What follows belongs to an exercise in optimizing a design on an open flow for small area; a production flow would make more cautious choices.
Where RTL was checked, it was by simulation tests only, not by an equivalence proof against the original.
Not every run is shown, and edits may drop behaviour that the tests do not exercise.
For runs 2 and 3, only the layout was checked, not whether the RTL still works.
No activity file was given, so power comes from the tool's default toggle rates.

==> flow/design.v <==
module router_fsm(clock,resetn,pkt_valid,parity_done,data_in,soft_reset_0,soft_reset_1,soft_reset_2,fifo_full,low_pkt_valid,fifo_empty_0,fifo_empty_1,fifo_empty_2,busy,detect_add,ld_state,laf_state,full_state,write_enb_reg,rst_int_reg,lfd_state);
input clock,resetn,pkt_valid,parity_done,soft_reset_0,soft_reset_1,soft_reset_2,fifo_full,low_pkt_valid,fifo_empty_0,fifo_empty_1,fifo_empty_2;
input [1:0]data_in;
output busy,detect_add,ld_state,laf_state,full_state,write_enb_reg,rst_int_reg,lfd_state;
parameter DECODER_ADDRESS   = 3'b000,
	  WAIT_TILL_EMPTY   = 3'b001,
	  LOAD_FIRST_DATA   = 3'b010,
	  LOAD_DATA         = 3'b011,
	  FIFO_FULL_STATE   = 3'b100,
	  LOAD_AFTER_FULL   = 3'b101,
	  LOAD_PARITY       = 3'b110,
	  CHECK_PARITY_ERROR= 3'b111;
reg [1:0]addr;
reg [2:0]state,next_state;
always@(posedge clock)
begin
	if(!resetn)
		addr<=1'b0;
	else if(soft_reset_0 | soft_reset_1 | soft_reset_2)
		addr<=1'b0;
	else
		addr<=data_in;
end
always@(posedge clock)
begin
	if(!resetn)
		state <= DECODER_ADDRESS;
	else if (soft_reset_0 | soft_reset_1 | soft_reset_2)
		state <= DECODER_ADDRESS;
	else
		state <= next_state;
end
always@(*)
begin
	next_state = DECODER_ADDRESS;
	case (state)
		DECODER_ADDRESS : if ((pkt_valid & (data_in[1:0] == 0) & fifo_empty_0)|(pkt_valid & (data_in[1:0] == 1)& fifo_empty_1)|(pkt_valid & (data_in[1:0] == 2)& fifo_empty_2))
					next_state = LOAD_FIRST_DATA;
				else if ((pkt_valid & (data_in[1:0] == 0)& (!fifo_empty_0))|(pkt_valid & (data_in[1:0] == 1)& (!fifo_empty_1))|(pkt_valid & (data_in[1:0] == 2)& (!fifo_empty_2)))
					next_state = WAIT_TILL_EMPTY;
				else
					next_state = DECODER_ADDRESS;
		WAIT_TILL_EMPTY : if ((fifo_empty_0 && (addr == 0)) || (fifo_empty_1 && (addr == 1)) || (fifo_empty_2 && (addr == 2)))
					next_state = LOAD_FIRST_DATA;
				  else 
					next_state = WAIT_TILL_EMPTY;
		LOAD_FIRST_DATA : next_state = LOAD_DATA;
		LOAD_DATA       : if ((!fifo_full && !pkt_valid))
				  	next_state = LOAD_PARITY;
				else if (fifo_full)
					next_state = FIFO_FULL_STATE;
				else
					next_state = LOAD_DATA;
		FIFO_FULL_STATE : if (!fifo_full)
					next_state = LOAD_AFTER_FULL;
				else if (fifo_full)
					next_state = FIFO_FULL_STATE;
		LOAD_AFTER_FULL : if (!parity_done && !low_pkt_valid)
					next_state = LOAD_DATA;
				else if (!parity_done && low_pkt_valid)
					next_state = LOAD_PARITY;
				else if (parity_done)
					next_state = DECODER_ADDRESS;
		LOAD_PARITY     : next_state = CHECK_PARITY_ERROR;
		CHECK_PARITY_ERROR : if (fifo_full)
					next_state = FIFO_FULL_STATE;
				     else if (!fifo_full)
					next_state = DECODER_ADDRESS;
	endcase
end
assign detect_add = (state == DECODER_ADDRESS);
assign lfd_state = (state == LOAD_FIRST_DATA);
assign ld_state = (state == LOAD_DATA);
assign rst_int_reg = (state == CHECK_PARITY_ERROR);
assign laf_state = (state == FIFO_FULL_STATE);
assign write_enb_reg = (state == LOAD_DATA) || (state == LOAD_PARITY) || (state == LOAD_AFTER_FULL);
assign full_state = (state == FIFO_FULL_STATE);
assign busy = (state == LOAD_FIRST_DATA) || (state == FIFO_FULL_STATE) || (state == LOAD_AFTER_FULL) || (state == LOAD_PARITY) || (state == WAIT_TILL_EMPTY) || (state == CHECK_PARITY_ERROR);
endmodule
module router_syn(input clock,resetn,detect_add,full_0,full_1,full_2,empty_0,empty_1,empty_2,write_enb_reg,read_enb_0,read_enb_1,read_enb_2,input[1:0]data_in,output reg[2:0]write_enb,output vld_out_0,vld_out_1,vld_out_2,output reg fifo_full,soft_reset_0,soft_reset_1,soft_reset_2);
reg[1:0]temp;
reg[5:0]count_0,count_1,count_2;
always@(posedge clock)
begin
 if(!resetn)
  temp<=0;
 else if(detect_add)
  temp<=data_in;
 else
  temp<=temp;
end
always@(*)
begin
 case(temp)
  2'b00:fifo_full=full_0;
  2'b01:fifo_full=full_1;
  2'b10:fifo_full=full_2;
  default:fifo_full=0;
 endcase
end
assign vld_out_0 = ~empty_0;
assign vld_out_1 = ~empty_1;
assign vld_out_2 = ~empty_2;
always@(*)
begin
 if(write_enb_reg)
 begin
  case(temp)
   2'b00:write_enb=3'b001;
   2'b01:write_enb=3'b010;
   2'b10:write_enb=3'b100;
   default:write_enb=3'b000;
  endcase
 end
 else
  write_enb=0;
end
always@(posedge clock)
begin
 if(!resetn)
 begin
  count_0<=0;
  soft_reset_0<=0;
 end
 else if(vld_out_0)
 begin
         if(!read_enb_0 && count_0==5'd29)
  begin
   soft_reset_0<=1;
   count_0<=0;
  end
  else
  begin
   soft_reset_0<=0;
   count_0<=count_0+1'b1;
  end
 end
 else
  soft_reset_0<=0;
end
always@(posedge clock)
begin
 if(!resetn)
 begin
  count_1<=0;
  soft_reset_1<=0;
 end
 else if(vld_out_1)
 begin
         if(!read_enb_1 && count_1==5'd29)
  begin
    soft_reset_1<=1;
    count_1<=0;
  end
  else
  begin
   count_1<=count_1+1'b1;
   soft_reset_1<=0;
  end
 end
 else
  soft_reset_1<=0;
end
always@(posedge clock)
begin
 if(!resetn)
 begin
  count_2<=0;
  soft_reset_2<=0;
 end
 else if(vld_out_2)
 begin
         if(!read_enb_2 && count_2==5'd29)
  begin
    soft_reset_2<=1;
    count_2<=0;
  end
  else
  begin
   count_2<=count_2+1'b1;
   soft_reset_2<=0;
  end
 end
 else
  soft_reset_2<=0;
end
endmodule
module router_fifo(input clock,resetn,soft_reset,write_enb,read_enb,lfd_state,
input[7:0]data_in,output full,empty,output reg [7:0]data_out);
reg [3:0]wr_ptr,rd_ptr;
reg lfd;
reg [6:0]count;
integer i;
reg [8:0]mem[15:0];  
always@(posedge clock)
begin
	if(!resetn)
		lfd<=0;
	else if(soft_reset)
		lfd<=0;
	else
		lfd<=lfd_state;
end
always@(posedge clock)
begin
	if(!resetn || soft_reset)
		for(i=0;i<16;i=i+1)
		begin
		{mem[i],wr_ptr}<=0;
		end
	else if(write_enb && !full)
	begin
	mem[wr_ptr]<={lfd,data_in};
	wr_ptr<=wr_ptr+1;
	end
end
always@(posedge clock)
begin
	if(!resetn)
	begin
		{data_out,rd_ptr}<=0;
	end
	else if(soft_reset)
	begin
		data_out<=8'b0;
		rd_ptr<=0;
	end
	else if(read_enb && !empty)
	begin
	data_out<=mem[rd_ptr];
	rd_ptr<=rd_ptr+1;
	end
end
always@(posedge clock)
begin
	if(!resetn)
		count<=0;
	else if(soft_reset)
		count<=0;
	else if(read_enb && !empty)
	begin
	if(mem[rd_ptr[3:0]][8]==1'b1)
		count<=mem[0][7:2]+1'b1;
	else if(count!=0)
		count<=count-1'b1;
end
end
assign full=(wr_ptr==4'd15 && rd_ptr==4'd0) ? 1'b1 : 1'b0;
assign empty=(wr_ptr==rd_ptr) ? 1'b1 : 1'b0;
endmodule
module router_reg(clock,resetn,pkt_valid,data_in,fifo_full,rst_int_reg,detect_add,ld_state,laf_state,full_state,lfd_state,parity_done,low_pkt_valid,err,dout);
input clock,resetn,pkt_valid,fifo_full,rst_int_reg,detect_add,ld_state,laf_state,full_state,lfd_state;
input [7:0]data_in;
output reg parity_done,low_pkt_valid;
output reg [7:0]dout;
output reg err;
reg [7:0] header_reg,fifo_full_reg,internal_parity_reg,packet_parity_reg;
always@(posedge clock)
begin
	if (!resetn)
		header_reg <=0;
	else if (detect_add && pkt_valid && (data_in [1:0] != 2'b11))
		header_reg <= data_in;
end
always@(posedge clock)
begin
	if (!resetn)
		internal_parity_reg <= 0;
	else if (detect_add)
		internal_parity_reg <= 0;
	else if (lfd_state)
		internal_parity_reg <= internal_parity_reg ^ header_reg;
	else if (pkt_valid && ld_state && ~full_state)
		internal_parity_reg <= internal_parity_reg ^ data_in;
	else
		internal_parity_reg <= internal_parity_reg;
end
always@(posedge clock)
begin
	if (!resetn)
		packet_parity_reg <= 0;
	else if (detect_add)
		packet_parity_reg <= 0;
	else if (ld_state && ~pkt_valid)
		packet_parity_reg <= data_in;
	else
		packet_parity_reg <= packet_parity_reg;
end
always@(posedge clock)
begin
	if (!resetn)
		dout <= 0;
	else if (detect_add && pkt_valid && (data_in [1:0] != 2'b11))
		dout <= dout;
	else if (lfd_state)
		dout <= header_reg;
	else if (ld_state && (~fifo_full))
		dout <= data_in;
	else if (ld_state && fifo_full)
		dout <= dout;
	else if (laf_state)
		dout <= fifo_full_reg;
	else
		dout <= dout;
end
always@(posedge clock)
begin
	if (!resetn)
		parity_done <= 0;
	else if ((ld_state && !fifo_full && !pkt_valid)||(laf_state && low_pkt_valid && !parity_done))
		parity_done <= 1;
	else if (detect_add)
		parity_done <= 0;
	else
		parity_done <= 0;
end
always@(posedge clock)
begin
	if (!resetn)
		low_pkt_valid <= 0;
	else if (ld_state && !pkt_valid)
		low_pkt_valid <= 1;
end
always@(posedge clock)
begin
	if (!resetn)
		fifo_full_reg <= 0;
	else if(fifo_full)
		fifo_full_reg <= data_in;
end
always@(posedge clock)
begin
	if (parity_done)
		err <= 0;
	else if (packet_parity_reg != internal_parity_reg)
		err <= 1;
	else
		err <= 0;
end
endmodule
module router_top(clock,resetn,read_enb_0,read_enb_1,read_enb_2,pkt_valid,data_in,data_out_0,data_out_1,data_out_2,vld_out_0,vld_out_1,vld_out_2,err,busy);
input clock,resetn,read_enb_0,read_enb_1,read_enb_2,pkt_valid;
input [7:0] data_in;
output [7:0] data_out_0,data_out_1,data_out_2;
output vld_out_0,vld_out_1,vld_out_2;
output err,busy;
wire [7:0]dout;
wire [2:0] write_enb;
router_fsm fsm(.clock(clock),.resetn(resetn),.pkt_valid(pkt_valid),.parity_done(parity_done),.data_in(data_in[1:0]),.soft_reset_0(soft_reset_0),.soft_reset_1(soft_reset_1),.soft_reset_2(soft_reset_2),.fifo_full(fifo_full),.low_pkt_valid(low_pkt_valid),.fifo_empty_0(empty_0),.fifo_empty_1(empty_1),.fifo_empty_2(empty_2),.busy(busy),.detect_add(detect_add),.ld_state(ld_state),.laf_state(laf_state),.full_state(full_state),.write_enb_reg(write_enb_reg),.rst_int_reg(rst_int_reg),.lfd_state(lfd_state));
router_syn sync1(.detect_add(detect_add),.data_in(data_in[1:0]),.write_enb_reg(write_enb_reg),.clock(clock),.resetn(resetn),.vld_out_0(vld_out_0),.vld_out_1(vld_out_1),.vld_out_2(vld_out_2),.read_enb_0(read_enb_0),.read_enb_1(read_enb_1),.read_enb_2(read_enb_2),.write_enb(write_enb),.fifo_full(fifo_full),.empty_0(empty_0),.empty_1(empty_1),.empty_2(empty_2),.soft_reset_0(soft_reset_0),.soft_reset_1(soft_reset_1),.soft_reset_2(soft_reset_2),.full_0(full_0),.full_1(full_1),.full_2(full_2));
router_reg register(.clock(clock),.resetn(resetn),.pkt_valid(pkt_valid),.data_in(data_in),.fifo_full(fifo_full),.rst_int_reg(rst_int_reg),.detect_add(detect_add),.ld_state(ld_state),.laf_state(laf_state),.full_state(full_state),.lfd_state(lfd_state),.parity_done(parity_done),.low_pkt_valid(low_pkt_valid),.err(err),.dout(dout));
router_fifo F0(.clock(clock),.resetn(resetn),.write_enb(write_enb[0]),.soft_reset(soft_reset_0),.read_enb(read_enb_0),.data_in(dout),.lfd_state(lfd_state),.empty(empty_0),.full(full_0),.data_out(data_out_0));
router_fifo F1(.clock(clock),.resetn(resetn),.write_enb(write_enb[1]),.soft_reset(soft_reset_1),.read_enb(read_enb_1),.data_in(dout),.lfd_state(lfd_state),.empty(empty_1),.full(full_1),.data_out(data_out_1));
router_fifo F2(.clock(clock),.resetn(resetn),.write_enb(write_enb[2]),.soft_reset(soft_reset_2),.read_enb(read_enb_2),.data_in(dout),.lfd_state(lfd_state),.empty(empty_2),.full(full_2),.data_out(data_out_2));
endmodule
==> flow/run.sh <==
#!/bin/bash
# synth_recipe.tcl (not shown) runs the flow's synth.tcl, then flattens the netlist and writes it again
# the make line also repeats each setting of config.mk as NAME=value (left out here)
make -C /OpenROAD-flow-scripts/flow DESIGN_CONFIG=/design/flow/config.mk WORK_HOME=/design/flow/orfs CLKGATE_MAP_FILE= SYNTH_SCRIPT=/design/flow/synth_recipe.tcl finish
==> flow/config.mk <==
export PLATFORM = sky130hd
export DESIGN_NAME = router_top
export DESIGN_NICKNAME = router_top
export VERILOG_FILES = /design/flow/design.v
export SDC_FILE = /design/flow/constraint.sdc
export NUM_CORES = 4
export LEC_CHECK = 0
export CAP_MARGIN = 20
export CORE_MARGIN = 2
export CORE_UTILIZATION = 40
export PLACE_DENSITY = 0.6
export SLEW_MARGIN = 20
==> flow/constraint.sdc <==
create_clock -name core_clock -period 5.0 [get_ports {clock}]
set_input_delay 1.0000 -clock core_clock [delete_from_list [all_inputs] [get_ports {clock}]]
set_output_delay 1.0000 -clock core_clock [all_outputs]
set_load 0.01 [all_outputs]
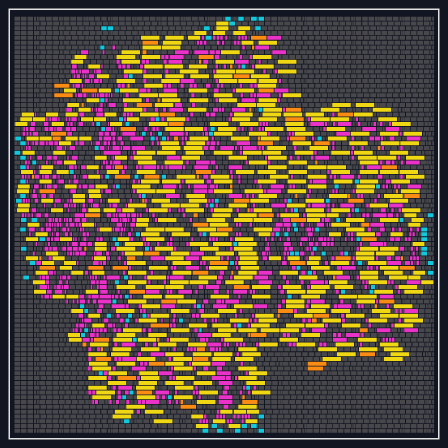
Run 1: placed cells, one color a class
Fill, decap, tap and diode cells in gray.
sequential cells -> yellow  # cells 503, share of their area 56%
remaining buffers and delay cells -> cyan  # cells 126, share of their area 4.2%
combinational and other logic -> magenta  # cells 1071, share of their area 33%
clock drivers and dummy loads -> orange  # cells 102, share of their area 7.3%

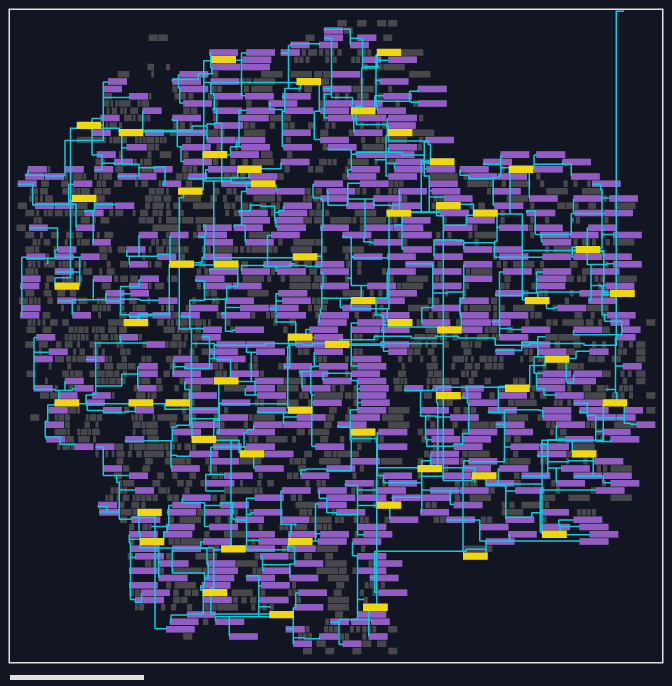
Run 1: routed clock nets over the placement
The bar under the picture is 50 um long.
clock drivers -> yellow  # count 55
flip-flops -> purple  # count 503
clock wires -> cyan  # length 6370 um
flops lie = all over the die
routed clock nets = 56

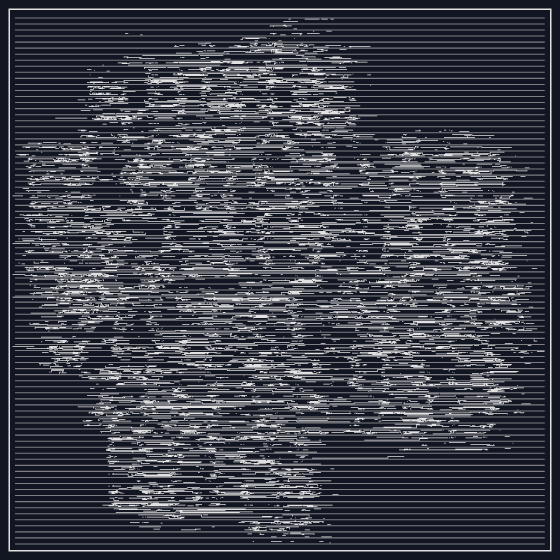
Run 1: met1 routing
Supply wires on this layer in gray.
longest straight run = 86.5 um
nets with wire on the layer = 1721

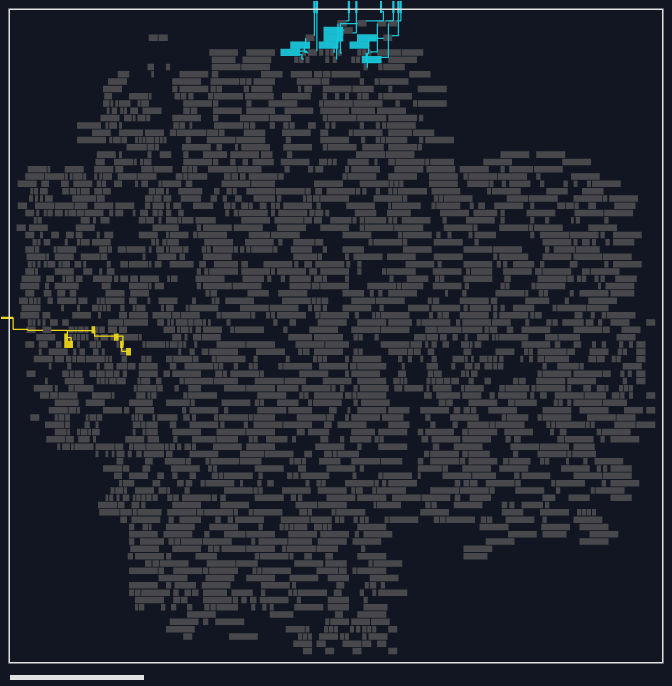
Run 1: wires at chosen ports, followed through buffers
The bar under the picture is 50 um long.
`pkt_valid` -> yellow  # direction input, edge west, end cells 6, buffers 1, wire 62.0 um
`data_out_1` -> cyan  # direction output, edge north, end cells 8, buffers 8, wire 184 um

run 1: report_power, final:
| group | switching (mW) | total (mW) | internal (mW) |
|---|---|---|---|
| registers | 0.0938 | 4.75 | 4.66 |
| clock network | 1.64 | 4.08 | 2.44 |
| logic | 0.929 | 1.26 | 0.333 |
| total | 2.67 | 10.1 | 7.43 |
run 1: cell families (layout without fill, tap and decap cells):
family / Yosys count / count (layout) / synth area share
AND/OR/NAND/NOR: 642 / 642 / 0.1490
flip-flops: 503 / 503 / 0.6093
buffers and inverters: 239 / 260 / 0.04230
AO/OA/AOI/OAI: 201 / 201 / 0.06143
multiplexers: 113 / 113 / 0.1021
XOR/XNOR: 59 / 59 / 0.02263
adder cells (fa/ha/maj): 24 / 24 / 0.01315
run 1: routing by layer:
| metal | vias to the layer above | part of all wire | track usage |
|---|---|---|---|
| met1 | 7492 | 0.43 | 0.2650 |
| met5 | - | 0 | 0 |
| li1 | 6860 | - | - |
| met2 | 454 | 0.48 | 0.3009 |
| met3 | 104 | 0.057 | 0.02355 |
| met4 | 0 | 0.031 | 0.06947 |
==> run_results.csv, run 1 <==
group,metric,value,unit
drt,ant_nets,0,
global_route,grt_pass1_vias,14665,
cts,clock_path_buffers,3,
cells_and_area,multi_input_area,0.007973,mm2
status,status,"timing/DRC/antenna clean",
die,core-area,0.05639,mm2
placement,pre_cts_ws,0.6580,ns
placement,place_area,0.02399,mm2
global_route,grt_use_total,0.1885,
yosys,synth_seq_area_share,0.6093,
critical_path,critical_path_depth,5,
cells_and_area,inverters_excl_clock,32,
drt,vias,14910,
cells_and_area,top_regs,"F0.mem (128), F1.mem (128), F2.mem (128)",
cts,cts_buffers,55,
timing,hold_viol,0,
critical_path,crit_required,5.21,ns
cells_and_area,seqCellArea,0.01392,mm2
timing,max_slew_margin,0.2759,
cells_and_area,fin_cells,2558,
drt,dr.first_iter.drc_count,1179,
critical_path,reg2regPathDepth,4,
pwr,leakagePower,8.203,nW
cells_and_area,buffers,126,
critical_path,critPathTopFamily,"compound AO/OA/AOI/OAI gates",
cells_and_area,area_dominant_class,"flip-flops and latches",
cells_and_area,utilization,0.4577,
drt,post-route-drc-count,0,
critical_path,cpPeakStageDelay,1.03,ns
yosys,synthArstFlopShare,0,
placement,hpwlAfterDp,34370,um
die,die_y,242.9,um
die,die_x,242.9,um
global_route,grt_pass1_wl,87010,um
cells_and_area,seq_share,0.5393,
yosys,netlist_area,0.02283,mm2
cells_and_area,buffer_area_frac,0.04063,
critical_path,critPathCapture,"F1.mem[12][1]",
yosys,synth_common_cells,"384 x edfxtp_1, 292 x nor3_1, 125 x clkbuf_1, 119 x dfxtp_1, 101 x nor4_1",
cells_and_area,clk_share,0.06986,
yosys,synth_seq_cells,503,
yosys,synth_area_leaders,"edfxtp_1 50%, dfxtp_1 10%, mux4_2 9.5%",
critical_path,path_buf_inv,2,
job,cap_violations,0,
critical_path,slowest_stage,"o21ai_0",
cells_and_area,final_area,0.02581,mm2
drt,drt-total-wl,55400,um
timing,max_freq,0.2747,GHz
cells_and_area,area_growth,13.02,%
cts,cts_hold_buf,0,
placement,place.gp.congestion,0.8035,
cells_and_area,final_cell_mix,"384 x edfxtp_1, 292 x nor3_1, 116 x dfxtp_1, 101 x nor4_1, 96 x mux4_2",
min_path,hold-path-cell-count,1,
cells_and_area,nFlopsAndLatches,503,
cts,cts_sinks,503,
yosys,synth_area_per_cell,12.82,um2
yosys,ys_warn_count,23,
timing,layout_setup_ws,1.360,ns
global_route,grt_max_degree,50,
min_path,min_to,"register.err",
placement,placed_cells,2455,
yosys,ys.flop_type,"edfxtp_1",
timing,grt_setup_unrepaired,"false",
yosys,synth_edf_count,384,
die,start_util,0.4050,
cells_and_area,diodes,0,
timing,whs,0.4635,ns
critical_path,start_kind,"primary input",
## Run 2: files that changed since run 1, shown whole
==> flow/design.v <==
module router_top(clock,resetn,read_enb_0,read_enb_1,read_enb_2,pkt_valid,data_in,data_out_0,data_out_1,data_out_2,vld_out_0,vld_out_1,vld_out_2,err,busy);
input clock,resetn,read_enb_0,read_enb_1,read_enb_2,pkt_valid;
input [7:0] data_in;
output [7:0] data_out_0,data_out_1,data_out_2;
output vld_out_0,vld_out_1,vld_out_2;
output reg err;
output busy;
localparam DECODER_ADDRESS    = 3'b000,
           WAIT_TILL_EMPTY    = 3'b001,
           LOAD_FIRST_DATA    = 3'b010,
           LOAD_DATA          = 3'b011,
           FIFO_FULL_STATE    = 3'b100,
           LOAD_AFTER_FULL    = 3'b101,
           LOAD_PARITY        = 3'b110,
           CHECK_PARITY_ERROR = 3'b111;
reg [2:0] state, next_state;
reg [1:0] addr, temp;
reg parity_done, low_pkt_valid, zero_par;
reg [7:0] dout, par;
wire [2:0] empty, full, soft_reset;
wire sr_any = |soft_reset;
wire s_dec  = (state == DECODER_ADDRESS);
wire s_wait = (state == WAIT_TILL_EMPTY);
wire s_lfd  = (state == LOAD_FIRST_DATA);
wire s_ld   = (state == LOAD_DATA);
wire s_full = (state == FIFO_FULL_STATE);
wire s_laf  = (state == LOAD_AFTER_FULL);
wire s_lp   = (state == LOAD_PARITY);
wire s_chk  = (state == CHECK_PARITY_ERROR);
reg fifo_full;
always @(*)
  case (temp)
    2'd0: fifo_full = full[0];
    2'd1: fifo_full = full[1];
    2'd2: fifo_full = full[2];
    default: fifo_full = 1'b0;
  endcase
reg empty_in, empty_addr;
always @(*) begin
  case (data_in[1:0])
    2'd0: empty_in = empty[0];
    2'd1: empty_in = empty[1];
    2'd2: empty_in = empty[2];
    default: empty_in = 1'b0;
  endcase
  case (addr)
    2'd0: empty_addr = empty[0];
    2'd1: empty_addr = empty[1];
    2'd2: empty_addr = empty[2];
    default: empty_addr = 1'b0;
  endcase
end
wire hdr_ok = pkt_valid & (data_in[1:0] != 2'b11);
always @(*) begin
  next_state = DECODER_ADDRESS;
  case (state)
    DECODER_ADDRESS:    next_state = hdr_ok ? (empty_in ? LOAD_FIRST_DATA : WAIT_TILL_EMPTY) : DECODER_ADDRESS;
    WAIT_TILL_EMPTY:    next_state = empty_addr ? LOAD_FIRST_DATA : WAIT_TILL_EMPTY;
    LOAD_FIRST_DATA:    next_state = LOAD_DATA;
    LOAD_DATA:          next_state = fifo_full ? FIFO_FULL_STATE : (pkt_valid ? LOAD_DATA : LOAD_PARITY);
    FIFO_FULL_STATE:    next_state = fifo_full ? FIFO_FULL_STATE : LOAD_AFTER_FULL;
    LOAD_AFTER_FULL:    next_state = parity_done ? DECODER_ADDRESS : (low_pkt_valid ? LOAD_PARITY : LOAD_DATA);
    LOAD_PARITY:        next_state = CHECK_PARITY_ERROR;
    CHECK_PARITY_ERROR: next_state = fifo_full ? FIFO_FULL_STATE : DECODER_ADDRESS;
  endcase
end
always @(posedge clock) begin
  if (!resetn || sr_any) begin
    state <= DECODER_ADDRESS;
    addr <= 2'b00;
  end else begin
    state <= next_state;
    addr <= data_in[1:0];
  end
end
always @(posedge clock)
  if (!resetn)
    temp <= 2'b00;
  else if (s_dec)
    temp <= data_in[1:0];
always @(posedge clock)
  if (!resetn)
    parity_done <= 1'b0;
  else
    parity_done <= (s_ld & ~fifo_full & ~pkt_valid) | (s_full & low_pkt_valid & ~parity_done);
always @(posedge clock)
  if (!resetn)
    low_pkt_valid <= 1'b0;
  else if (s_ld & ~pkt_valid)
    low_pkt_valid <= 1'b1;
always @(posedge clock)
  zero_par <= ~resetn | s_dec | s_wait;
always @(posedge clock)
  if (s_dec)
    par <= data_in;
  else if (s_ld)
    par <= par ^ data_in;
always @(posedge clock)
  err <= ~parity_done & ~zero_par & (|par);
always @(posedge clock)
  if (!(s_wait | s_lfd | s_laf | (s_full & ~fifo_full)))
    dout <= data_in;
assign busy = ~(s_dec | s_ld);
wire wr_any = (s_ld | s_lp | s_laf) & ~fifo_full;
router_fifo F0(.clock(clock), .resetn(resetn), .soft_reset(soft_reset[0]), .write_enb(wr_any & (temp == 2'd0)), .read_enb(read_enb_0), .data_in(dout), .empty(empty[0]), .full(full[0]), .data_out(data_out_0), .sr_out(soft_reset[0]));
router_fifo F1(.clock(clock), .resetn(resetn), .soft_reset(soft_reset[1]), .write_enb(wr_any & (temp == 2'd1)), .read_enb(read_enb_1), .data_in(dout), .empty(empty[1]), .full(full[1]), .data_out(data_out_1), .sr_out(soft_reset[1]));
router_fifo F2(.clock(clock), .resetn(resetn), .soft_reset(soft_reset[2]), .write_enb(wr_any & (temp == 2'd2)), .read_enb(read_enb_2), .data_in(dout), .empty(empty[2]), .full(full[2]), .data_out(data_out_2), .sr_out(soft_reset[2]));
assign vld_out_0 = ~empty[0];
assign vld_out_1 = ~empty[1];
assign vld_out_2 = ~empty[2];
endmodule
module router_fifo(input clock, resetn, soft_reset, write_enb, read_enb,
                   input [7:0] data_in, output empty, full,
                   output reg [7:0] data_out, output reg sr_out);
reg [3:0] wr_ptr, lvl;
reg [5:0] count;
reg [7:0] mem [0:14];
integer k;
assign full  = (wr_ptr == 4'd15) & (lvl == 4'd14);
assign empty = (lvl == 4'd15);
wire rd = read_enb & ~empty;
wire clr = ~resetn | soft_reset;
wire [14:0] sel;
reg [7:0] rdata;
genvar g;
generate
  for (g = 0; g < 15; g = g + 1) begin : dec
    assign sel[g] = (lvl == g) & ~clr;
  end
endgenerate
always @(*) begin
  rdata = 8'd0;
  for (k = 0; k < 15; k = k + 1)
    rdata = rdata | (mem[k] & {8{sel[k]}});
end
always @(posedge clock)
  if (write_enb) begin
    mem[0] <= data_in;
    for (k = 1; k < 15; k = k + 1)
      mem[k] <= mem[k-1];
  end
always @(posedge clock)
  if (!resetn || soft_reset) begin
    wr_ptr <= 4'd0;
    lvl <= 4'd15;
  end else begin
    if (write_enb)
      wr_ptr <= wr_ptr + 4'd1;
    if (write_enb & ~rd)
      lvl <= lvl + 4'd1;
    else if (rd & ~write_enb)
      lvl <= lvl - 4'd1;
  end
always @(posedge clock)
  if (clr | rd)
    data_out <= rdata;
always @(posedge clock)
  if (!resetn) begin
    count <= 6'd0;
    sr_out <= 1'b0;
  end else if (!empty) begin
    if (!read_enb && count == 6'd29) begin
      sr_out <= 1'b1;
      count <= 6'd0;
    end else begin
      sr_out <= 1'b0;
      count <= count + 6'd1;
    end
  end else
    sr_out <= 1'b0;
endmodule
==> flow/config.mk <==
export PLATFORM = sky130hd
export DESIGN_NAME = router_top
export DESIGN_NICKNAME = router_top
export VERILOG_FILES = /design/flow/design.v
export SDC_FILE = /design/flow/constraint.sdc
export NUM_CORES = 4
export LEC_CHECK = 0
export CAP_MARGIN = 20
export CORE_MARGIN = 2
export CORE_UTILIZATION = 60
export CTS_BUF_LIST = sky130_fd_sc_hd__clkbuf_8
export CTS_CLUSTER_DIAMETER = 60
export CTS_CLUSTER_SIZE = 16
export PLACE_DENSITY = 0.7
export SLEW_MARGIN = 20
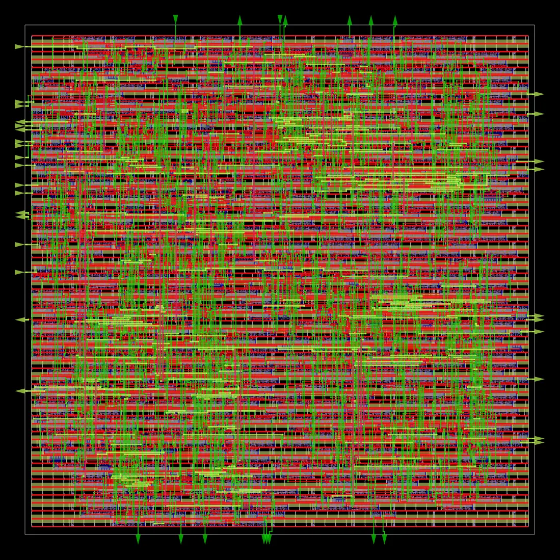
Run 2: the routed nets
max layer used: met4
via count: 10.20k
Metal-1 WL: 16240 um
met3 wire length: 2968 um

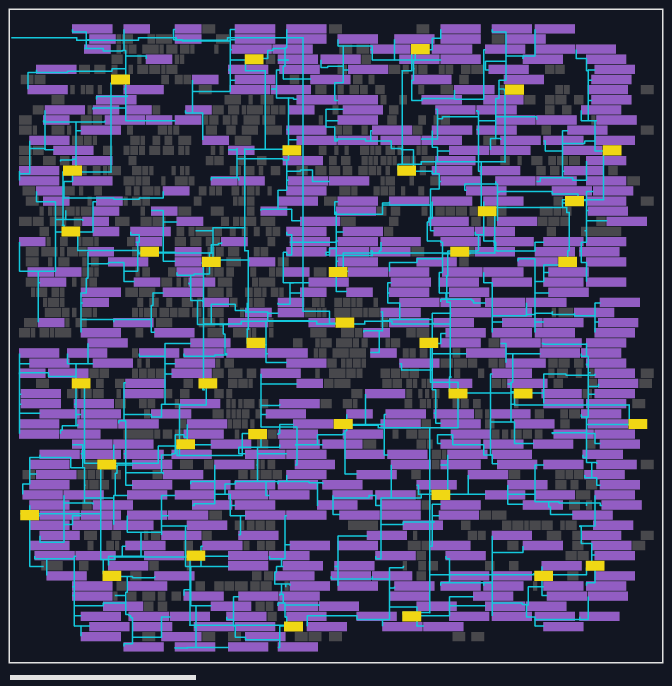
Run 2: routed clock nets over the placement
The bar under the picture is 50 um long.
flip-flops -> purple  # count 456
clock drivers -> yellow  # count 36
clock wires -> cyan  # length 4720 um
flops lie = all over the die

==> run_results.csv, run 2 <==
group,metric,value,unit
cts,clock_path_buffers,3,
pwr,pg_comb,1.29,mW
global_route,grt_use_total,0.2466,
job,cap_violations,0,
placement,place_area,0.01845,mm2
yosys,synth_area_per_cell,15.76,um2
yosys,synth-compound-area-share,0.09492,
yosys,synthMuxAreaShare,0.01268,
timing,layout_setup_ws,1.365,ns
status,status,"timing/DRC/antenna clean",
drt,drt-total-wl,37190,um
critical_path,path_buf_inv,3,
yosys,synth_common_cells,"400 x edfxtp_1, 108 x a22oi_1, 67 x nor2_1, 56 x dfxtp_1, 55 x nand2_1",
timing,max_freq,0.2751,GHz
critical_path,cpPeakStageDelay,0.82,ns
timing,max_slew_margin,0.3009,
drt,dr.first_iter.drc_count,1272,
min_path,hold-path-cell-count,1,
die,core-area,0.02878,mm2
critical_path,slowest_stage,"buf_4",
pwr,p_sw,2.388,mW
yosys,post_synth_fa_ha_maj_area_fraction,0.01924,
pwr,share_comb_of_total_power,0.151,
yosys,synth_seq_cells,456,
cts,cts_hold_buf,0,
yosys,ys_warn_count,3,
global_route,grt_pass1_wl,57720,um
drt,wl_met2,17050,um
timing,hold_viol,0,
timing,whs,0.4171,ns
pwr,power_frac_clock,0.227,
drt,ant_nets,0,
cells_and_area,final_area,0.01910,mm2
yosys,synth_top_family_by_area,"simple AND/OR/NAND/NOR gates",
yosys,netlist_area,0.01756,mm2
die,start_util,0.6101,
global_route,use_met3,0.04460,
pwr,power-top-group,"sequential cells",
yosys,ys.flop_type,"edfxtp_1",
pwr,leakagePower,6.235,nW
yosys,synthArstFlopShare,0,
cells_and_area,top_regs,"F0.mem (120), F1.mem (120), F2.mem (120)",
placement,place.gp.congestion,0.8386,
critical_path,start_kind,"flip-flop",
yosys,synth_seq_area_share,0.7480,
yosys,synth_edf_count,400,
==> run 2: changes by cell type after synthesis, moves of 23 or more <==
cell,before,now
nand3_1,50,19
nor4_1,101,5
a22oi_1,9,108
nor3_1,292,23
clkbuf_1,125,13
buf_2,34,10
o21ai_0,67,12
mux4_2,96,2
buf_1,42,1
a221oi_1,32,9
dfxtp_1,119,56
==> run 2: worst paths after layout <==
| kind | to | slack, ns |
|---|---|---|
| min reg2reg | err | 0.42 |
| max reg2reg | F2.mem[11][0] | 1.36 |
| max | F2.mem[11][0] | 1.36 |
| min | err | 0.42 |
==> run 2: cells by family (layout without fill, tap and decap cells) <==
kind of cell	after synthesis	count (layout)
AOI/OAI and AO/OA	223	223
buffers and inverters	44	135
DFF	456	456
and+or+nand+nor	311	311
adders and majority gates	27	27
muxes	19	19
xor gates and xnor gates	34	34
==> run 2: layout make-up <==
| type | instances | area [um2] |
|---|---|---|
| Clock inverter | 25 | 145.1 |
| Multi-Input combinational cell | 614 | 4224 |
| Timing Repair Buffer | 61 | 563.0 |
| Inverter | 12 | 45.04 |
| Sequential cell | 456 | 13130 |
| Tap cell | 384 | 480.5 |
| Fill cell | 2006 | 9681 |
| Clock buffer | 37 | 509.2 |
==> run 3, diff against run 2 <==
--- a/flow/config.mk
+++ b/flow/config.mk
@@ -10,5 +10,5 @@
 export CORE_UTILIZATION = 60
-export CTS_BUF_LIST = sky130_fd_sc_hd__clkbuf_8
-export CTS_CLUSTER_DIAMETER = 60
-export CTS_CLUSTER_SIZE = 16
+export CTS_BUF_LIST = sky130_fd_sc_hd__clkbuf_16
+export CTS_CLUSTER_DIAMETER = 100
+export CTS_CLUSTER_SIZE = 30
 export PLACE_DENSITY = 0.7
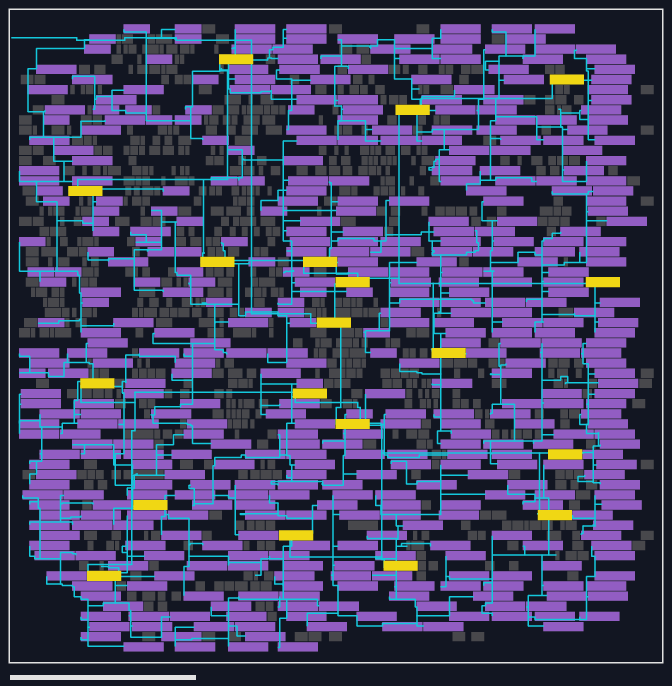
Run 3: routed clock nets over the placement
The bar under the picture is 50 um long.
clock drivers -> yellow  # count 19
flip-flops -> purple  # count 456
clock wires -> cyan  # length 4240 um
routed clock nets = 20

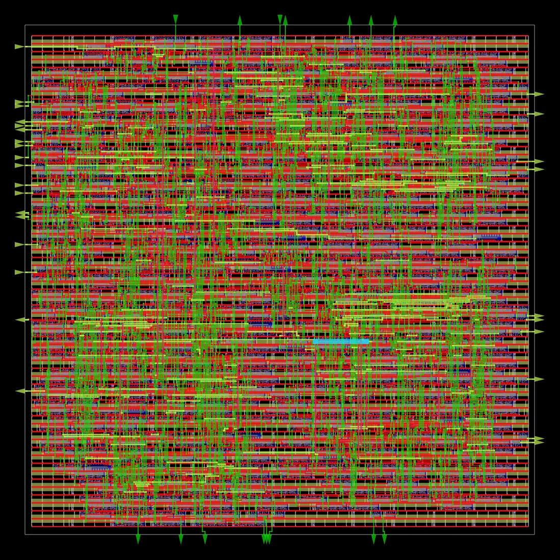
Run 3: the routed nets
met3 wire length: 2582 um
via count: 10.08k
detailed-route wire length: 36710 um

==> run_results.csv, run 3 <==
group,metric,value,unit
status,status,"timing/DRC/antenna clean",
drt,routedWlPerCell,23.53,um
pwr,p_seq_frac,0.631,
cells_and_area,clk_share,0.02917,
yosys,synth_seq_cells,456,
cells_and_area,buffer_area_frac,0.02963,
yosys,synth_cell_types,57,
cts,cts.clk_slew.worst_paths,0.12,ns
die,core-area,0.02878,mm2
critical_path,crit_required,5.17,ns
yosys,netlist_area,0.01756,mm2
critical_path,cpPeakStageDelay,0.81,ns
placement,pre_cts_ws,1.407,ns
global_route,grt_max_degree,87,
yosys,synth_edf_count,400,
critical_path,crit_arrival,3.86,ns
cells_and_area,final_cell_mix,"400 x edfxtp_1, 108 x a22oi_1, 65 x nor2_1, 56 x dfxtp_1, 55 x nand2_1",
drt,viasPerCell,6.459,
die,start_util,0.6101,
cts,htreeDepth,1,
timing,finalMaxSlewViolations,0,
cells_and_area,seqCellArea,0.01313,mm2
die,num_tap_cells,384,
global_route,grt_pass1_wl,56950,um
critical_path,critPathTopFamily,"buffers and inverters",
timing,fin_tns_setup,0,ns
placement,hpwlAfterDp,23610,um
global_route,grt_use_total,0.2412,
cells_and_area,inverters_excl_clock,12,
timing,layout_setup_ws,1.318,ns
pwr,share_comb_of_total_power,0.153,
timing,setup_viol,0,
cells_and_area,top_regs,"F0.mem (120), F1.mem (120), F2.mem (120)",
critical_path,start_kind,"flip-flop",
cts,cts.root.buffer_cell,"clkbuf_16",
cells_and_area,multi_input_cells,614,
placement,place.gp.congestion,0.8386,
placement,place_area,0.01845,mm2
yosys,synth_common_cells,"400 x edfxtp_1, 108 x a22oi_1, 67 x nor2_1, 56 x dfxtp_1, 55 x nand2_1",
critical_path,critPathKind,"reg -> reg",
yosys,synth_seq_area_share,0.7480,
yosys,ys_warn_count,3,
cells_and_area,multi_input_area,0.004224,mm2
pwr,p_sw,2.298,mW
cts,clock_insertion_delay_worst_skew,0.54,ns
critical_path,path_buf_inv,3,
yosys,synthArstFlopShare,0,
global_route,overflow,0,
cells_and_area,fin_cells,1560,
cells_and_area,final_area,0.01900,mm2
critical_path,slowest_stage,"buf_4",
cells_and_area,buffers,61,
job,cap_violations,0,
min_path,hold-path-cell-count,1,
timing,max_freq,0.2716,GHz
timing,fin_crit_sh,0.7364,
cells_and_area,nFlopsAndLatches,456,
timing,whs,0.4095,ns
yosys,synth.net_count,1155,
pwr,internal_power,6.075,mW
pwr,power_frac_clock,0.216,
cells_and_area,seq_share,0.6912,
critical_path,critical_path.cell_chain,"inv_1 > ha_1 > nand4_1 > or3_1 > nand4_1 > nor2_4 > buf_4 > buf_4",
yosys,yosysMostFrequentCell,"edfxtp_1",
critical_path,reg2regPathDepth,8,
cts,cts_hold_buf,0,
cells_and_area,area_dominant_class,"flip-flops and latches",
yosys,yosysTopAreaCellShare,0.6841,
cts,cts_buffers,19,
timing,hold_viol,0,
timing,max_slew_margin,0.3053,
yosys,synth_area_leaders,"edfxtp_1 68%, dfxtp_1 6.4%, a22oi_1 4.6%",
cells_and_area,n_fill_cell,1999,
cts,clock_path_buffers,3,
yosys,ys.flop_type,"edfxtp_1",
pwr,leakagePower,6.156,nW
cells_and_area,num-clock-buffers,19,
global_route,antenna_found_initial,1,
yosys,synth_area_per_cell,15.76,um2
cells_and_area,multi_input_area_share,0.2223,
critical_path,end_kind,"flip-flop",
timing,tightest_slew,1.042,ns
drt,ant_nets,0,
drt,dr.first_iter.drc_count,1275,
run 3: cell counts after synthesis:
Identical to the previous run, type by type.
run 3: power by group through the flow:
stage                     clock network [mW]  logic (mW)  registers, mW
after floorplan                            0       0.835           5.20
after global placement                     0        1.26           5.36
after detailed placement                   0        1.28           5.37
after CTS                               1.85        1.28           5.29
after global routing                    1.97        1.42           5.35
final                                   1.81        1.28           5.28
run 3: cell families after synthesis:
logic type / share of synthesized area
simple gates: 0.09577
flops: 0.7480
mux: 0.01268
xor+xnor: 0.01696
fa+ha+maj: 0.01924
buf+inv: 0.01247
compound gates: 0.09492
run 3: final timing paths:
path                            slack (ns)  startpoint      endpoint
worst max register to register        1.32   F2.lvl[0]  F2.mem[2][4]
worst min register to register        0.41    zero_par           err
worst max-delay path                  1.32   F2.lvl[0]  F2.mem[2][4]
worst min-delay path                  0.41    zero_par           err
run 3: routing by layer:
metal | GRT usage | up-vias | part of all wire
li1 | - | 4572 | -
met3 | 0.03177 | 45 | 0.070
met1 | 0.3747 | 5048 | 0.44
met2 | 0.3715 | 409 | 0.47
met5 | 0 | - | 0.00046
met4 | 0.05035 | 2 | 0.019
==> run 4, diff against run 3 <==
--- a/flow/design.v
+++ b/flow/design.v
@@ -114,44 +114,23 @@
                    output reg [7:0] data_out, output reg sr_out);
-reg [3:0] wr_ptr, lvl;
+reg [3:0] wr_ptr, rd_ptr;
 reg [5:0] count;
-reg [7:0] mem [0:14];
-integer k;
-assign full  = (wr_ptr == 4'd15) & (lvl == 4'd14);
-assign empty = (lvl == 4'd15);
-wire rd = read_enb & ~empty;
-wire clr = ~resetn | soft_reset;
-wire [14:0] sel;
-reg [7:0] rdata;
-genvar g;
-generate
-  for (g = 0; g < 15; g = g + 1) begin : dec
-    assign sel[g] = (lvl == g) & ~clr;
-  end
-endgenerate
-always @(*) begin
-  rdata = 8'd0;
-  for (k = 0; k < 15; k = k + 1)
-    rdata = rdata | (mem[k] & {8{sel[k]}});
-end
+reg [7:0] mem [0:15];
+assign full  = (wr_ptr == 4'd15) & (rd_ptr == 4'd0);
+assign empty = (wr_ptr == rd_ptr);
 always @(posedge clock)
-  if (write_enb) begin
-    mem[0] <= data_in;
-    for (k = 1; k < 15; k = k + 1)
-      mem[k] <= mem[k-1];
-  end
+  if (write_enb)
+    mem[wr_ptr] <= data_in;
+always @(posedge clock)
+  if (!resetn || soft_reset)
+    wr_ptr <= 4'd0;
+  else if (write_enb)
+    wr_ptr <= wr_ptr + 4'd1;
 always @(posedge clock)
   if (!resetn || soft_reset) begin
-    wr_ptr <= 4'd0;
-    lvl <= 4'd15;
-  end else begin
-    if (write_enb)
-      wr_ptr <= wr_ptr + 4'd1;
-    if (write_enb & ~rd)
-      lvl <= lvl + 4'd1;
-    else if (rd & ~write_enb)
-      lvl <= lvl - 4'd1;
+    data_out <= 8'd0;
+    rd_ptr <= 4'd0;
+  end else if (read_enb && !empty) begin
+    data_out <= mem[rd_ptr];
+    rd_ptr <= rd_ptr + 4'd1;
   end
-always @(posedge clock)
-  if (clr | rd)
-    data_out <= rdata;
 always @(posedge clock)
--- a/flow/config.mk
+++ b/flow/config.mk
@@ -9,7 +9,4 @@
 export CORE_MARGIN = 2
-export CORE_UTILIZATION = 60
-export CTS_BUF_LIST = sky130_fd_sc_hd__clkbuf_16
-export CTS_CLUSTER_DIAMETER = 100
-export CTS_CLUSTER_SIZE = 30
-export PLACE_DENSITY = 0.7
+export CORE_UTILIZATION = 40
+export PLACE_DENSITY = 0.6
 export SLEW_MARGIN = 20
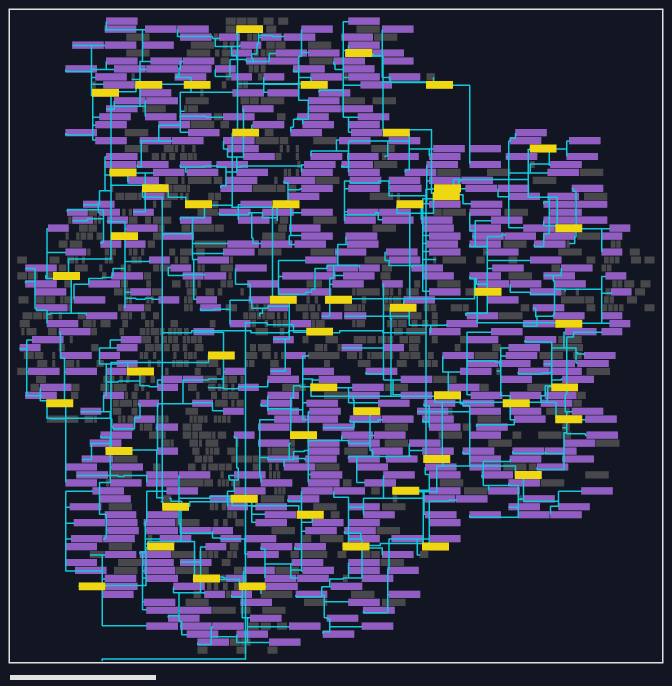
Run 4: routed clock nets over the placement
The bar under the picture is 50 um long.
clock wires -> cyan  # length 5780 um
clock drivers -> yellow  # count 49
flip-flops -> purple  # count 480
flops lie = all over the die

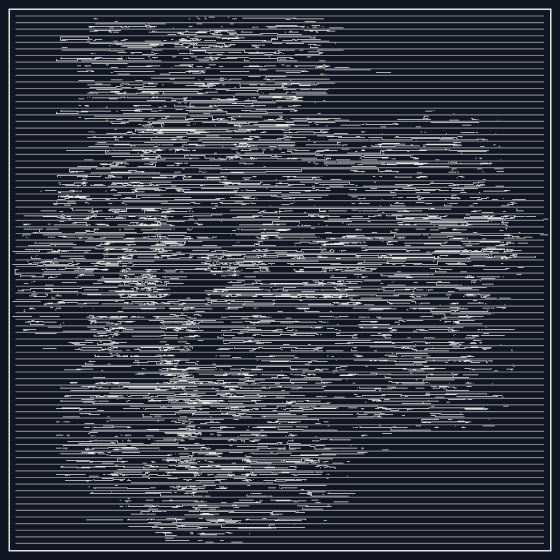
Run 4: met1 routing
Supply wires on this layer in gray.
longest straight run = 61.6 um
share of all routed wire = 45%
wire length on this layer = 18000 um
main direction = horizontal
nets with wire on the layer = 1136

==> run_results.csv, run 4 <==
group,metric,value,unit
job,cap_violations,0,
timing,layout_setup_ws,1.251,ns
yosys,post_synth_fa_ha_maj_area_fraction,0.01568,
yosys,synth-compound-area-share,0.03862,
critical_path,start_kind,"flip-flop",
critical_path,critPathKind,"reg -> out",
global_route,met2_usage,0.2582,
global_route,grt_max_degree,49,
global_route,use_met3,0.02671,
die,start_util,0.4035,
yosys,synthMuxAreaShare,0.1161,
cells_and_area,final_area,0.02172,mm2
timing,hold_viol,0,
drt,met1_length,17980,um
critical_path,slowest_stage,"clkdlybuf4s50_1",
drt,drt-total-wl,39570,um
yosys,synth_cell_types,49,
cells_and_area,fin_cells,1809,
yosys,netlist_area,0.01915,mm2
cts,htreeDepth,2,
placement,pre_cts_ws,1.651,ns
yosys,synth_common_cells,"400 x edfxtp_1, 96 x mux4_2, 80 x dfxtp_1, 75 x nor2_1, 51 x nand2_1",
global_route,overflow,0,
drt,wl_met2,18840,um
critical_path,reg2regPathDepth,8,
cts,cts_buffers,49,
placement,place.gp.congestion,0.7633,
timing,whs,0.4185,ns
timing,setup_viol,0,
timing,tightest_slew,0.9784,ns
cells_and_area,top_regs,"F0.mem (128), F1.mem (128), F2.mem (128)",
yosys,yosysTopAreaCellShare,0.6274,
status,status,"timing/DRC/antenna clean",
critical_path,crit_required,4.00,ns
drt,dr.max_layer_used,"met4",
cts,clock_insertion_delay_worst_skew,0.58,ns
yosys,synthArstFlopShare,0,
yosys,synth-xor-area-share,0.02242,
yosys,ys.flop_type,"edfxtp_1",
min_path,min_from,"zero_par",
cts,cts.clk_slew.worst_paths,0.06,ns
critical_path,setup.worst_path.start,"F0.rd_ptr[1]",
yosys,synth_area_per_cell,17.34,um2
timing,fin_crit_sh,0.7498,
pwr,leakagePower,6.799,nW
yosys,yosysMostFrequentCell,"edfxtp_1",
timing,max_slew_margin,0.3478,
run 4: changes by cell type after synthesis, sizes merged, moves of 14 or more:
cell,previous run,this run
a22oi,108,0
dfxtp,56,80
mux4,2,96
and2,6,20
and3,22,5
buf,19,46
a221oi,9,24
o21ai,12,33
run 4: power breakdown:
part,switching [mW],total [mW],internal [mW]
Combinational,0.885,1.27,0.389
Sequential,0.120,5.03,4.91
Clock,1.53,3.69,2.17
run 4: cell type report:
cell class	count	area, um2
Fill cell	4077	25730
Sequential cell	480	13620
Multi-Input combinational cell	542	5076
Clock buffer	61	1303
Tap cell	615	769.5
Timing Repair Buffer	61	563.0
Clock inverter	30	316.6
Inverter	20	75.07
run 4: critical path, delay by kind of cell (launching register included):
| family | cells | cell delay [ns] |
|---|---|---|
| xor gates and xnor gates | 1 | 0.18 |
| buffers and inverters | 2 | 1.16 |
| DFF | 1 | 0.34 |
| and+or+nand+nor | 1 | 0.50 |
run 4: logic make-up (layout without fill, tap and decap cells):
family,count (synthesis),in the layout
buf+inv,82,172
simple gates,262,262
xor+xnor,49,49
mux,102,102
fa+ha+maj,24,24
compound gates,105,105
flops,480,480
--- run 5 (changed files replaced; the others as in run 4) ---
removed: flow/run.sh
==> flow/design.v <==
module router_aoi222(input a1, a2, b1, b2, c1, c2, output y);
assign y = ~((a1 & a2) | (b1 & b2) | (c1 & c2));
endmodule
module router_nand5(input a, b, c, d, e, output y);
assign y = ~(a & b & c & d & e);
endmodule
module router_top(clock,resetn,read_enb_0,read_enb_1,read_enb_2,pkt_valid,data_in,data_out_0,data_out_1,data_out_2,vld_out_0,vld_out_1,vld_out_2,err,busy);
input clock,resetn,read_enb_0,read_enb_1,read_enb_2,pkt_valid;
input [7:0] data_in;
output [7:0] data_out_0,data_out_1,data_out_2;
output vld_out_0,vld_out_1,vld_out_2;
output reg err;
output busy;
localparam DECODER_ADDRESS    = 3'b000,
           WAIT_TILL_EMPTY    = 3'b001,
           LOAD_FIRST_DATA    = 3'b010,
           LOAD_DATA          = 3'b011,
           FIFO_FULL_STATE    = 3'b100,
           LOAD_AFTER_FULL    = 3'b101,
           LOAD_PARITY        = 3'b110,
           CHECK_PARITY_ERROR = 3'b111;
reg [2:0] state, next_state;
reg [1:0] addr, temp;
reg parity_done, low_pkt_valid, zero_par;
reg [7:0] dout, par;
wire [2:0] empty, full, soft_reset;
wire sr_any = |soft_reset;
wire s_dec  = (state == DECODER_ADDRESS);
wire s_wait = (state == WAIT_TILL_EMPTY);
wire s_lfd  = (state == LOAD_FIRST_DATA);
wire s_ld   = (state == LOAD_DATA);
wire s_full = (state == FIFO_FULL_STATE);
wire s_laf  = (state == LOAD_AFTER_FULL);
wire s_lp   = (state == LOAD_PARITY);
wire s_chk  = (state == CHECK_PARITY_ERROR);
reg fifo_full;
always @(*)
  case (temp)
    2'd0: fifo_full = full[0];
    2'd1: fifo_full = full[1];
    2'd2: fifo_full = full[2];
    default: fifo_full = 1'b0;
  endcase
reg empty_in, empty_addr;
always @(*) begin
  case (data_in[1:0])
    2'd0: empty_in = empty[0];
    2'd1: empty_in = empty[1];
    2'd2: empty_in = empty[2];
    default: empty_in = 1'b0;
  endcase
  case (addr)
    2'd0: empty_addr = empty[0];
    2'd1: empty_addr = empty[1];
    2'd2: empty_addr = empty[2];
    default: empty_addr = 1'b0;
  endcase
end
wire hdr_ok = pkt_valid & (data_in[1:0] != 2'b11);
always @(*) begin
  next_state = DECODER_ADDRESS;
  case (state)
    DECODER_ADDRESS:    next_state = hdr_ok ? (empty_in ? LOAD_FIRST_DATA : WAIT_TILL_EMPTY) : DECODER_ADDRESS;
    WAIT_TILL_EMPTY:    next_state = empty_addr ? LOAD_FIRST_DATA : WAIT_TILL_EMPTY;
    LOAD_FIRST_DATA:    next_state = LOAD_DATA;
    LOAD_DATA:          next_state = fifo_full ? FIFO_FULL_STATE : (pkt_valid ? LOAD_DATA : LOAD_PARITY);
    FIFO_FULL_STATE:    next_state = fifo_full ? FIFO_FULL_STATE : LOAD_AFTER_FULL;
    LOAD_AFTER_FULL:    next_state = parity_done ? DECODER_ADDRESS : (low_pkt_valid ? LOAD_PARITY : LOAD_DATA);
    LOAD_PARITY:        next_state = CHECK_PARITY_ERROR;
    CHECK_PARITY_ERROR: next_state = fifo_full ? FIFO_FULL_STATE : DECODER_ADDRESS;
  endcase
end
always @(posedge clock) begin
  if (!resetn || sr_any) begin
    state <= DECODER_ADDRESS;
    addr <= 2'b00;
  end else begin
    state <= next_state;
    addr <= data_in[1:0];
  end
end
always @(posedge clock)
  if (!resetn)
    temp <= 2'b00;
  else if (s_dec)
    temp <= data_in[1:0];
always @(posedge clock)
  if (!resetn)
    parity_done <= 1'b0;
  else
    parity_done <= (s_ld & ~fifo_full & ~pkt_valid) | (s_full & low_pkt_valid & ~parity_done);
always @(posedge clock)
  if (!resetn)
    low_pkt_valid <= 1'b0;
  else if (s_ld & ~pkt_valid)
    low_pkt_valid <= 1'b1;
always @(posedge clock)
  zero_par <= ~resetn | s_dec | s_wait;
always @(posedge clock)
  if (s_dec)
    par <= data_in;
  else if (s_ld)
    par <= par ^ data_in;
always @(posedge clock)
  err <= ~parity_done & ~zero_par & (|par);
always @(posedge clock)
  if (!(s_wait | s_lfd | s_laf | (s_full & ~fifo_full)))
    dout <= data_in;
assign busy = ~(s_dec | s_ld);
wire wr_any = (s_ld | s_lp | s_laf) & ~fifo_full;
wire [7:0] dout_q [0:2];
wire [2:0] read_enb = {read_enb_2, read_enb_1, read_enb_0};
genvar gi, gk, gb;
generate
  for (gi = 0; gi < 3; gi = gi + 1) begin : fifo
    reg [3:0] wr_ptr, lvl;
    reg [5:0] count;
    reg sr;
    reg [7:0] mem [0:14];
    reg [7:0] q;
    wire we = wr_any & (temp == gi);
    wire re = read_enb[gi];
    wire emp = (lvl == 4'd15);
    wire rd = re & ~emp;
    wire clr = ~resetn | sr;
    integer k;
    assign empty[gi] = emp;
    assign full[gi] = (wr_ptr == 4'd15) & (lvl == 4'd14);
    assign soft_reset[gi] = sr;
    assign dout_q[gi] = q;
    always @(posedge clock)
      if (we) begin
        mem[0] <= dout;
        for (k = 1; k < 15; k = k + 1)
          mem[k] <= mem[k-1];
      end
    always @(posedge clock)
      if (clr) begin
        wr_ptr <= 4'd0;
        lvl <= 4'd15;
      end else begin
        if (we)
          wr_ptr <= wr_ptr + 4'd1;
        if (we & ~rd)
          lvl <= lvl + 4'd1;
        else if (rd & ~we)
          lvl <= lvl - 4'd1;
      end
    wire [14:0] sel;
    for (gk = 0; gk < 15; gk = gk + 1) begin : dec
      assign sel[gk] = (lvl == gk) & ~clr;
    end
    wire [7:0] rdata;
    for (gb = 0; gb < 8; gb = gb + 1) begin : rbit
      wire [4:0] y;
      for (gk = 0; gk < 5; gk = gk + 1) begin : grp
        router_aoi222 g(.a1(sel[3*gk]), .a2(mem[3*gk][gb]),
                        .b1(sel[3*gk+1]), .b2(mem[3*gk+1][gb]),
                        .c1(sel[3*gk+2]), .c2(mem[3*gk+2][gb]), .y(y[gk]));
      end
      router_nand5 n(.a(y[0]), .b(y[1]), .c(y[2]), .d(y[3]), .e(y[4]), .y(rdata[gb]));
    end
    always @(posedge clock)
      if (clr | rd)
        q <= rdata;
    always @(posedge clock)
      if (!resetn) begin
        count <= 6'd0;
        sr <= 1'b0;
      end else if (!emp) begin
        if (!re && count == 6'd29) begin
          sr <= 1'b1;
          count <= 6'd0;
        end else begin
          sr <= 1'b0;
          count <= count + 6'd1;
        end
      end else
        sr <= 1'b0;
  end
endgenerate
assign data_out_0 = dout_q[0];
assign data_out_1 = dout_q[1];
assign data_out_2 = dout_q[2];
assign vld_out_0 = ~empty[0];
assign vld_out_1 = ~empty[1];
assign vld_out_2 = ~empty[2];
endmodule
==> flow/flow/run.sh <==
#!/bin/bash
# Own layout flow: the standard ORFS flow, with the ports buffered by the
# smallest buffer and a clock tree built without dummy loads. Make's output
# goes to flow_make.log; ORFS writes each step's log under orfs/logs/.
set -euo pipefail
CTS_ARGS="-sink_clustering_enable -repair_clock_nets -dont_use_dummy_load"
CTS_ARGS="$CTS_ARGS -buf_list sky130_fd_sc_hd__clkbuf_16"
CTS_ARGS="$CTS_ARGS -sink_clustering_size 30 -sink_clustering_max_diameter 100"
bash standard.sh "CTS_ARGS=$CTS_ARGS" \
  "BUFFER_PORTS_ARGS=-buffer_cell sky130_fd_sc_hd__buf_1" \
  finish > flow_make.log 2>&1
==> flow/standard.sh <==
#!/bin/bash
# synth_recipe.tcl (not shown) runs the flow's synth.tcl, then flattens the netlist and writes it again
# the make line also repeats each setting of config.mk as NAME=value (left out here)
make -C /OpenROAD-flow-scripts/flow DESIGN_CONFIG=/design/flow/config.mk WORK_HOME=/design/flow/orfs CLKGATE_MAP_FILE= SYNTH_SCRIPT=/design/flow/synth_recipe.tcl "${@:-finish}"
==> flow/config.mk <==
export PLATFORM = sky130hd
export DESIGN_NAME = router_top
export DESIGN_NICKNAME = router_top
export VERILOG_FILES = /design/flow/design.v
export SDC_FILE = /design/flow/constraint.sdc
export NUM_CORES = 4
export LEC_CHECK = 0
export CAP_MARGIN = 20
export CORE_MARGIN = 2
export CORE_UTILIZATION = 60
export CTS_BUF_LIST = sky130_fd_sc_hd__clkbuf_16
export CTS_CLUSTER_DIAMETER = 100
export CTS_CLUSTER_SIZE = 30
export PLACE_DENSITY = 0.7
export SLEW_MARGIN = 20
export SYNTH_HIERARCHICAL = 1
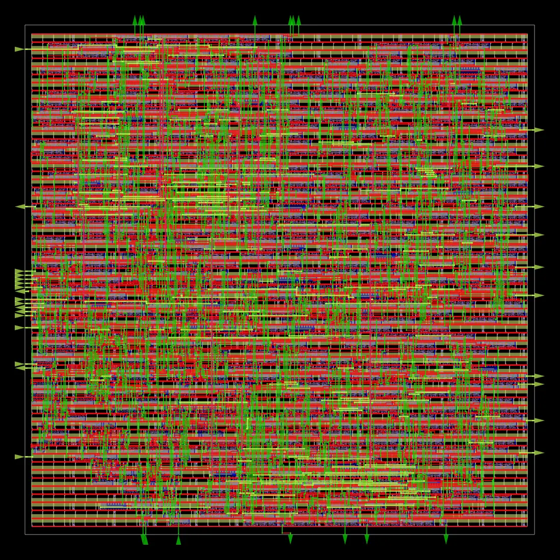
Run 5: the routed nets
met3 wire length: 2250 um
detailed-route wire length: 31320 um
WL met2: 14190 um

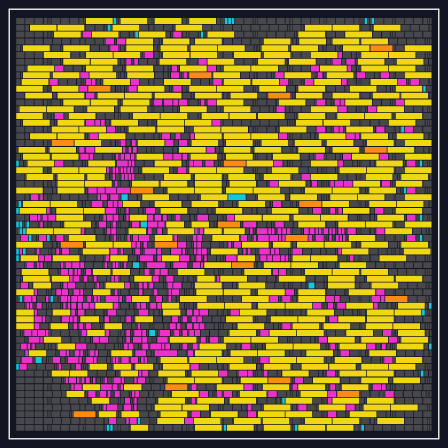
Run 5: placed cells, one color a class
Fill, decap, tap and diode cells in gray.
sequential cells -> yellow  # cells 456, share of their area 75%
clock drivers -> orange  # cells 19, share of their area 2.7%
combinational and other logic -> magenta  # cells 520, share of their area 21%
remaining buffers and delay cells -> cyan  # cells 49, share of their area 1.3%

==> run_results.csv, run 5 <==
group,metric,value,unit
cells_and_area,n_fill_cell,1948,
cells_and_area,seqCellArea,0.01315,mm2
yosys,ys.flop_type,"edfxtp_1",
cells_and_area,largest_register_ffs,360,
cts,postCtsSetupRepairBufs,0,
yosys,yosysMostFrequentCell,"edfxtp_1",
min_path,min_path_type,"reg -> reg",
timing,fin_crit,3.378,ns
yosys,synth_seq_area_share,0.7781,
yosys,synthArstFlopShare,0,
cells_and_area,final_common_cell,"edfxtp_1",
cells_and_area,multi_input_area,0.003647,mm2
cells_and_area,nets,1084,
drt,routedWlPerCell,22.03,um
timing,max_slew_margin,0.1874,
global_route,grt_max_degree,124,
pwr,power_frac_clock,0.229,
placement,pre_cts_ws,1.179,ns
placement,place.gp.congestion,0.8030,
placement,hpwlAfterDp,20200,um
cells_and_area,top_regs,"fifo.mem (360), fifo.q (24), fifo.count (18)",
yosys,synth_cell_types,54,
cts,cts-resized-gates,0,
drt,dr.first_iter.drc_count,1488,
drt,met1_length,14220,um
cts,cts.root.buffer_cell,"clkbuf_16",
pwr,share_comb_of_total_power,0.133,
timing,hold_viol,0,
pwr,powerSeq,4.82,mW
timing,layout_setup_ws,1.622,ns
drt,ant_nets,0,
cells_and_area,fin_cells,1422,
die,io_pins,43,
yosys,netlist_area,0.01688,mm2
cts,cts_tree,"done",
die,die_area,0.02949,mm2
cts,cts.clk_slew.worst_paths,0.11,ns
drt,dr.max_layer_used,"met4",
cts,cts_sinks,456,
placement,port_buffers,42,
pwr,power-top-group,"sequential cells",
pwr,irDropWorstVdd,0.0003124,V
cts,cts_buffers,19,
die,die_y,171.7,um
global_route,grt_pass1_wl,49120,um
timing,worst_clock_skew,0.07309,ns
critical_path,path_buf_inv,3,
timing,setup_viol,0,
global_route,grt_use_total,0.2158,
die,start_util,0.6092,
status,status,"timing/DRC/antenna clean",
cells_and_area,diodes,0,
timing,tightest_slew,1.210,ns
placement,place_area,0.01754,mm2
pwr,p_sw,1.969,mW
die,num_rows,61,
yosys,syn_inst,992,
critical_path,cpPeakStageDelay,0.95,ns
cells_and_area,area_growth,6.769,%
pwr,swShare,0.2611,
pwr,p_per_area,418.4,mW/mm2
cts,cts_hold_buf,0,
cells_and_area,final_cell_mix,"400 x edfxtp_1, 120 x a222oi_1, 57 x nor2_1, 55 x nand2_1, 51 x dfxtp_1",
pwr,power,7.540,mW
cts,htreeDepth,1,
die,die_x,171.7,um
critical_path,critical_path.cell_chain,"buf_1 > buf_4 > clkinv_1 > nor2_1 > nand2_1 > nor3_1 > a222oi_1 > and3_1 > nand3_1",
cts,clock_path_buffers,3,
pwr,pg_comb,0.999,mW
cells_and_area,top_register,"fifo.mem",
pwr,leakagePower,5.628,nW
critical_path,cp_max_fo,10,
timing,fin_crit_sh,0.6757,
yosys,synth_edf_count,400,
critical_path,critPathKind,"in -> reg",
pwr,pg_clk,1.72,mW
job,cap_violations,0,
placement,placed_cells,1403,
drt,viasPerCell,6.485,
global_route,grt_pass1_vias,8780,
timing,whs,0.4100,ns
yosys,synth_seq_cells,456,
global_route,overflow,0,
drt,post-route-drc-count,0,
yosys,synth_common_cells,"400 x edfxtp_1, 120 x a222oi_1, 59 x nor2_1, 56 x dfxtp_1, 55 x nand2_1",
critical_path,critPathTopFamily,"simple AND/OR/NAND/NOR gates",
yosys,synth.net_count,1030,
critical_path,crit_required,5.39,ns
pwr,p_seq_frac,0.639,
cells_and_area,final_area,0.01802,mm2
drt,drt-pass1-iter-count,7,
critical_path,end_kind,"flip-flop",
yosys,yosysTopAreaCellShare,0.7117,
cts,clock_insertion_delay_worst_skew,0.53,ns
critical_path,start_kind,"primary input",
timing,fin_tns_setup,0,ns
critical_path,slowest_stage,"nor3_1",
yosys,synth_area_per_cell,17.01,um2
die,core-area,0.02771,mm2
cells_and_area,utilization,0.6504,
drt,vias,9221,
pwr,internal_power,5.571,mW
run 5: worst paths after layout:
path	from	end	slack (ns)	cells past startpoint
max reg2reg	state[1]	fifo[1].mem[13][5]	1.75	6
max	resetn	fifo[2].q[2]	1.62	9
min reg2reg	zero_par	err	0.41	1
min	zero_par	err	0.41	1
run 5: cell type report:
class | count | area share
clock buffers | 19 | 0.02639
flip-flops and latches | 456 | 0.7296
well taps | 378 | 0.02625
repair buffers | 49 | 0.01236
multi-input cells | 506 | 0.2024
inverters | 14 | 0.003055
run 5: logic make-up after synthesis:
logic type	synth area share
flops	0.7781
mux	0.002965
simple gates	0.08311
xor+xnor	0.01712
buf+inv	0.009044
compound gates	0.09185
fa+ha+maj	0.01779
run 5: worst register-to-register path: stages (launching register included):
cell and delay, ns:
dfxtp_1 0.58, and3b_1 0.28, a21o_1 0.19, nand4_4 0.27, nor2_4 0.17, buf_4 0.51, buf_4 0.87
run 5: per-layer routing:
| metal | track usage | vias up |
|---|---|---|
| met5 | 0 | - |
| met4 | 0.05232 | 0 |
| met3 | 0.02761 | 38 |
| li1 | - | 4220 |
| met2 | 0.3269 | 355 |
| met1 | 0.3373 | 4608 |
==> run 6, diff against run 5 <==
--- a/flow/flow/run.sh
+++ b/flow/flow/run.sh
@@ -6,4 +6,4 @@
 CTS_ARGS="-sink_clustering_enable -repair_clock_nets -dont_use_dummy_load"
-CTS_ARGS="$CTS_ARGS -buf_list sky130_fd_sc_hd__clkbuf_16"
-CTS_ARGS="$CTS_ARGS -sink_clustering_size 30 -sink_clustering_max_diameter 100"
+CTS_ARGS="$CTS_ARGS -buf_list sky130_fd_sc_hd__clkbuf_8"
+CTS_ARGS="$CTS_ARGS -sink_clustering_size 18 -sink_clustering_max_diameter 70"
 bash standard.sh "CTS_ARGS=$CTS_ARGS" \
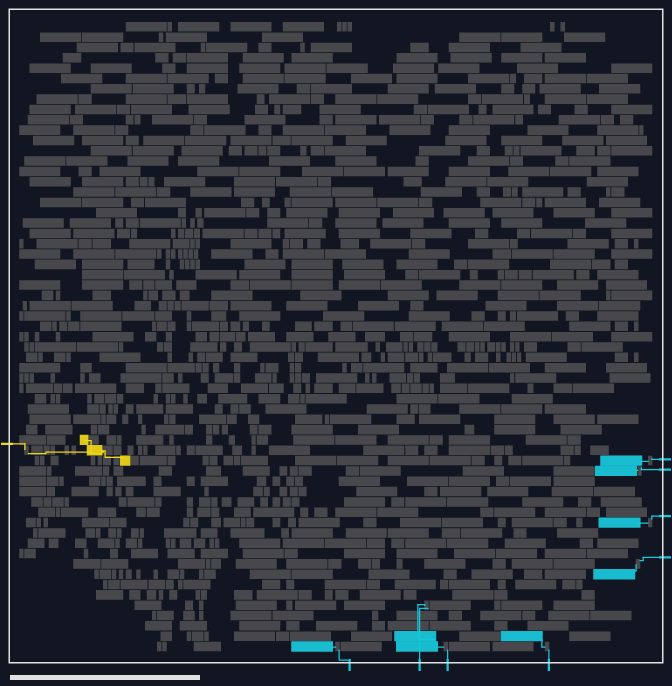
Run 6: wires at chosen ports, followed through buffers
The bar under the picture is 50 um long.
`pkt_valid` -> yellow  # direction input, edge west, end cells 4, buffers 1, wire 39.3 um
`data_out_1` -> cyan  # direction output, edge 4 east, 4 south, end cells 8, buffers 8, wire 74.7 um

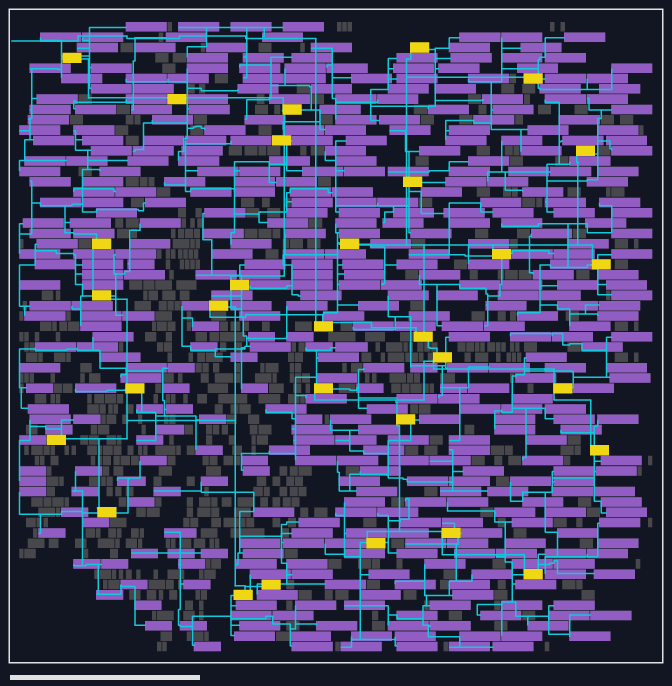
Run 6: routed clock nets over the placement
The bar under the picture is 50 um long.
clock wires -> cyan  # length 4440 um
flip-flops -> purple  # count 456
clock drivers -> yellow  # count 30
flops lie = all over the die
routed clock nets = 31

==> run_results.csv, run 6 <==
group,metric,value,unit
pwr,power_frac_clock,0.213,
yosys,netlist_area,0.01688,mm2
drt,post-route-drc-count,0,
pwr,leakagePower,5.610,nW
timing,fin_crit_sh,0.6666,
die,num_tap_cells,378,
cells_and_area,final_area,0.01796,mm2
cells_and_area,area_dominant_class,"flip-flops and latches",
yosys,yosysTopAreaCellShare,0.7117,
drt,route.met3.wl,2567,um
die,die_x,171.7,um
cells_and_area,top_regs,"fifo.mem (360), fifo.q (24), fifo.count (18)",
min_path,min_path_type,"reg -> reg",
cells_and_area,largest_register_ffs,360,
cts,cts.clk_slew.worst_paths,0.11,ns
status,status,"timing/DRC/antenna clean",
cells_and_area,num-clock-buffers,30,
yosys,synth_area_per_cell,17.01,um2
timing,max_slew_margin,0.1764,
drt,dr.max_layer_used,"met4",
yosys,synth_cell_types,54,
cells_and_area,area_growth,6.398,%
timing,fin_tns_setup,0,ns
global_route,busiest_layer,"met1",
cells_and_area,multi_input_cells,506,
global_route,overflow,0,
yosys,synth.net_count,1030,
yosys,synth_seq_area_share,0.7781,
cts,cts.root.buffer_cell,"clkbuf_8",
job,cap_violations,0,
critical_path,start_kind,"primary input",
cells_and_area,seqCellArea,0.01315,mm2
cells_and_area,nets,1095,
cells_and_area,buffer_area_frac,0.01240,
die,die_area,0.02949,mm2
timing,hold_viol,0,
yosys,synth_common_cells,"400 x edfxtp_1, 120 x a222oi_1, 59 x nor2_1, 56 x dfxtp_1, 55 x nand2_1",
pwr,p_per_area,411.8,mW/mm2
cts,clock_insertion_delay_worst_skew,0.59,ns
cts,cts_buffers,30,
critical_path,end_kind,"flip-flop",
critical_path,crit_required,5.44,ns
placement,placed_cells,1403,
placement,place.gp.congestion,0.8030,
timing,whs,0.3336,ns
cells_and_area,fin_cells,1433,
pwr,p_seq_frac,0.652,
cells_and_area,multi_input_area_share,0.2031,
cells_and_area,final_common_cell,"edfxtp_1",
cells_and_area,clk_share,0.02299,
yosys,syn_inst,992,
die,core-area,0.02771,mm2
drt,vias,9305,
drt,ant_nets,0,
cells_and_area,seq_share,0.7321,
die,io_pins,43,
timing,worst_clock_skew,0.05345,ns
global_route,grt_use_total,0.2168,
pwr,power,7.394,mW
cells_and_area,n_fill_cell,1968,
die,die_y,171.7,um
timing,layout_setup_ws,1.667,ns
pwr,internal_power,5.420,mW
global_route,grt_pass1_vias,8885,
die,num_rows,61,
drt,routedWlPerCell,21.97,um
cells_and_area,buffers,49,
timing,setup_viol,0,
placement,pre_cts_ws,1.179,ns
pwr,irDropWorstVdd,0.0003142,V
critical_path,cp_max_fo,10,
yosys,synth_edf_count,400,
drt,met1_length,14090,um
cells_and_area,multi_input_area,0.003647,mm2
cts,postCtsSetupRepairBufs,0,
drt,drt-total-wl,31480,um
global_route,use_met3,0.03106,
cts,cts_tree,"done",
yosys,yosysMostFrequentCell,"edfxtp_1",
pwr,p_sw,1.973,mW
global_route,met1_usage,0.3394,
placement,port_buffers,42,
cells_and_area,diodes,0,
global_route,grt_max_degree,124,
cells_and_area,utilization,0.6482,
drt,dr.first_iter.drc_count,1478,
cts,cts-resized-gates,0,
yosys,synth_seq_cells,456,
cts,cts_sinks,456,
pwr,share_comb_of_total_power,0.135,
timing,fin_crit,3.333,ns
global_route,grt_pass1_wl,49400,um
cells_and_area,top_register,"fifo.mem",
placement,place_area,0.01754,mm2
cells_and_area,final_cell_mix,"400 x edfxtp_1, 120 x a222oi_1, 57 x nor2_1, 55 x nand2_1, 51 x dfxtp_1",
[run 6: cells by family (layout without fill, tap and decap cells)]
logic type,after synthesis,count (layout),synth area share
XOR/XNOR,33,33,0.01712
AND/OR/NAND/NOR,269,269,0.08311
adder cells (fa/ha/maj),24,24,0.01779
AO/OA/AOI/OAI,175,175,0.09185
flip-flops,456,456,0.7781
buffers and inverters,30,93,0.009044
multiplexers,5,5,0.002965
[run 6: final timing paths]
check	from	end	slack [ns]	cells after the start
worst max-delay path	resetn	fifo[2].q[3]	1.67	9
worst max register to register	fifo[0].lvl[1]	fifo[2].lvl[3]	1.78	11
worst min register to register	zero_par	err	0.33	1
worst min-delay path	zero_par	err	0.33	1
[run 6: power by group through the flow]
stage / clock [mW] / combinational, mW / sequential (mW)
global route: 1.75 / 1.13 / 4.86
floorplan: 0 / 0.713 / 4.82
finish: 1.57 / 1.00 / 4.82
global placement: 0 / 0.975 / 4.89
detailed placement: 0 / 1.01 / 4.90
CTS: 1.63 / 1.01 / 4.82
[run 6: critical path: stages]
cell and delay (ns):
buf_1 0.08, buf_4 0.18, clkinv_1 0.23, nor2_1 0.56, nand2_1 0.19, nor3_1 0.96, a222oi_1 0.28, and3_1 0.21
nand3_1 0.08
==> run 7, diff against run 6 <==
--- a/flow/flow/run.sh
+++ b/flow/flow/run.sh
@@ -7,3 +7,3 @@
 CTS_ARGS="$CTS_ARGS -buf_list sky130_fd_sc_hd__clkbuf_8"
-CTS_ARGS="$CTS_ARGS -sink_clustering_size 18 -sink_clustering_max_diameter 70"
+CTS_ARGS="$CTS_ARGS -sink_clustering_size 20 -sink_clustering_max_diameter 80"
 bash standard.sh "CTS_ARGS=$CTS_ARGS" \
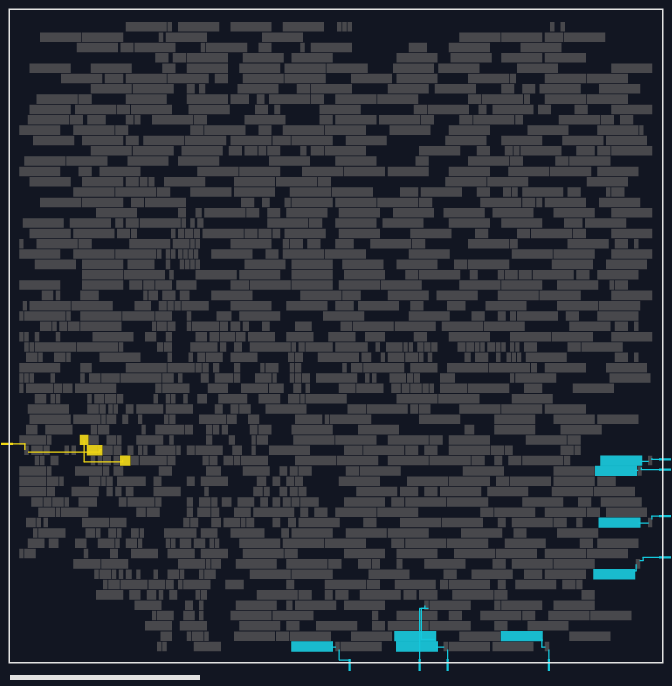
Run 7: wires at chosen ports, followed through buffers
The bar under the picture is 50 um long.
`data_out_1` -> cyan  # direction output, edge 4 east, 4 south, end cells 8, buffers 8, wire 72.2 um
`pkt_valid` -> yellow  # direction input, edge west, end cells 4, buffers 1, wire 41.2 um

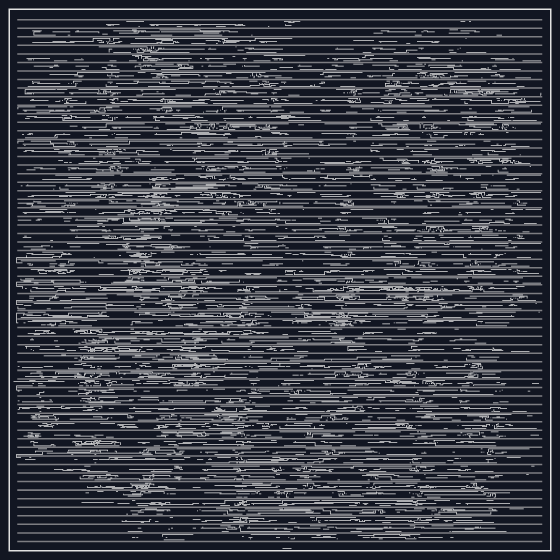
Run 7: met1 routing
Supply wires on this layer in gray.
longest straight run = 61.6 um
wire length on this layer = 14200 um
nets with wire on the layer = 1031

==> run_results.csv, run 7 <==
group,metric,value,unit
cts,cts_tree,"done",
cells_and_area,top_register,"fifo.mem",
yosys,synth_cell_types,54,
cells_and_area,seqCellArea,0.01315,mm2
cells_and_area,nFlopsAndLatches,456,
cts,cts_buffers,26,
timing,tightest_slew,1.178,ns
timing,fin_tns_setup,0,ns
die,io_pins,43,
cells_and_area,buffers,49,
pwr,power,7.318,mW
drt,dr.first_iter.drc_count,1465,
global_route,grt_use_total,0.2169,
cells_and_area,num-clock-buffers,26,
yosys,synth_area_per_cell,17.01,um2
yosys,syn_inst,992,
cells_and_area,final_common_cell,"edfxtp_1",
placement,place.gp.congestion,0.8030,
cells_and_area,clk_share,0.01999,
yosys,post_synth_fa_ha_maj_area_fraction,0.01779,
yosys,synth_common_cells,"400 x edfxtp_1, 120 x a222oi_1, 59 x nor2_1, 56 x dfxtp_1, 55 x nand2_1",
yosys,synth_seq_cells,456,
cells_and_area,multi_input_area_share,0.2037,
cells_and_area,n_fill_cell,1965,
yosys,synth_area_leaders,"edfxtp_1 71%, a222oi_1 7.1%, dfxtp_1 6.6%",
timing,worst_clock_skew,0.06091,ns
pwr,p_per_area,408.8,mW/mm2
cells_and_area,area_growth,6.072,%
timing,layout_setup_ws,1.770,ns
cells_and_area,top_regs,"fifo.mem (360), fifo.q (24), fifo.count (18)",
placement,pre_cts_ws,1.179,ns
global_route,grt_pass1_vias,8845,
yosys,synth_seq_area_share,0.7781,
timing,fin_crit_sh,0.6460,
timing,max_slew_margin,0.2084,
yosys,synth_top_family_by_area,"compound AO/OA/AOI/OAI gates",
yosys,synth-xor-area-share,0.01713,
cells_and_area,area_dominant_class,"flip-flops and latches",
timing,whs,0.4160,ns
critical_path,setup.worst_path.start,"resetn",
drt,routedWlPerCell,22.13,um
status,status,"timing/DRC/antenna clean",
global_route,overflow,0,
critical_path,crit_arrival,3.71,ns
pwr,irDropWorstVdd,0.0002803,V
cts,postCtsSetupRepairBufs,0,
timing,setup_viol,0,
critical_path,cp_max_fo,10,
yosys,synth-compound-area-share,0.09185,
global_route,grt_max_degree,124,
drt,vias,9291,
cells_and_area,nets,1091,
job,cap_violations,0,
drt,ant_nets,0,
cts,cts_hold_buf,0,
yosys,netlist_area,0.01688,mm2
critical_path,crit_required,5.48,ns
drt,drt-total-wl,31620,um
die,core-area,0.02771,mm2
cts,htreeDepth,1,
die,die_x,171.7,um
cts,clock_insertion_delay_worst_skew,0.61,ns
pwr,leakagePower,5.581,nW
min_path,min_from,"zero_par",
cells_and_area,buffer_area_frac,0.01244,
cells_and_area,utilization,0.6462,
timing,fin_crit,3.230,ns
cts,cts_sinks,456,
placement,hpwlAfterDp,20200,um
yosys,ys_warn_count,13,
placement,placed_cells,1403,
cells_and_area,fin_cells,1429,
critical_path,cpPeakStageDelay,0.83,ns
cells_and_area,largest_register_ffs,360,
cells_and_area,final_cell_mix,"400 x edfxtp_1, 120 x a222oi_1, 57 x nor2_1, 55 x nand2_1, 51 x dfxtp_1",
timing,hold_viol,0,
cts,cts.root.buffer_cell,"clkbuf_8",
cts,cts-resized-gates,0,
yosys,yosys.area_share.simple,0.08310,
yosys,synth_edf_count,400,
cells_and_area,multi_input_area,0.003647,mm2
die,die_y,171.7,um
yosys,synthMuxAreaShare,0.002965,
cells_and_area,multi_input_cells,506,
timing,max_freq,0.3096,GHz
cts,cts.clk_slew.worst_paths,0.12,ns
die,num_tap_cells,378,
cells_and_area,seq_share,0.7343,
cells_and_area,diodes,0,
global_route,grt_pass1_wl,49380,um
die,die_area,0.02949,mm2
placement,place_area,0.01754,mm2
yosys,yosysMostFrequentCell,"edfxtp_1",
die,num_rows,61,
cells_and_area,final_area,0.01790,mm2
yosys,yosysTopAreaCellShare,0.7117,
drt,post-route-drc-count,0,
min_path,min_path_type,"reg -> reg",
timing,finalMaxSlewViolations,0,
critical_path,start_kind,"primary input",
yosys,synth.net_count,1030,
placement,port_buffers,42,
critical_path,end_kind,"flip-flop",
critical_path,slowest_stage,"nor3_1",
critical_path,r2r-start,"state[1]",
critical_path,critical_path.cell_chain,"buf_1 > buf_4 > clkinv_1 > nor2_1 > nand2_1 > nor3_1 > a222oi_1 > and3_1 > nand3_1",
-- run 7: cell counts after synthesis --
Identical to the previous run, type by type.
-- run 7: report_power, final --
group          total (mW)  internal, mW  switching, mW
Sequential           4.82          4.55          0.262
Combinational       0.999         0.328          0.671
Clock                1.50         0.470           1.03
Total                7.32          5.35           1.97
-- run 7: path summary, 6_finish.rpt --
path / end / slack (ns) / cells past startpoint
worst max-delay path: fifo[2].q[2] / 1.77 / 9
worst min-delay path: err / 0.42 / 1
worst max register to register: fifo[1].mem[7][5] / 1.79 / 6
worst min register to register: err / 0.42 / 1
-- run 7: worst max-delay path, delay by kind of cell --
family,cells,cell delay [ns]
buffers and inverters,3,0.48
AND/OR/NAND/NOR,5,1.93
AO/OA/AOI/OAI,1,0.28
-- run 7: layer usage --
layer	wire [um]	vias to the layer above	GRT usage
li1	-	4225	-
met3	2559	39	0.02945
met5	0	-	0
met1	14150	4649	0.3418
met4	575	0	0.05232
met2	14340	378	0.3246
-- run 7: per-module statistics from Yosys, one instance, submodules excluded --
module | cells inside | copies in the design | area [um2] | flops+latches
router_top | 824 | 1 | 15410 | 456
router_nand5 | 2 | 24 | 11.26 | 0
router_aoi222 | 1 | 120 | 10.01 | 0
==> run 8, diff against run 7 <==
==> flow/run.sh (new file) <==
#!/bin/bash
# synth_recipe.tcl (not shown) runs the flow's synth.tcl, then flattens the netlist and writes it again
# the make line also repeats each setting of config.mk as NAME=value (left out here)
make -C /OpenROAD-flow-scripts/flow DESIGN_CONFIG=/design/flow/config.mk WORK_HOME=/design/flow/orfs CLKGATE_MAP_FILE= SYNTH_SCRIPT=/design/flow/synth_recipe.tcl finish
removed: flow/flow/run.sh
removed: flow/standard.sh
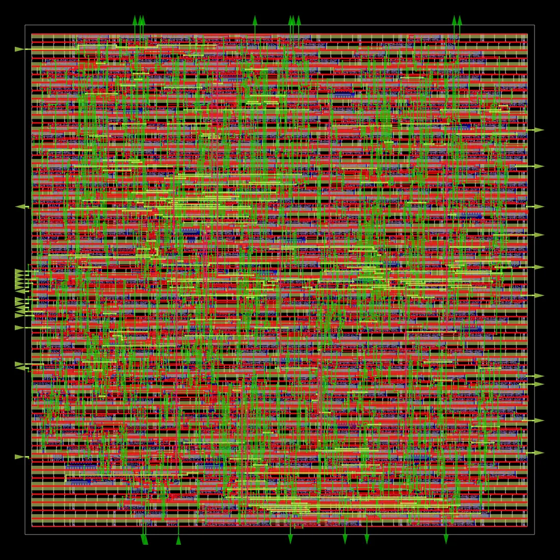
Run 8: the routed nets
detailed-route wire length: 31820 um
WL met2: 14830 um
All-Layer GR Usage: 0.2178

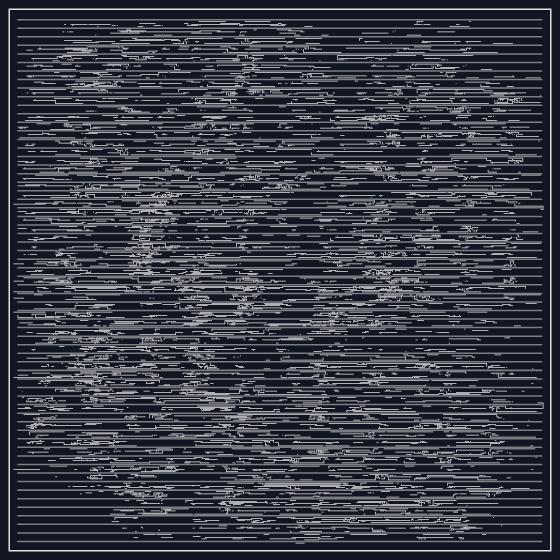
Run 8: met1 routing
Supply wires on this layer in gray.
share of all routed wire = 44%
main direction = horizontal

==> run_results.csv, run 8 <==
group,metric,value,unit
cells_and_area,top_register,"fifo.mem",
global_route,overflow,0,
critical_path,setup.worst_path.start,"resetn",
die,io_pins,43,
status,status,"timing/DRC/antenna clean",
cells_and_area,largest_register_ffs,360,
global_route,antenna_found_initial,0,
timing,fin_crit,3.610,ns
cts,htreeDepth,1,
critical_path,start_kind,"primary input",
yosys,synth_seq_area_share,0.7781,
die,num_tap_cells,378,
timing,fin_crit_sh,0.7219,
cts,postCtsSetupRepairBufs,0,
critical_path,end_kind,"flip-flop",
cells_and_area,final_common_cell,"edfxtp_1",
placement,pre_cts_ws,0.9475,ns
timing,tightest_slew,1.063,ns
cells_and_area,nets,1085,
critical_path,r2r-end,"fifo[0].mem[14][3]",
cts,cts-resized-gates,0,
cells_and_area,multi_input_area,0.003652,mm2
cells_and_area,final_cell_mix,"400 x edfxtp_1, 120 x a222oi_1, 57 x nor2_1, 55 x nand2_1, 51 x dfxtp_1",
cells_and_area,num-clock-buffers,19,
cells_and_area,final_area,0.01837,mm2
placement,place_area,0.01781,mm2
yosys,yosysMostFrequentCell,"edfxtp_1",
yosys,netlist_area,0.01688,mm2
yosys,synth.net_count,1030,
pwr,internal_power,5.715,mW
timing,finalMaxSlewViolations,0,
pwr,p_per_area,421.1,mW/mm2
drt,post-route-drc-count,0,
pwr,share_comb_of_total_power,0.144,
die,num_rows,61,
yosys,synth_area_leaders,"edfxtp_1 71%, a222oi_1 7.1%, dfxtp_1 6.6%",
pwr,pg_clk,1.81,mW
cts,cts_sinks,456,
yosys,synth_common_cells,"400 x edfxtp_1, 120 x a222oi_1, 59 x nor2_1, 56 x dfxtp_1, 55 x nand2_1",
timing,max_slew_margin,0.2862,
global_route,grt_max_degree,73,
timing,worst_clock_skew,0.04133,ns
die,core-area,0.02771,mm2
cells_and_area,multi_input_area_share,0.1988,
cts,cts_buffers,19,
pwr,p_sw,2.021,mW
drt,vias,9222,
cells_and_area,top_regs,"fifo.mem (360), fifo.q (24), fifo.count (18)",
pwr,power_frac_clock,0.234,
yosys,syn_inst,992,
placement,port_buffers,42,
drt,ant_nets,0,
yosys,synth_cell_types,54,
pwr,irDropWorstVdd,0.0002951,V
global_route,grt_pass1_wl,49650,um
critical_path,reg2regPathDepth,6,
pwr,leakagePower,5.825,nW
timing,max_freq,0.2770,GHz
pwr,pg_comb,1.12,mW
die,die_area,0.02949,mm2
pwr,powerSeq,4.81,mW
critical_path,r2r-start,"state[1]",
yosys,ys_warn_count,13,
drt,routedWlPerCell,22.13,um
critical_path,cp_max_fo,14,
cells_and_area,buffer_area_frac,0.02615,
cells_and_area,buffers,50,
cells_and_area,clk_share,0.03065,
timing,layout_setup_ws,1.390,ns
cells_and_area,seq_share,0.7156,
cts,cts.clk_slew.worst_paths,0.11,ns
cts,clock_insertion_delay_worst_skew,0.54,ns
cells_and_area,seqCellArea,0.01315,mm2
timing,whs,0.4039,ns
global_route,grt_pass1_vias,8871,
yosys,synth_edf_count,400,
critical_path,critPathCapture,"fifo[0].q[2]",
die,die_x,171.7,um
cells_and_area,area_dominant_class,"flip-flops and latches",
critical_path,reg2reg_slack,1.62,ns
cts,cts.root.buffer_cell,"clkbuf_16",
cells_and_area,multi_input_cells,506,
timing,setup_viol,0,
cells_and_area,diodes,0,
die,die_y,171.7,um
placement,hpwlAfterDp,20910,um
pwr,swShare,0.2612,
cells_and_area,area_growth,8.844,%
cells_and_area,n_fill_cell,1937,
yosys,synth_area_per_cell,17.01,um2
critical_path,crit_arrival,4.02,ns
run 8: cell families (layout without fill, tap and decap cells):
group,count (synthesis),after routing,share of synthesized area
flops,456,456,0.7781
simple gates,269,269,0.08311
mux,5,5,0.002965
fa+ha+maj,24,24,0.01779
buf+inv,30,98,0.009044
xor+xnor,33,33,0.01712
compound gates,175,175,0.09185
run 8: Yosys stat by module (local to each module, per instance):
module	area (um2)	copies in the design	cells	flops+latches
router_top	15410	1	824	456
router_aoi222	10.01	120	1	0
router_nand5	11.26	24	2	0
run 8: stage by stage:
step,power (mW),TNS (ns),util,cells
2_1_floorplan,5.534,-2.039,-,992
3_3_place_gp,5.988,0,0.6426,1404
3_5_place_dp,6.016,0,0.6427,1404
4_1_cts,7.803,0,0.6631,1438
5_1_grt,8.096,0,0.6631,1438
6_report,7.736,0,0.6631,1438
run 8: critical path, cell delays in order:
cell and delay, ns:
clkdlybuf4s50_1 0.72, clkinv_1 0.32, nor2_1 0.22, buf_4 0.23, nand2_1 0.15, nor3_1 0.81, a222oi_1 0.26, and3_1 0.23
nand3_1 0.07
run 8: routing by layer:
layer,GRT usage,routed length [um]
met5,0,0
met2,0.3400,14830
met3,0.03083,2337
met4,0.04532,598
met1,0.3322,14050
==> run 9, diff against run 8 <==
--- a/flow/design.v
+++ b/flow/design.v
@@ -14,8 +14,8 @@
 localparam DECODER_ADDRESS    = 3'b000,
-           WAIT_TILL_EMPTY    = 3'b001,
-           LOAD_FIRST_DATA    = 3'b010,
-           LOAD_DATA          = 3'b011,
-           FIFO_FULL_STATE    = 3'b100,
-           LOAD_AFTER_FULL    = 3'b101,
-           LOAD_PARITY        = 3'b110,
+           WAIT_TILL_EMPTY    = 3'b100,
+           LOAD_FIRST_DATA    = 3'b110,
+           LOAD_DATA          = 3'b001,
+           FIFO_FULL_STATE    = 3'b010,
+           LOAD_AFTER_FULL    = 3'b011,
+           LOAD_PARITY        = 3'b101,
            CHECK_PARITY_ERROR = 3'b111;
==> flow/flow/run.sh (new file) <==
#!/bin/bash
# Own layout flow: the standard ORFS flow, with the ports buffered by the
# smallest buffer and a clock tree built without dummy loads. Make's output
# goes to flow_make.log; ORFS writes each step's log under orfs/logs/.
set -euo pipefail
CTS_ARGS="-sink_clustering_enable -repair_clock_nets -dont_use_dummy_load"
CTS_ARGS="$CTS_ARGS -buf_list sky130_fd_sc_hd__clkbuf_8"
CTS_ARGS="$CTS_ARGS -sink_clustering_size 20 -sink_clustering_max_diameter 80"
bash standard.sh "CTS_ARGS=$CTS_ARGS" \
  "BUFFER_PORTS_ARGS=-buffer_cell sky130_fd_sc_hd__buf_1" \
  RECOVER_POWER=100 finish > flow_make.log 2>&1
==> flow/standard.sh (new file) <==
#!/bin/bash
# synth_recipe.tcl (not shown) runs the flow's synth.tcl, then flattens the netlist and writes it again
# the make line also repeats each setting of config.mk as NAME=value (left out here)
make -C /OpenROAD-flow-scripts/flow DESIGN_CONFIG=/design/flow/config.mk WORK_HOME=/design/flow/orfs CLKGATE_MAP_FILE= SYNTH_SCRIPT=/design/flow/synth_recipe.tcl "${@:-finish}"
removed: flow/run.sh
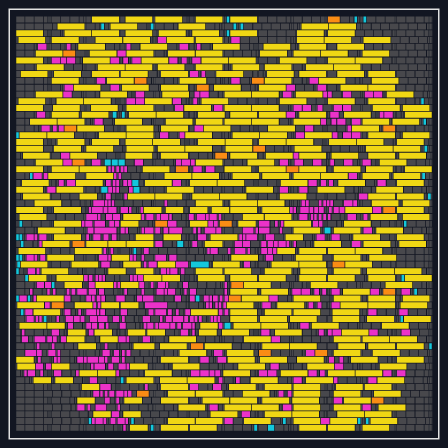
Run 9: placed cells, one color a class
Fill, decap, tap and diode cells in gray.
clock drivers -> orange  # cells 26, share of their area 2.1%
combinational and other logic -> magenta  # cells 498, share of their area 20%
remaining buffers and delay cells -> cyan  # cells 57, share of their area 1.6%
sequential cells -> yellow  # cells 456, share of their area 76%

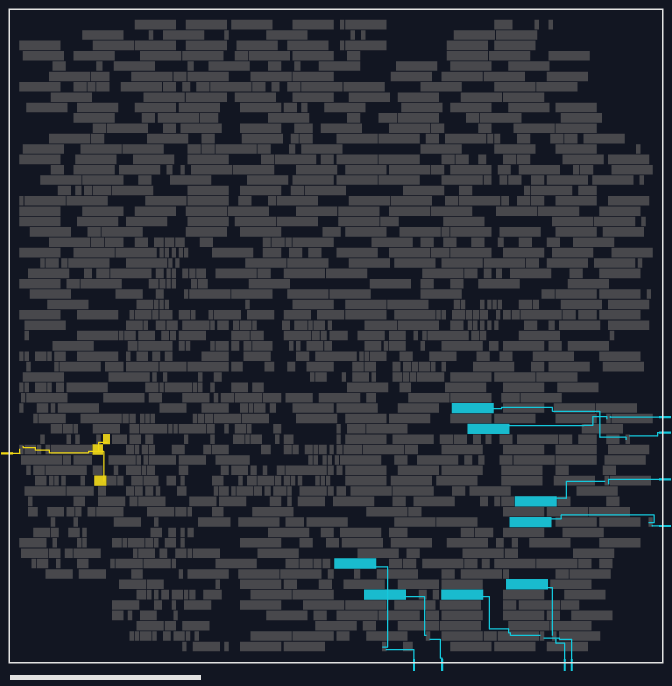
Run 9: wires at chosen ports, followed through buffers
The bar under the picture is 50 um long.
`pkt_valid` -> yellow  # direction input, edge west, end cells 3, buffers 1, wire 39.0 um
`data_out_1` -> cyan  # direction output, edge 4 east, 4 south, end cells 8, buffers 8, wire 284 um

==> run_results.csv, run 9 <==
group,metric,value,unit
global_route,grt_max_degree,127,
yosys,ys_warn_count,13,
placement,port_buffers,42,
cells_and_area,seqCellArea,0.01314,mm2
drt,routedWlPerCell,22.53,um
die,io_pins,43,
yosys,synth.net_count,1006,
placement,placed_cells,1389,
critical_path,setup.worst_path.start,"state[0]",
yosys,synth_area_per_cell,17.31,um2
drt,dr.max_layer_used,"met4",
die,die_area,0.02928,mm2
status,so_faults,"capacitance limit, slew limit",
cts,cts.root.buffer_cell,"clkbuf_8",
cts,cts-resized-gates,0,
cts,cts.clk_slew.worst_paths,0.12,ns
global_route,overflow,0,
critical_path,reg2reg_slack,1.29,ns
cells_and_area,multi_input_area_share,0.1950,
die,core-area,0.02763,mm2
cells_and_area,top_regs,"fifo.mem (360), fifo.q (24), fifo.count (18)",
cells_and_area,buffer_area_frac,0.01522,
drt,wl_met2,14600,um
timing,layout_setup_ws,1.288,ns
placement,hpwlAfterDp,20410,um
cells_and_area,nets,1077,
drt,route.met3.wl,2657,um
die,num_rows,61,
timing,max_slew_margin,-0.3869,
placement,pre_cts_ws,1.025,ns
global_route,antenna_found_initial,0,
global_route,use_met3,0.03146,
placement,place_area,0.01750,mm2
yosys,synth_seq_area_share,0.7837,
die,die_y,171.1,um
critical_path,start_kind,"flip-flop",
critical_path,crit_arrival,3.93,ns
timing,fin_crit,3.712,ns
cells_and_area,seq_share,0.7400,
yosys,syn_inst,968,
global_route,grt_use_total,0.2209,
critical_path,cp_max_fo,80,
cells_and_area,num-clock-buffers,26,
yosys,yosysMostFrequentCell,"edfxtp_1",
global_route,met1_usage,0.3449,
cells_and_area,multi_input_area,0.003463,mm2
cts,clock_insertion_delay_worst_skew,0.61,ns
global_route,met2_usage,0.3368,
yosys,synth_edf_count,400,
cells_and_area,area_dominant_class,"flip-flops and latches",
cts,cts_sinks,456,
global_route,busiest_layer,"met1",
die,die_x,171.1,um
pwr,swShare,0.2732,
cells_and_area,fin_cells,1415,
die,num_tap_cells,378,
critical_path,r2r-end,"fifo[1].mem[12][5]",
timing,finalMaxSlewViolations,170,
timing,max_freq,0.2694,GHz
pwr,internal_power,5.675,mW
pwr,p_per_area,439.6,mW/mm2
drt,ant_nets,0,
cts,htreeDepth,1,
critical_path,reg2regPathDepth,4,
pwr,p_sw,2.133,mW
cells_and_area,final_area,0.01776,mm2
pwr,leakagePower,5.599,nW
drt,drt-total-wl,31890,um
critical_path,r2r-start,"state[0]",
cells_and_area,largest_register_ffs,360,
yosys,synth_area_leaders,"edfxtp_1 72%, a222oi_1 7.2%, dfxtp_1 6.7%",
timing,fin_tns_setup,0,ns
cts,cts_buffers,26,
yosys,synth_seq_cells,456,
yosys,synth_common_cells,"400 x edfxtp_1, 120 x a222oi_1, 76 x nor2_1, 56 x dfxtp_1, 54 x nand2_1",
pwr,irDropWorstVdd,0.0003549,V
critical_path,end_kind,"flip-flop",
cells_and_area,final_cell_mix,"400 x edfxtp_1, 120 x a222oi_1, 77 x nor2_1, 55 x nand2_1, 53 x dfxtp_1",
drt,vias,9108,
cells_and_area,final_common_cell,"edfxtp_1",
global_route,grt_pass1_vias,8636,
cells_and_area,area_growth,5.995,%
cells_and_area,clk_share,0.02015,
status,status,"complete, but fails checks",
timing,tightest_slew,2.080,ns
pwr,power_frac_clock,0.190,
cells_and_area,top_register,"fifo.mem",
cells_and_area,buffers,57,
job,cap_violations,2,
yosys,synth_cell_types,50,
timing,fin_crit_sh,0.7425,
global_route,grt_pass1_wl,49420,um
pwr,share_comb_of_total_power,0.140,
run 9: worst max-delay path, cell delays in order (launching register included):
cell and delay (ns):
dfxtp_1 0.56, a21bo_1 0.30, a211oi_1 0.30, clkbuf_2 1.45, buf_4 0.68
run 9: power groups by stage:
stage	clock, mW	sequential (mW)	combinational, mW
after floorplan	0	5.21	0.810
after global placement	0	5.32	1.11
after detailed placement	0	5.32	1.13
after CTS	1.53	5.23	1.13
after global routing	1.63	5.30	1.23
final	1.48	5.23	1.10
run 9: cell families (layout without fill, tap and decap cells):
group                    Yosys count  count (layout)  synth area share
flip-flops                       456             456            0.7837
AND/OR/NAND/NOR                  260             260           0.07907
AO/OA/AOI/OAI                    151             151           0.08497
adder cells (fa/ha/maj)           25              25           0.01859
multiplexers                      12              12          0.007317
buffers and inverters             27              96          0.007018
XOR/XNOR                          37              37           0.01934
run 9: metrics by stage:
stage               hold slack [ns]  power (mW)
finish                       0.4431       7.808
global route                 0.4573       8.159
CTS                          0.4267       7.897
detailed placement           0.3844       6.443
global placement             0.4067       6.422
floorplan                    0.3695       6.023
run 9: modules after synthesis, one instance, submodules excluded:
module	flops+latches	cells	copies in the design
router_aoi222	0	1	120
router_top	456	800	1
router_nand5	0	2	24
==> run 10, diff against run 9 <==
--- a/flow/flow/run.sh
+++ b/flow/flow/run.sh
@@ -10,2 +10,2 @@
   "BUFFER_PORTS_ARGS=-buffer_cell sky130_fd_sc_hd__buf_1" \
-  RECOVER_POWER=100 finish > flow_make.log 2>&1
+  finish > flow_make.log 2>&1
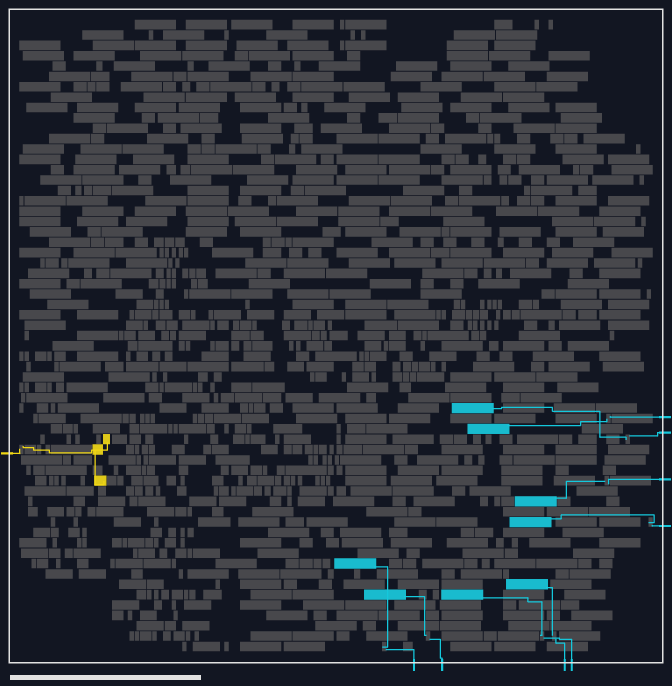
Run 10: wires at chosen ports, followed through buffers
The bar under the picture is 50 um long.
`pkt_valid` -> yellow  # direction input, edge west, end cells 3, buffers 1, wire 41.9 um
`data_out_1` -> cyan  # direction output, edge 4 east, 4 south, end cells 8, buffers 8, wire 283 um

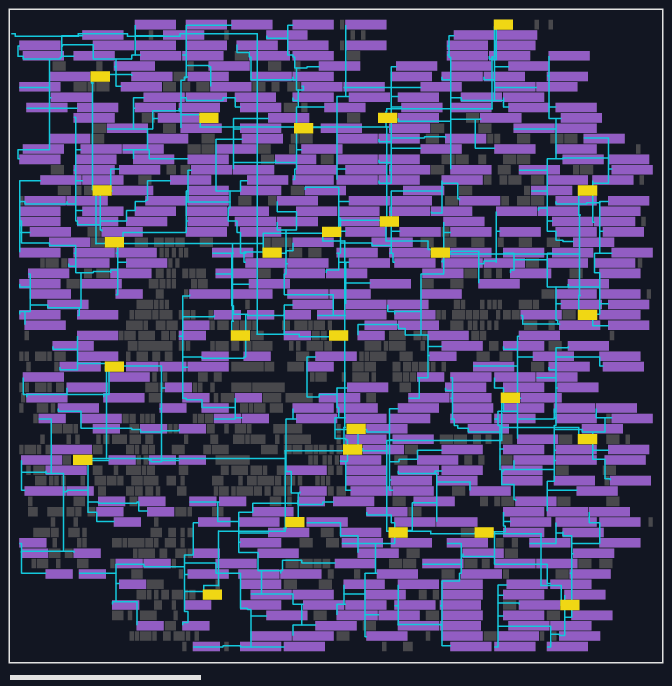
Run 10: routed clock nets over the placement
The bar under the picture is 50 um long.
flip-flops -> purple  # count 456
clock wires -> cyan  # length 4210 um
clock drivers -> yellow  # count 26
routed clock nets = 27

==> run_results.csv, run 10 <==
group,metric,value,unit
critical_path,reg2regPathDepth,4,
cells_and_area,top_regs,"fifo.mem (360), fifo.q (24), fifo.count (18)",
critical_path,reg2reg_slack,2.07,ns
die,num_rows,61,
die,io_pins,43,
cells_and_area,largest_register_ffs,360,
global_route,busiest_layer,"met1",
critical_path,crit_arrival,3.86,ns
critical_path,setup.worst_path.start,"resetn",
timing,fin_crit_sh,0.6845,
critical_path,cp_max_fo,11,
cts,clock_insertion_delay_worst_skew,0.61,ns
critical_path,end_kind,"flip-flop",
cts,cts.root.buffer_cell,"clkbuf_8",
critical_path,critical_path_depth,8,
cells_and_area,final_area,0.01786,mm2
cts,cts_buffers,26,
die,die_y,171.1,um
yosys,synth.net_count,1006,
global_route,grt_pass1_wl,49420,um
status,status,"timing/DRC/antenna clean",
pwr,power,7.830,mW
yosys,synth_common_cells,"400 x edfxtp_1, 120 x a222oi_1, 76 x nor2_1, 56 x dfxtp_1, 54 x nand2_1",
critical_path,critical_path.cell_chain,"buf_1 > clkinv_1 > nor2_1 > nand2_1 > nor3_1 > a222oi_1 > and3_1 > nand3_1",
pwr,irDropWorstVdd,0.0003568,V
die,die_x,171.1,um
drt,route.met3.wl,2700,um
drt,drt-total-wl,31930,um
timing,whs,0.4402,ns
timing,fin_crit,3.422,ns
timing,max_freq,0.2922,GHz
cells_and_area,area_growth,6.593,%
drt,wl_met2,14580,um
global_route,grt_max_degree,127,
global_route,met2_usage,0.3368,
cells_and_area,fin_cells,1415,
critical_path,slowest_stage,"nor3_1",
job,cap_violations,0,
drt,ant_nets,0,
critical_path,cpPeakStageDelay,0.75,ns
cts,cts_sinks,456,
pwr,share_comb_of_total_power,0.143,
timing,max_slew_margin,0.2869,
critical_path,r2r-end,"fifo[1].mem[12][5]",
timing,finalMaxSlewViolations,0,
cells_and_area,final_common_cell,"edfxtp_1",
yosys,synth_cell_types,50,
==> run 10: area by class of cell <==
class                           count  area (um2)  area share
Clock buffer                       26       357.8     0.02003
Multi-Input combinational cell    485        3551      0.1988
Sequential cell                   456       13140      0.7359
Tap cell                          378       473.0     0.02648
Inverter                           13       53.80    0.003012
Timing Repair Buffer               57       282.8     0.01583
==> run 10: cells by family (layout without fill, tap and decap cells) <==
kind of cell | Yosys count | in the layout | share of synthesized area
buffers and inverters | 27 | 96 | 0.007018
flip-flops | 456 | 456 | 0.7837
XOR/XNOR | 37 | 37 | 0.01934
multiplexers | 12 | 12 | 0.007317
AND/OR/NAND/NOR | 260 | 260 | 0.07907
AO/OA/AOI/OAI | 151 | 151 | 0.08497
adder cells (fa/ha/maj) | 25 | 25 | 0.01859
==> run 10: power groups by stage <==
stage / clock network (mW) / logic (mW) / registers [mW]
5_1_grt: 1.63 / 1.25 / 5.30
4_1_cts: 1.53 / 1.13 / 5.23
6_report: 1.48 / 1.12 / 5.23
2_1_floorplan: 0 / 0.810 / 5.21
3_5_place_dp: 0 / 1.13 / 5.32
3_3_place_gp: 0 / 1.11 / 5.32
==> run 11, diff against run 10 <==
--- a/flow/flow/run.sh
+++ b/flow/flow/run.sh
@@ -6,6 +6,6 @@
 CTS_ARGS="-sink_clustering_enable -repair_clock_nets -dont_use_dummy_load"
-CTS_ARGS="$CTS_ARGS -buf_list sky130_fd_sc_hd__clkbuf_8"
-CTS_ARGS="$CTS_ARGS -sink_clustering_size 20 -sink_clustering_max_diameter 80"
+CTS_ARGS="$CTS_ARGS -buf_list sky130_fd_sc_hd__clkbuf_16"
+CTS_ARGS="$CTS_ARGS -sink_clustering_size 30 -sink_clustering_max_diameter 100"
 bash standard.sh "CTS_ARGS=$CTS_ARGS" \
   "BUFFER_PORTS_ARGS=-buffer_cell sky130_fd_sc_hd__buf_1" \
-  finish > flow_make.log 2>&1
+  RECOVER_POWER=100 finish > flow_make.log 2>&1
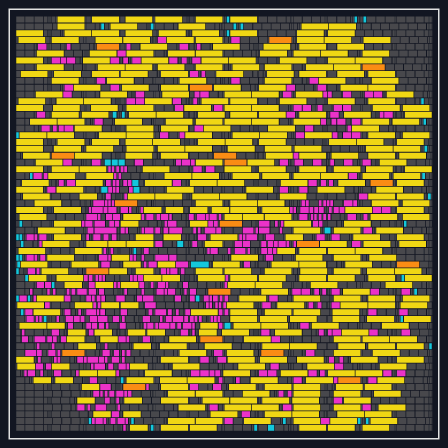
Run 11: placed cells, one color a class
Fill, decap, tap and diode cells in gray.
remaining buffers and delay cells -> cyan  # cells 57, share of their area 1.6%
sequential cells -> yellow  # cells 456, share of their area 76%
clock drivers -> orange  # cells 19, share of their area 2.7%
combinational and other logic -> magenta  # cells 498, share of their area 20%

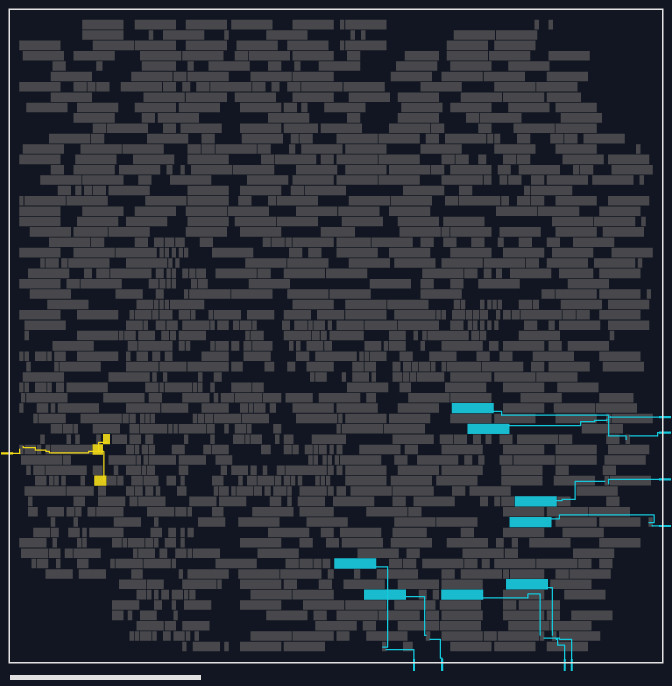
Run 11: wires at chosen ports, followed through buffers
The bar under the picture is 50 um long.
`pkt_valid` -> yellow  # direction input, edge west, end cells 3, buffers 1, wire 39.0 um
`data_out_1` -> cyan  # direction output, edge 4 east, 4 south, end cells 8, buffers 8, wire 283 um

==> run_results.csv, run 11 <==
group,metric,value,unit
status,status,"complete, but fails checks",
status,so_faults,"capacitance limit, slew limit",
die,io_pins,43,
timing,finalMaxSlewViolations,170,
die,start_util,0.6065,
drt,drt-total-wl,32050,um
drt,ant_nets,0,
timing,hold_viol,0,
cells_and_area,area_growth,6.608,%
cells_and_area,multi_input_cells,485,
cells_and_area,multi_input_area,0.003453,mm2
critical_path,setup.worst_path.start,"fifo[1].lvl[0]",
die,num_tap_cells,378,
yosys,synth_common_cells,"400 x edfxtp_1, 120 x a222oi_1, 76 x nor2_1, 56 x dfxtp_1, 54 x nand2_1",
critical_path,reg2reg_slack,1.11,ns
job,cap_violations,2,
cells_and_area,largest_register_ffs,360,
drt,vias,9083,
timing,max_slew_margin,-0.4009,
cells_and_area,final_area,0.01786,mm2
critical_path,cp_max_fo,80,
cells_and_area,num-clock-buffers,19,
cells_and_area,multi_input_area_share,0.1933,
cells_and_area,clk_share,0.02661,
min_path,min_from,"zero_par",
cells_and_area,final_common_cell,"edfxtp_1",
timing,fin_crit_sh,0.7772,
cells_and_area,drive_gt1_frac,0.04660,
cells_and_area,buffers,57,
yosys,synthArstFlopShare,0,
cts,cts_buffers,19,
cells_and_area,seqCellArea,0.01314,mm2
cts,clock_insertion_delay_worst_skew,0.54,ns
drt,viasPerCell,6.451,
pwr,p_per_area,450.6,mW/mm2
yosys,synth_area_leaders,"edfxtp_1 72%, a222oi_1 7.2%, dfxtp_1 6.7%",
pwr,p_sw,2.159,mW
cells_and_area,final_cell_mix,"400 x edfxtp_1, 120 x a222oi_1, 77 x nor2_1, 55 x nand2_1, 54 x dfxtp_1",
global_route,grt_max_degree,127,
pwr,irDropWorstVdd,0.0003101,V
timing,max_freq,0.2573,GHz
yosys,synth_cell_types,50,
critical_path,reg2regPathDepth,6,
global_route,grt_pass1_wl,49620,um
cells_and_area,seq_share,0.7355,
cells_and_area,buffer_area_frac,0.01513,
timing,layout_setup_ws,1.114,ns
cells_and_area,nets,1070,
die,die_x,171.1,um
critical_path,end_kind,"flip-flop",
placement,port_buffers,42,
pwr,power,8.049,mW
die,num_rows,61,
cells_and_area,top_regs,"fifo.mem (360), fifo.q (24), fifo.count (18)",
timing,fin_crit,3.886,ns
critical_path,crit_arrival,4.06,ns
drt,post-route-drc-count,0,
critical_path,r2r-end,"fifo[1].mem[9][5]",
cells_and_area,inverters_excl_clock,13,
cells_and_area,diodes,0,
cts,cts.root.buffer_cell,"clkbuf_16",
critical_path,critPathCapture,"fifo[1].mem[9][5]",
global_route,overflow,0,
cells_and_area,area_dominant_class,"flip-flops and latches",
die,die_y,171.1,um
cells_and_area,fin_cells,1408,
cts,cts.clk_slew.worst_paths,0.11,ns
pwr,share_comb_of_total_power,0.136,
cts,cts_sinks,456,
cells_and_area,nFlopsAndLatches,456,
yosys,yosys.area.top_type,"edfxtp_1",
yosys,synth.net_count,1006,
timing,whs,0.4196,ns
yosys,yosysTopAreaCellShare,0.7168,
cells_and_area,top_register,"fifo.mem",
critical_path,r2r-start,"fifo[1].lvl[0]",
placement,place_area,0.01750,mm2
## run 11: kinds of logic after synthesis
group,count (synthesis),synth area share
flops,456,0.7837
fa+ha+maj,25,0.01859
compound gates,151,0.08497
xor+xnor,37,0.01934
buf+inv,27,0.007018
mux,12,0.007317
simple gates,260,0.07907
## run 11: critical path, cell delays in order, from the launching register on
cell	delay [ns]
dfxtp_1	0.46
clkinvlp_2	0.18
ha_1	0.24
and4_1	0.16
a211oi_1	0.31
clkbuf_2	1.44
buf_4	0.70
## run 11: routing by layer
layer / track usage / vias up / share of wire
met5: 0 / - / 0
met4: 0.04016 / 0 / 0.013
met3: 0.03123 / 34 / 0.083
met2: 0.3392 / 387 / 0.47
met1: 0.3495 / 4526 / 0.44
li1: - / 4136 / -
## run 11: power by group through the flow
| stage | Clock (mW) | Combinational [mW] | Sequential, mW |
|---|---|---|---|
| floorplan | 0 | 0.810 | 5.21 |
| global placement | 0 | 1.11 | 5.32 |
| detailed placement | 0 | 1.13 | 5.32 |
| CTS | 1.78 | 1.13 | 5.24 |
| global route | 1.89 | 1.22 | 5.29 |
| finish | 1.73 | 1.10 | 5.23 |
==> run 12, diff against run 11 <==
--- a/flow/design.v
+++ b/flow/design.v
@@ -3,4 +3,4 @@
 endmodule
-module router_nand5(input a, b, c, d, e, output y);
-assign y = ~(a & b & c & d & e);
+module router_rdsum(input a, b, c, d, e, h, q, output y);
+assign y = ~(a & b & c & d & e) | (h & q);
 endmodule
@@ -148,5 +148,7 @@
       end
+    wire ld = rd & ~clr;
+    wire hold = ~rd & ~clr;
     wire [14:0] sel;
     for (gk = 0; gk < 15; gk = gk + 1) begin : dec
-      assign sel[gk] = (lvl == gk) & ~clr;
+      assign sel[gk] = (lvl == gk) & ld;
     end
@@ -160,7 +162,7 @@
       end
-      router_nand5 n(.a(y[0]), .b(y[1]), .c(y[2]), .d(y[3]), .e(y[4]), .y(rdata[gb]));
+      router_rdsum n(.a(y[0]), .b(y[1]), .c(y[2]), .d(y[3]), .e(y[4]),
+                     .h(hold), .q(q[gb]), .y(rdata[gb]));
     end
     always @(posedge clock)
-      if (clr | rd)
-        q <= rdata;
+      q <= rdata;
     always @(posedge clock)
==> flow/flow/run.sh (replaced) <==
#!/bin/bash
# Own layout flow: the standard ORFS flow, with the ports buffered by the
# smallest buffer and a clock tree built without dummy loads. Make's output
# goes to flow_make.log; ORFS writes each step's log under orfs/logs/.
set -euo pipefail
CTS_ARGS="-sink_clustering_enable -repair_clock_nets -dont_use_dummy_load"
CTS_ARGS="$CTS_ARGS -buf_list sky130_fd_sc_hd__clkbuf_8"
CTS_ARGS="$CTS_ARGS -sink_clustering_size 20 -sink_clustering_max_diameter 80"
bash standard.sh "CTS_ARGS=$CTS_ARGS" \
  "BUFFER_PORTS_ARGS=-buffer_cell sky130_fd_sc_hd__buf_1" \
  finish > flow_make.log 2>&1
==> flow/config.mk (replaced) <==
export PLATFORM = sky130hd
export DESIGN_NAME = router_top
export DESIGN_NICKNAME = router_top
export VERILOG_FILES = /design/flow/design.v
export SDC_FILE = /design/flow/constraint.sdc
export NUM_CORES = 4
export LEC_CHECK = 0
export CAP_MARGIN = 5
export CORE_MARGIN = 2
export CORE_UTILIZATION = 60
export PLACE_DENSITY = 0.7
export SLEW_MARGIN = 5
export SYNTH_HIERARCHICAL = 1
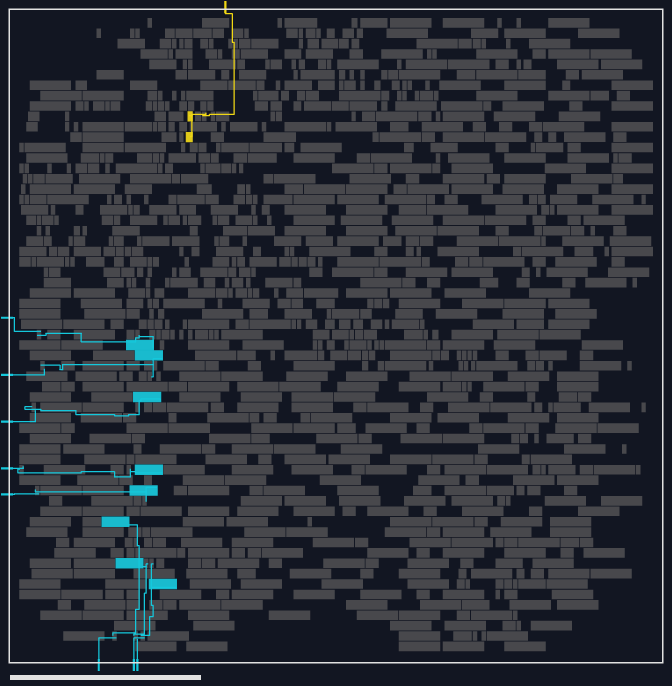
Run 12: wires at chosen ports, followed through buffers
The bar under the picture is 50 um long.
`pkt_valid` -> yellow  # direction input, edge north, end cells 2, buffers 1, wire 49.2 um
`data_out_1` -> cyan  # direction output, edge 5 west, 3 south, end cells 8, buffers 8, wire 358 um

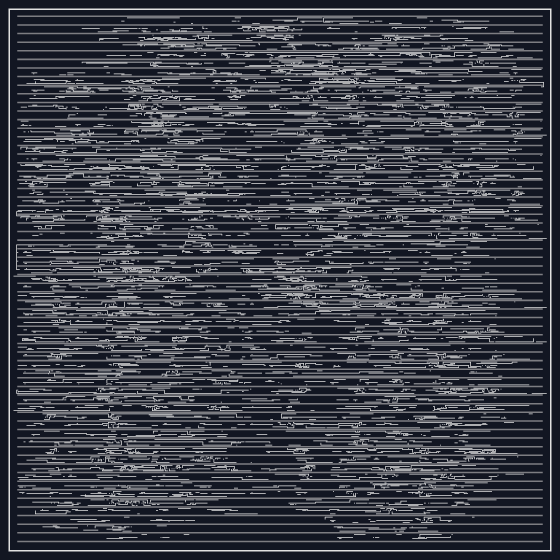
Run 12: met1 routing
Supply wires on this layer in gray.
longest straight run = 57.0 um
share of all routed wire = 45%

==> run_results.csv, run 12 <==
group,metric,value,unit
cells_and_area,nets,1099,
cells_and_area,final_cell_mix,"376 x edfxtp_1, 120 x a222oi_1, 80 x nor2_1, 78 x dfxtp_1, 77 x nand2_1",
yosys,ys_warn_count,13,
critical_path,setup.worst_path.start,"fifo[2].lvl[1]",
die,num_tap_cells,378,
cells_and_area,multi_input_cells,513,
cells_and_area,area_dominant_class,"flip-flops and latches",
die,core-area,0.02755,mm2
global_route,met1_usage,0.3287,
global_route,grt_use_total,0.2122,
cells_and_area,multi_input_area_share,0.2077,
yosys,synth_cell_types,47,
pwr,powerSeq,5.14,mW
yosys,synth_area_leaders,"edfxtp_1 68%, dfxtp_1 9.6%, a222oi_1 7.2%",
global_route,overflow,0,
global_route,grt_pass1_wl,47870,um
placement,placed_cells,1411,
die,io_pins,43,
die,start_util,0.6047,
min_path,min_from,"zero_par",
drt,vias,9249,
global_route,busiest_layer,"met1",
critical_path,critPathCapture,"fifo[2].q[5]",
pwr,power,7.622,mW
timing,finalMaxSlewViolations,0,
cells_and_area,seqCellArea,0.01290,mm2
cells_and_area,final_area,0.01767,mm2
cts,cts_buffers,26,
cells_and_area,largest_register_ffs,360,
cells_and_area,clk_share,0.02025,
critical_path,r2r-start,"fifo[2].lvl[1]",
timing,whs,0.4177,ns
drt,drt-pass1-iter-count,9,
cells_and_area,num-clock-buffers,26,
drt,drt-total-wl,31550,um
timing,max_freq,0.3153,GHz
cells_and_area,seq_share,0.7299,
yosys,yosys.area.top_type,"edfxtp_1",
cells_and_area,fin_cells,1437,
die,num_rows,61,
yosys,synth_common_cells,"376 x edfxtp_1, 120 x a222oi_1, 80 x dfxtp_1, 80 x nor2_1, 77 x nand2_1",
timing,fin_crit,3.172,ns
timing,worst_clock_skew,0.01955,ns
pwr,irDropWorstVdd,0.0003254,V
die,die_x,170.6,um
yosys,synthArstFlopShare,0,
critical_path,cp_max_fo,12,
timing,tightest_slew,1.127,ns
global_route,grt_max_degree,92,
cells_and_area,diodes,0,
timing,max_slew_margin,0.2490,
cts,cts_hold_buf,0,
pwr,pg_clk,1.50,mW
cells_and_area,top_register,"fifo.mem",
drt,post-route-drc-count,0,
pwr,pg_comb,0.982,mW
critical_path,crit_arrival,3.71,ns
timing,layout_setup_ws,1.828,ns
critical_path,reg2reg_slack,1.83,ns
cts,cts.root.buffer_cell,"clkbuf_8",
cells_and_area,top_regs,"fifo.mem (360), fifo.q (24), fifo.count (18)",
cts,cts.clk_slew.worst_paths,0.12,ns
yosys,synth.net_count,1037,
cells_and_area,nFlopsAndLatches,456,
cells_and_area,area_growth,6.075,%
timing,fin_crit_sh,0.6344,
cells_and_area,multi_input_area,0.003671,mm2
drt,ant_nets,0,
yosys,yosysTopAreaCellShare,0.6777,
placement,port_buffers,42,
cells_and_area,buffer_area_frac,0.01189,
critical_path,r2r-end,"fifo[2].q[5]",
cells_and_area,inverters_excl_clock,15,
global_route,met2_usage,0.3249,
die,die_y,170.6,um
critical_path,reg2regPathDepth,9,
timing,hold_viol,0,
pwr,power-top-group,"sequential cells",
status,status,"timing/DRC/antenna clean",
drt,viasPerCell,6.436,
pwr,p_sw,2.063,mW
critical_path,end_kind,"flip-flop",
pwr,share_comb_of_total_power,0.129,
cells_and_area,drive_gt1_frac,0.05382,
global_route,use_met3,0.02614,
cts,clock_insertion_delay_worst_skew,0.59,ns
cells_and_area,final_common_cell,"edfxtp_1",
job,cap_violations,0,
cts,cts_sinks,456,
placement,place_area,0.01732,mm2
pwr,p_per_area,431.2,mW/mm2
cells_and_area,buffers,49,
run 12: cell count changes after synthesis, sizes merged, moves of 3 or more:
cell	previous run	this run
a21oi	7	11
nor3b	4	0
edfxtp	400	376
nand2	55	78
dfxtp	56	80
o22ai	1	4
nor2	77	80
nand4	18	41
inv	12	15
nand3	31	8
run 12: worst max-delay path, stage by stage (launching register included):
cell and delay, ns:
dfxtp_1 0.40, ha_1 0.24, nand3_1 0.37, nand2_1 0.14
nor2_1 0.27, nand2_1 0.19, nor3_1 0.83, a222oi_1 0.36
and3_1 0.24, nand4_1 0.08
run 12: metal layers:
metal  vias to the layer above  wire length [um]
met2                       389             14520
met4                         0               697
met1                      4597             14130
met3                        49              2208
li1                       4214                 -
met5                         -                 0
run 12: logic make-up after synthesis:
family                     Yosys count  synth area share
adders and majority gates           25           0.01870
and+or+nand+nor                    281           0.08539
AOI/OAI and AO/OA                  157           0.08629
buffers and inverters               30          0.008410
DFF                                456            0.7738
muxes                               13          0.007961
xor gates and xnor gates            37           0.01945

==> screenshots <==
Met1 routing.
Supply wires on this layer in gray.
(a)
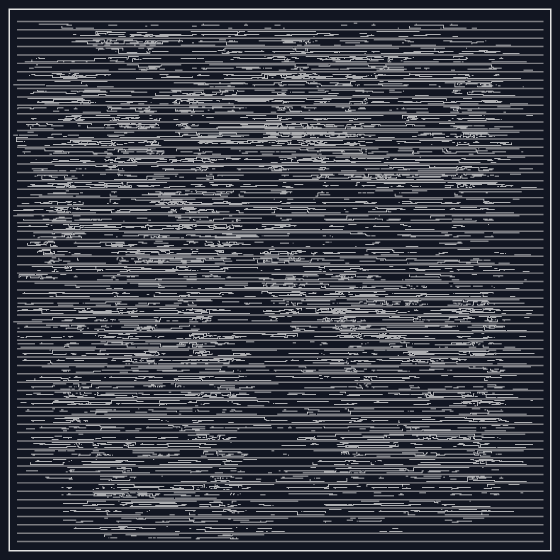
(b)
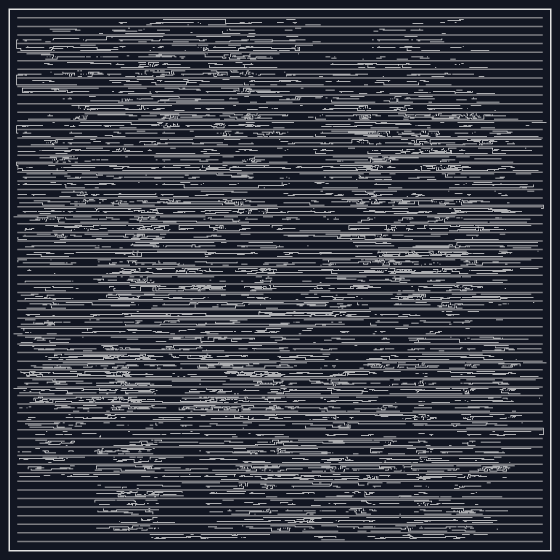
| from | picture |
|---|---|
| run 2 | (a) |
| run 10 | (b) |


==> screenshots <==
The routed nets.
picture 1
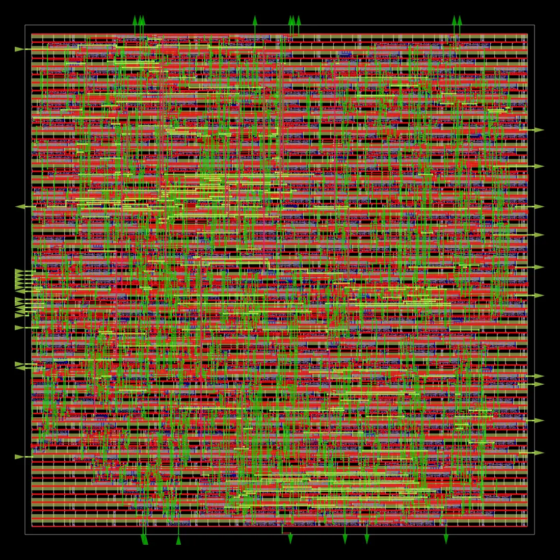
picture 2
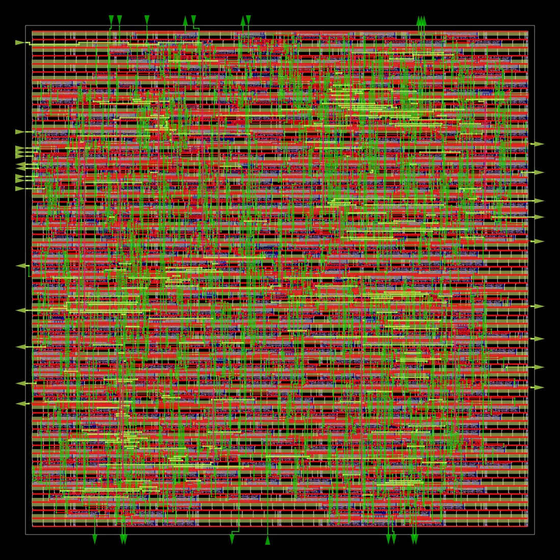
picture 3
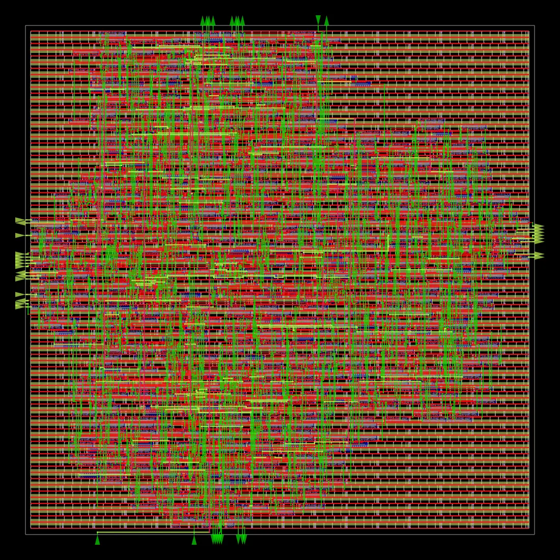
picture 4
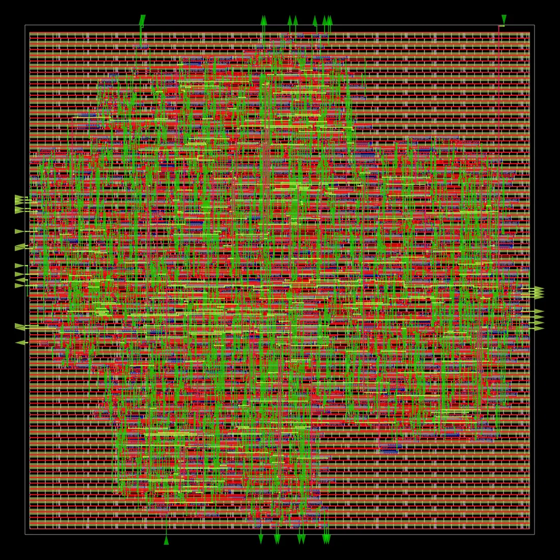
run 4 -> picture 3
run 6 -> picture 1
run 12 -> picture 2
run 1 -> picture 4

==> port drivers added, routing unchanged <==
In the flow no input, the clock included, has a driving cell. The finished layouts below were timed again as built, in two steps. Step 1 (the two cells are an assumption about what drives the block):
set clk [get_ports {clock}]
set_driving_cell -lib_cell sky130_fd_sc_hd__clkbuf_16 $clk
set_driving_cell -lib_cell sky130_fd_sc_hd__buf_2 [delete_from_list [all_inputs] $clk]
Step 2 times the ports against the registers' clock, not the clock port: input delays grow and output delays shrink by t, the midpoint of the rising clock arrivals with the driver on. a / b / c = no drivers / after step 1 / after step 2; a / b = the first two.
run	t (ns)	setup slack, ns	worst setup path after step 2	pins driven straight from the clock port
run 1	0.649	1.360 / 1.309 / 0.749	input to register	1
run 2	0.589	1.365 / 1.365 / 1.340	input to register	1
run 3	0.565	1.318 / 1.318 / 1.318	register to register	1
run 4	0.622	1.251 / 1.201 / 1.676	input to register	1
run 5	0.549	1.622 / 1.651 / 1.102	input to register	1
run 6	0.619	1.667 / 1.690 / 1.071	input to register	1
run 7	0.629	1.770 / 1.787 / 1.166	input to register	1
run 8	0.573	1.390 / 1.415 / 0.842	input to register	1
run 9	0.627	1.288 / 1.288 / 0.991	input to register	1
run 10	0.629	1.578 / 1.591 / 0.963	input to register	1
run 11	0.560	1.114 / 1.114 / 0.958	input to register	1
run 12	0.629	1.828 / 1.828 / 1.299	input to register	1
The setup slack of run 10, which loses most, moves by +0.013 ns with the drivers and by -0.615 ns with both steps.
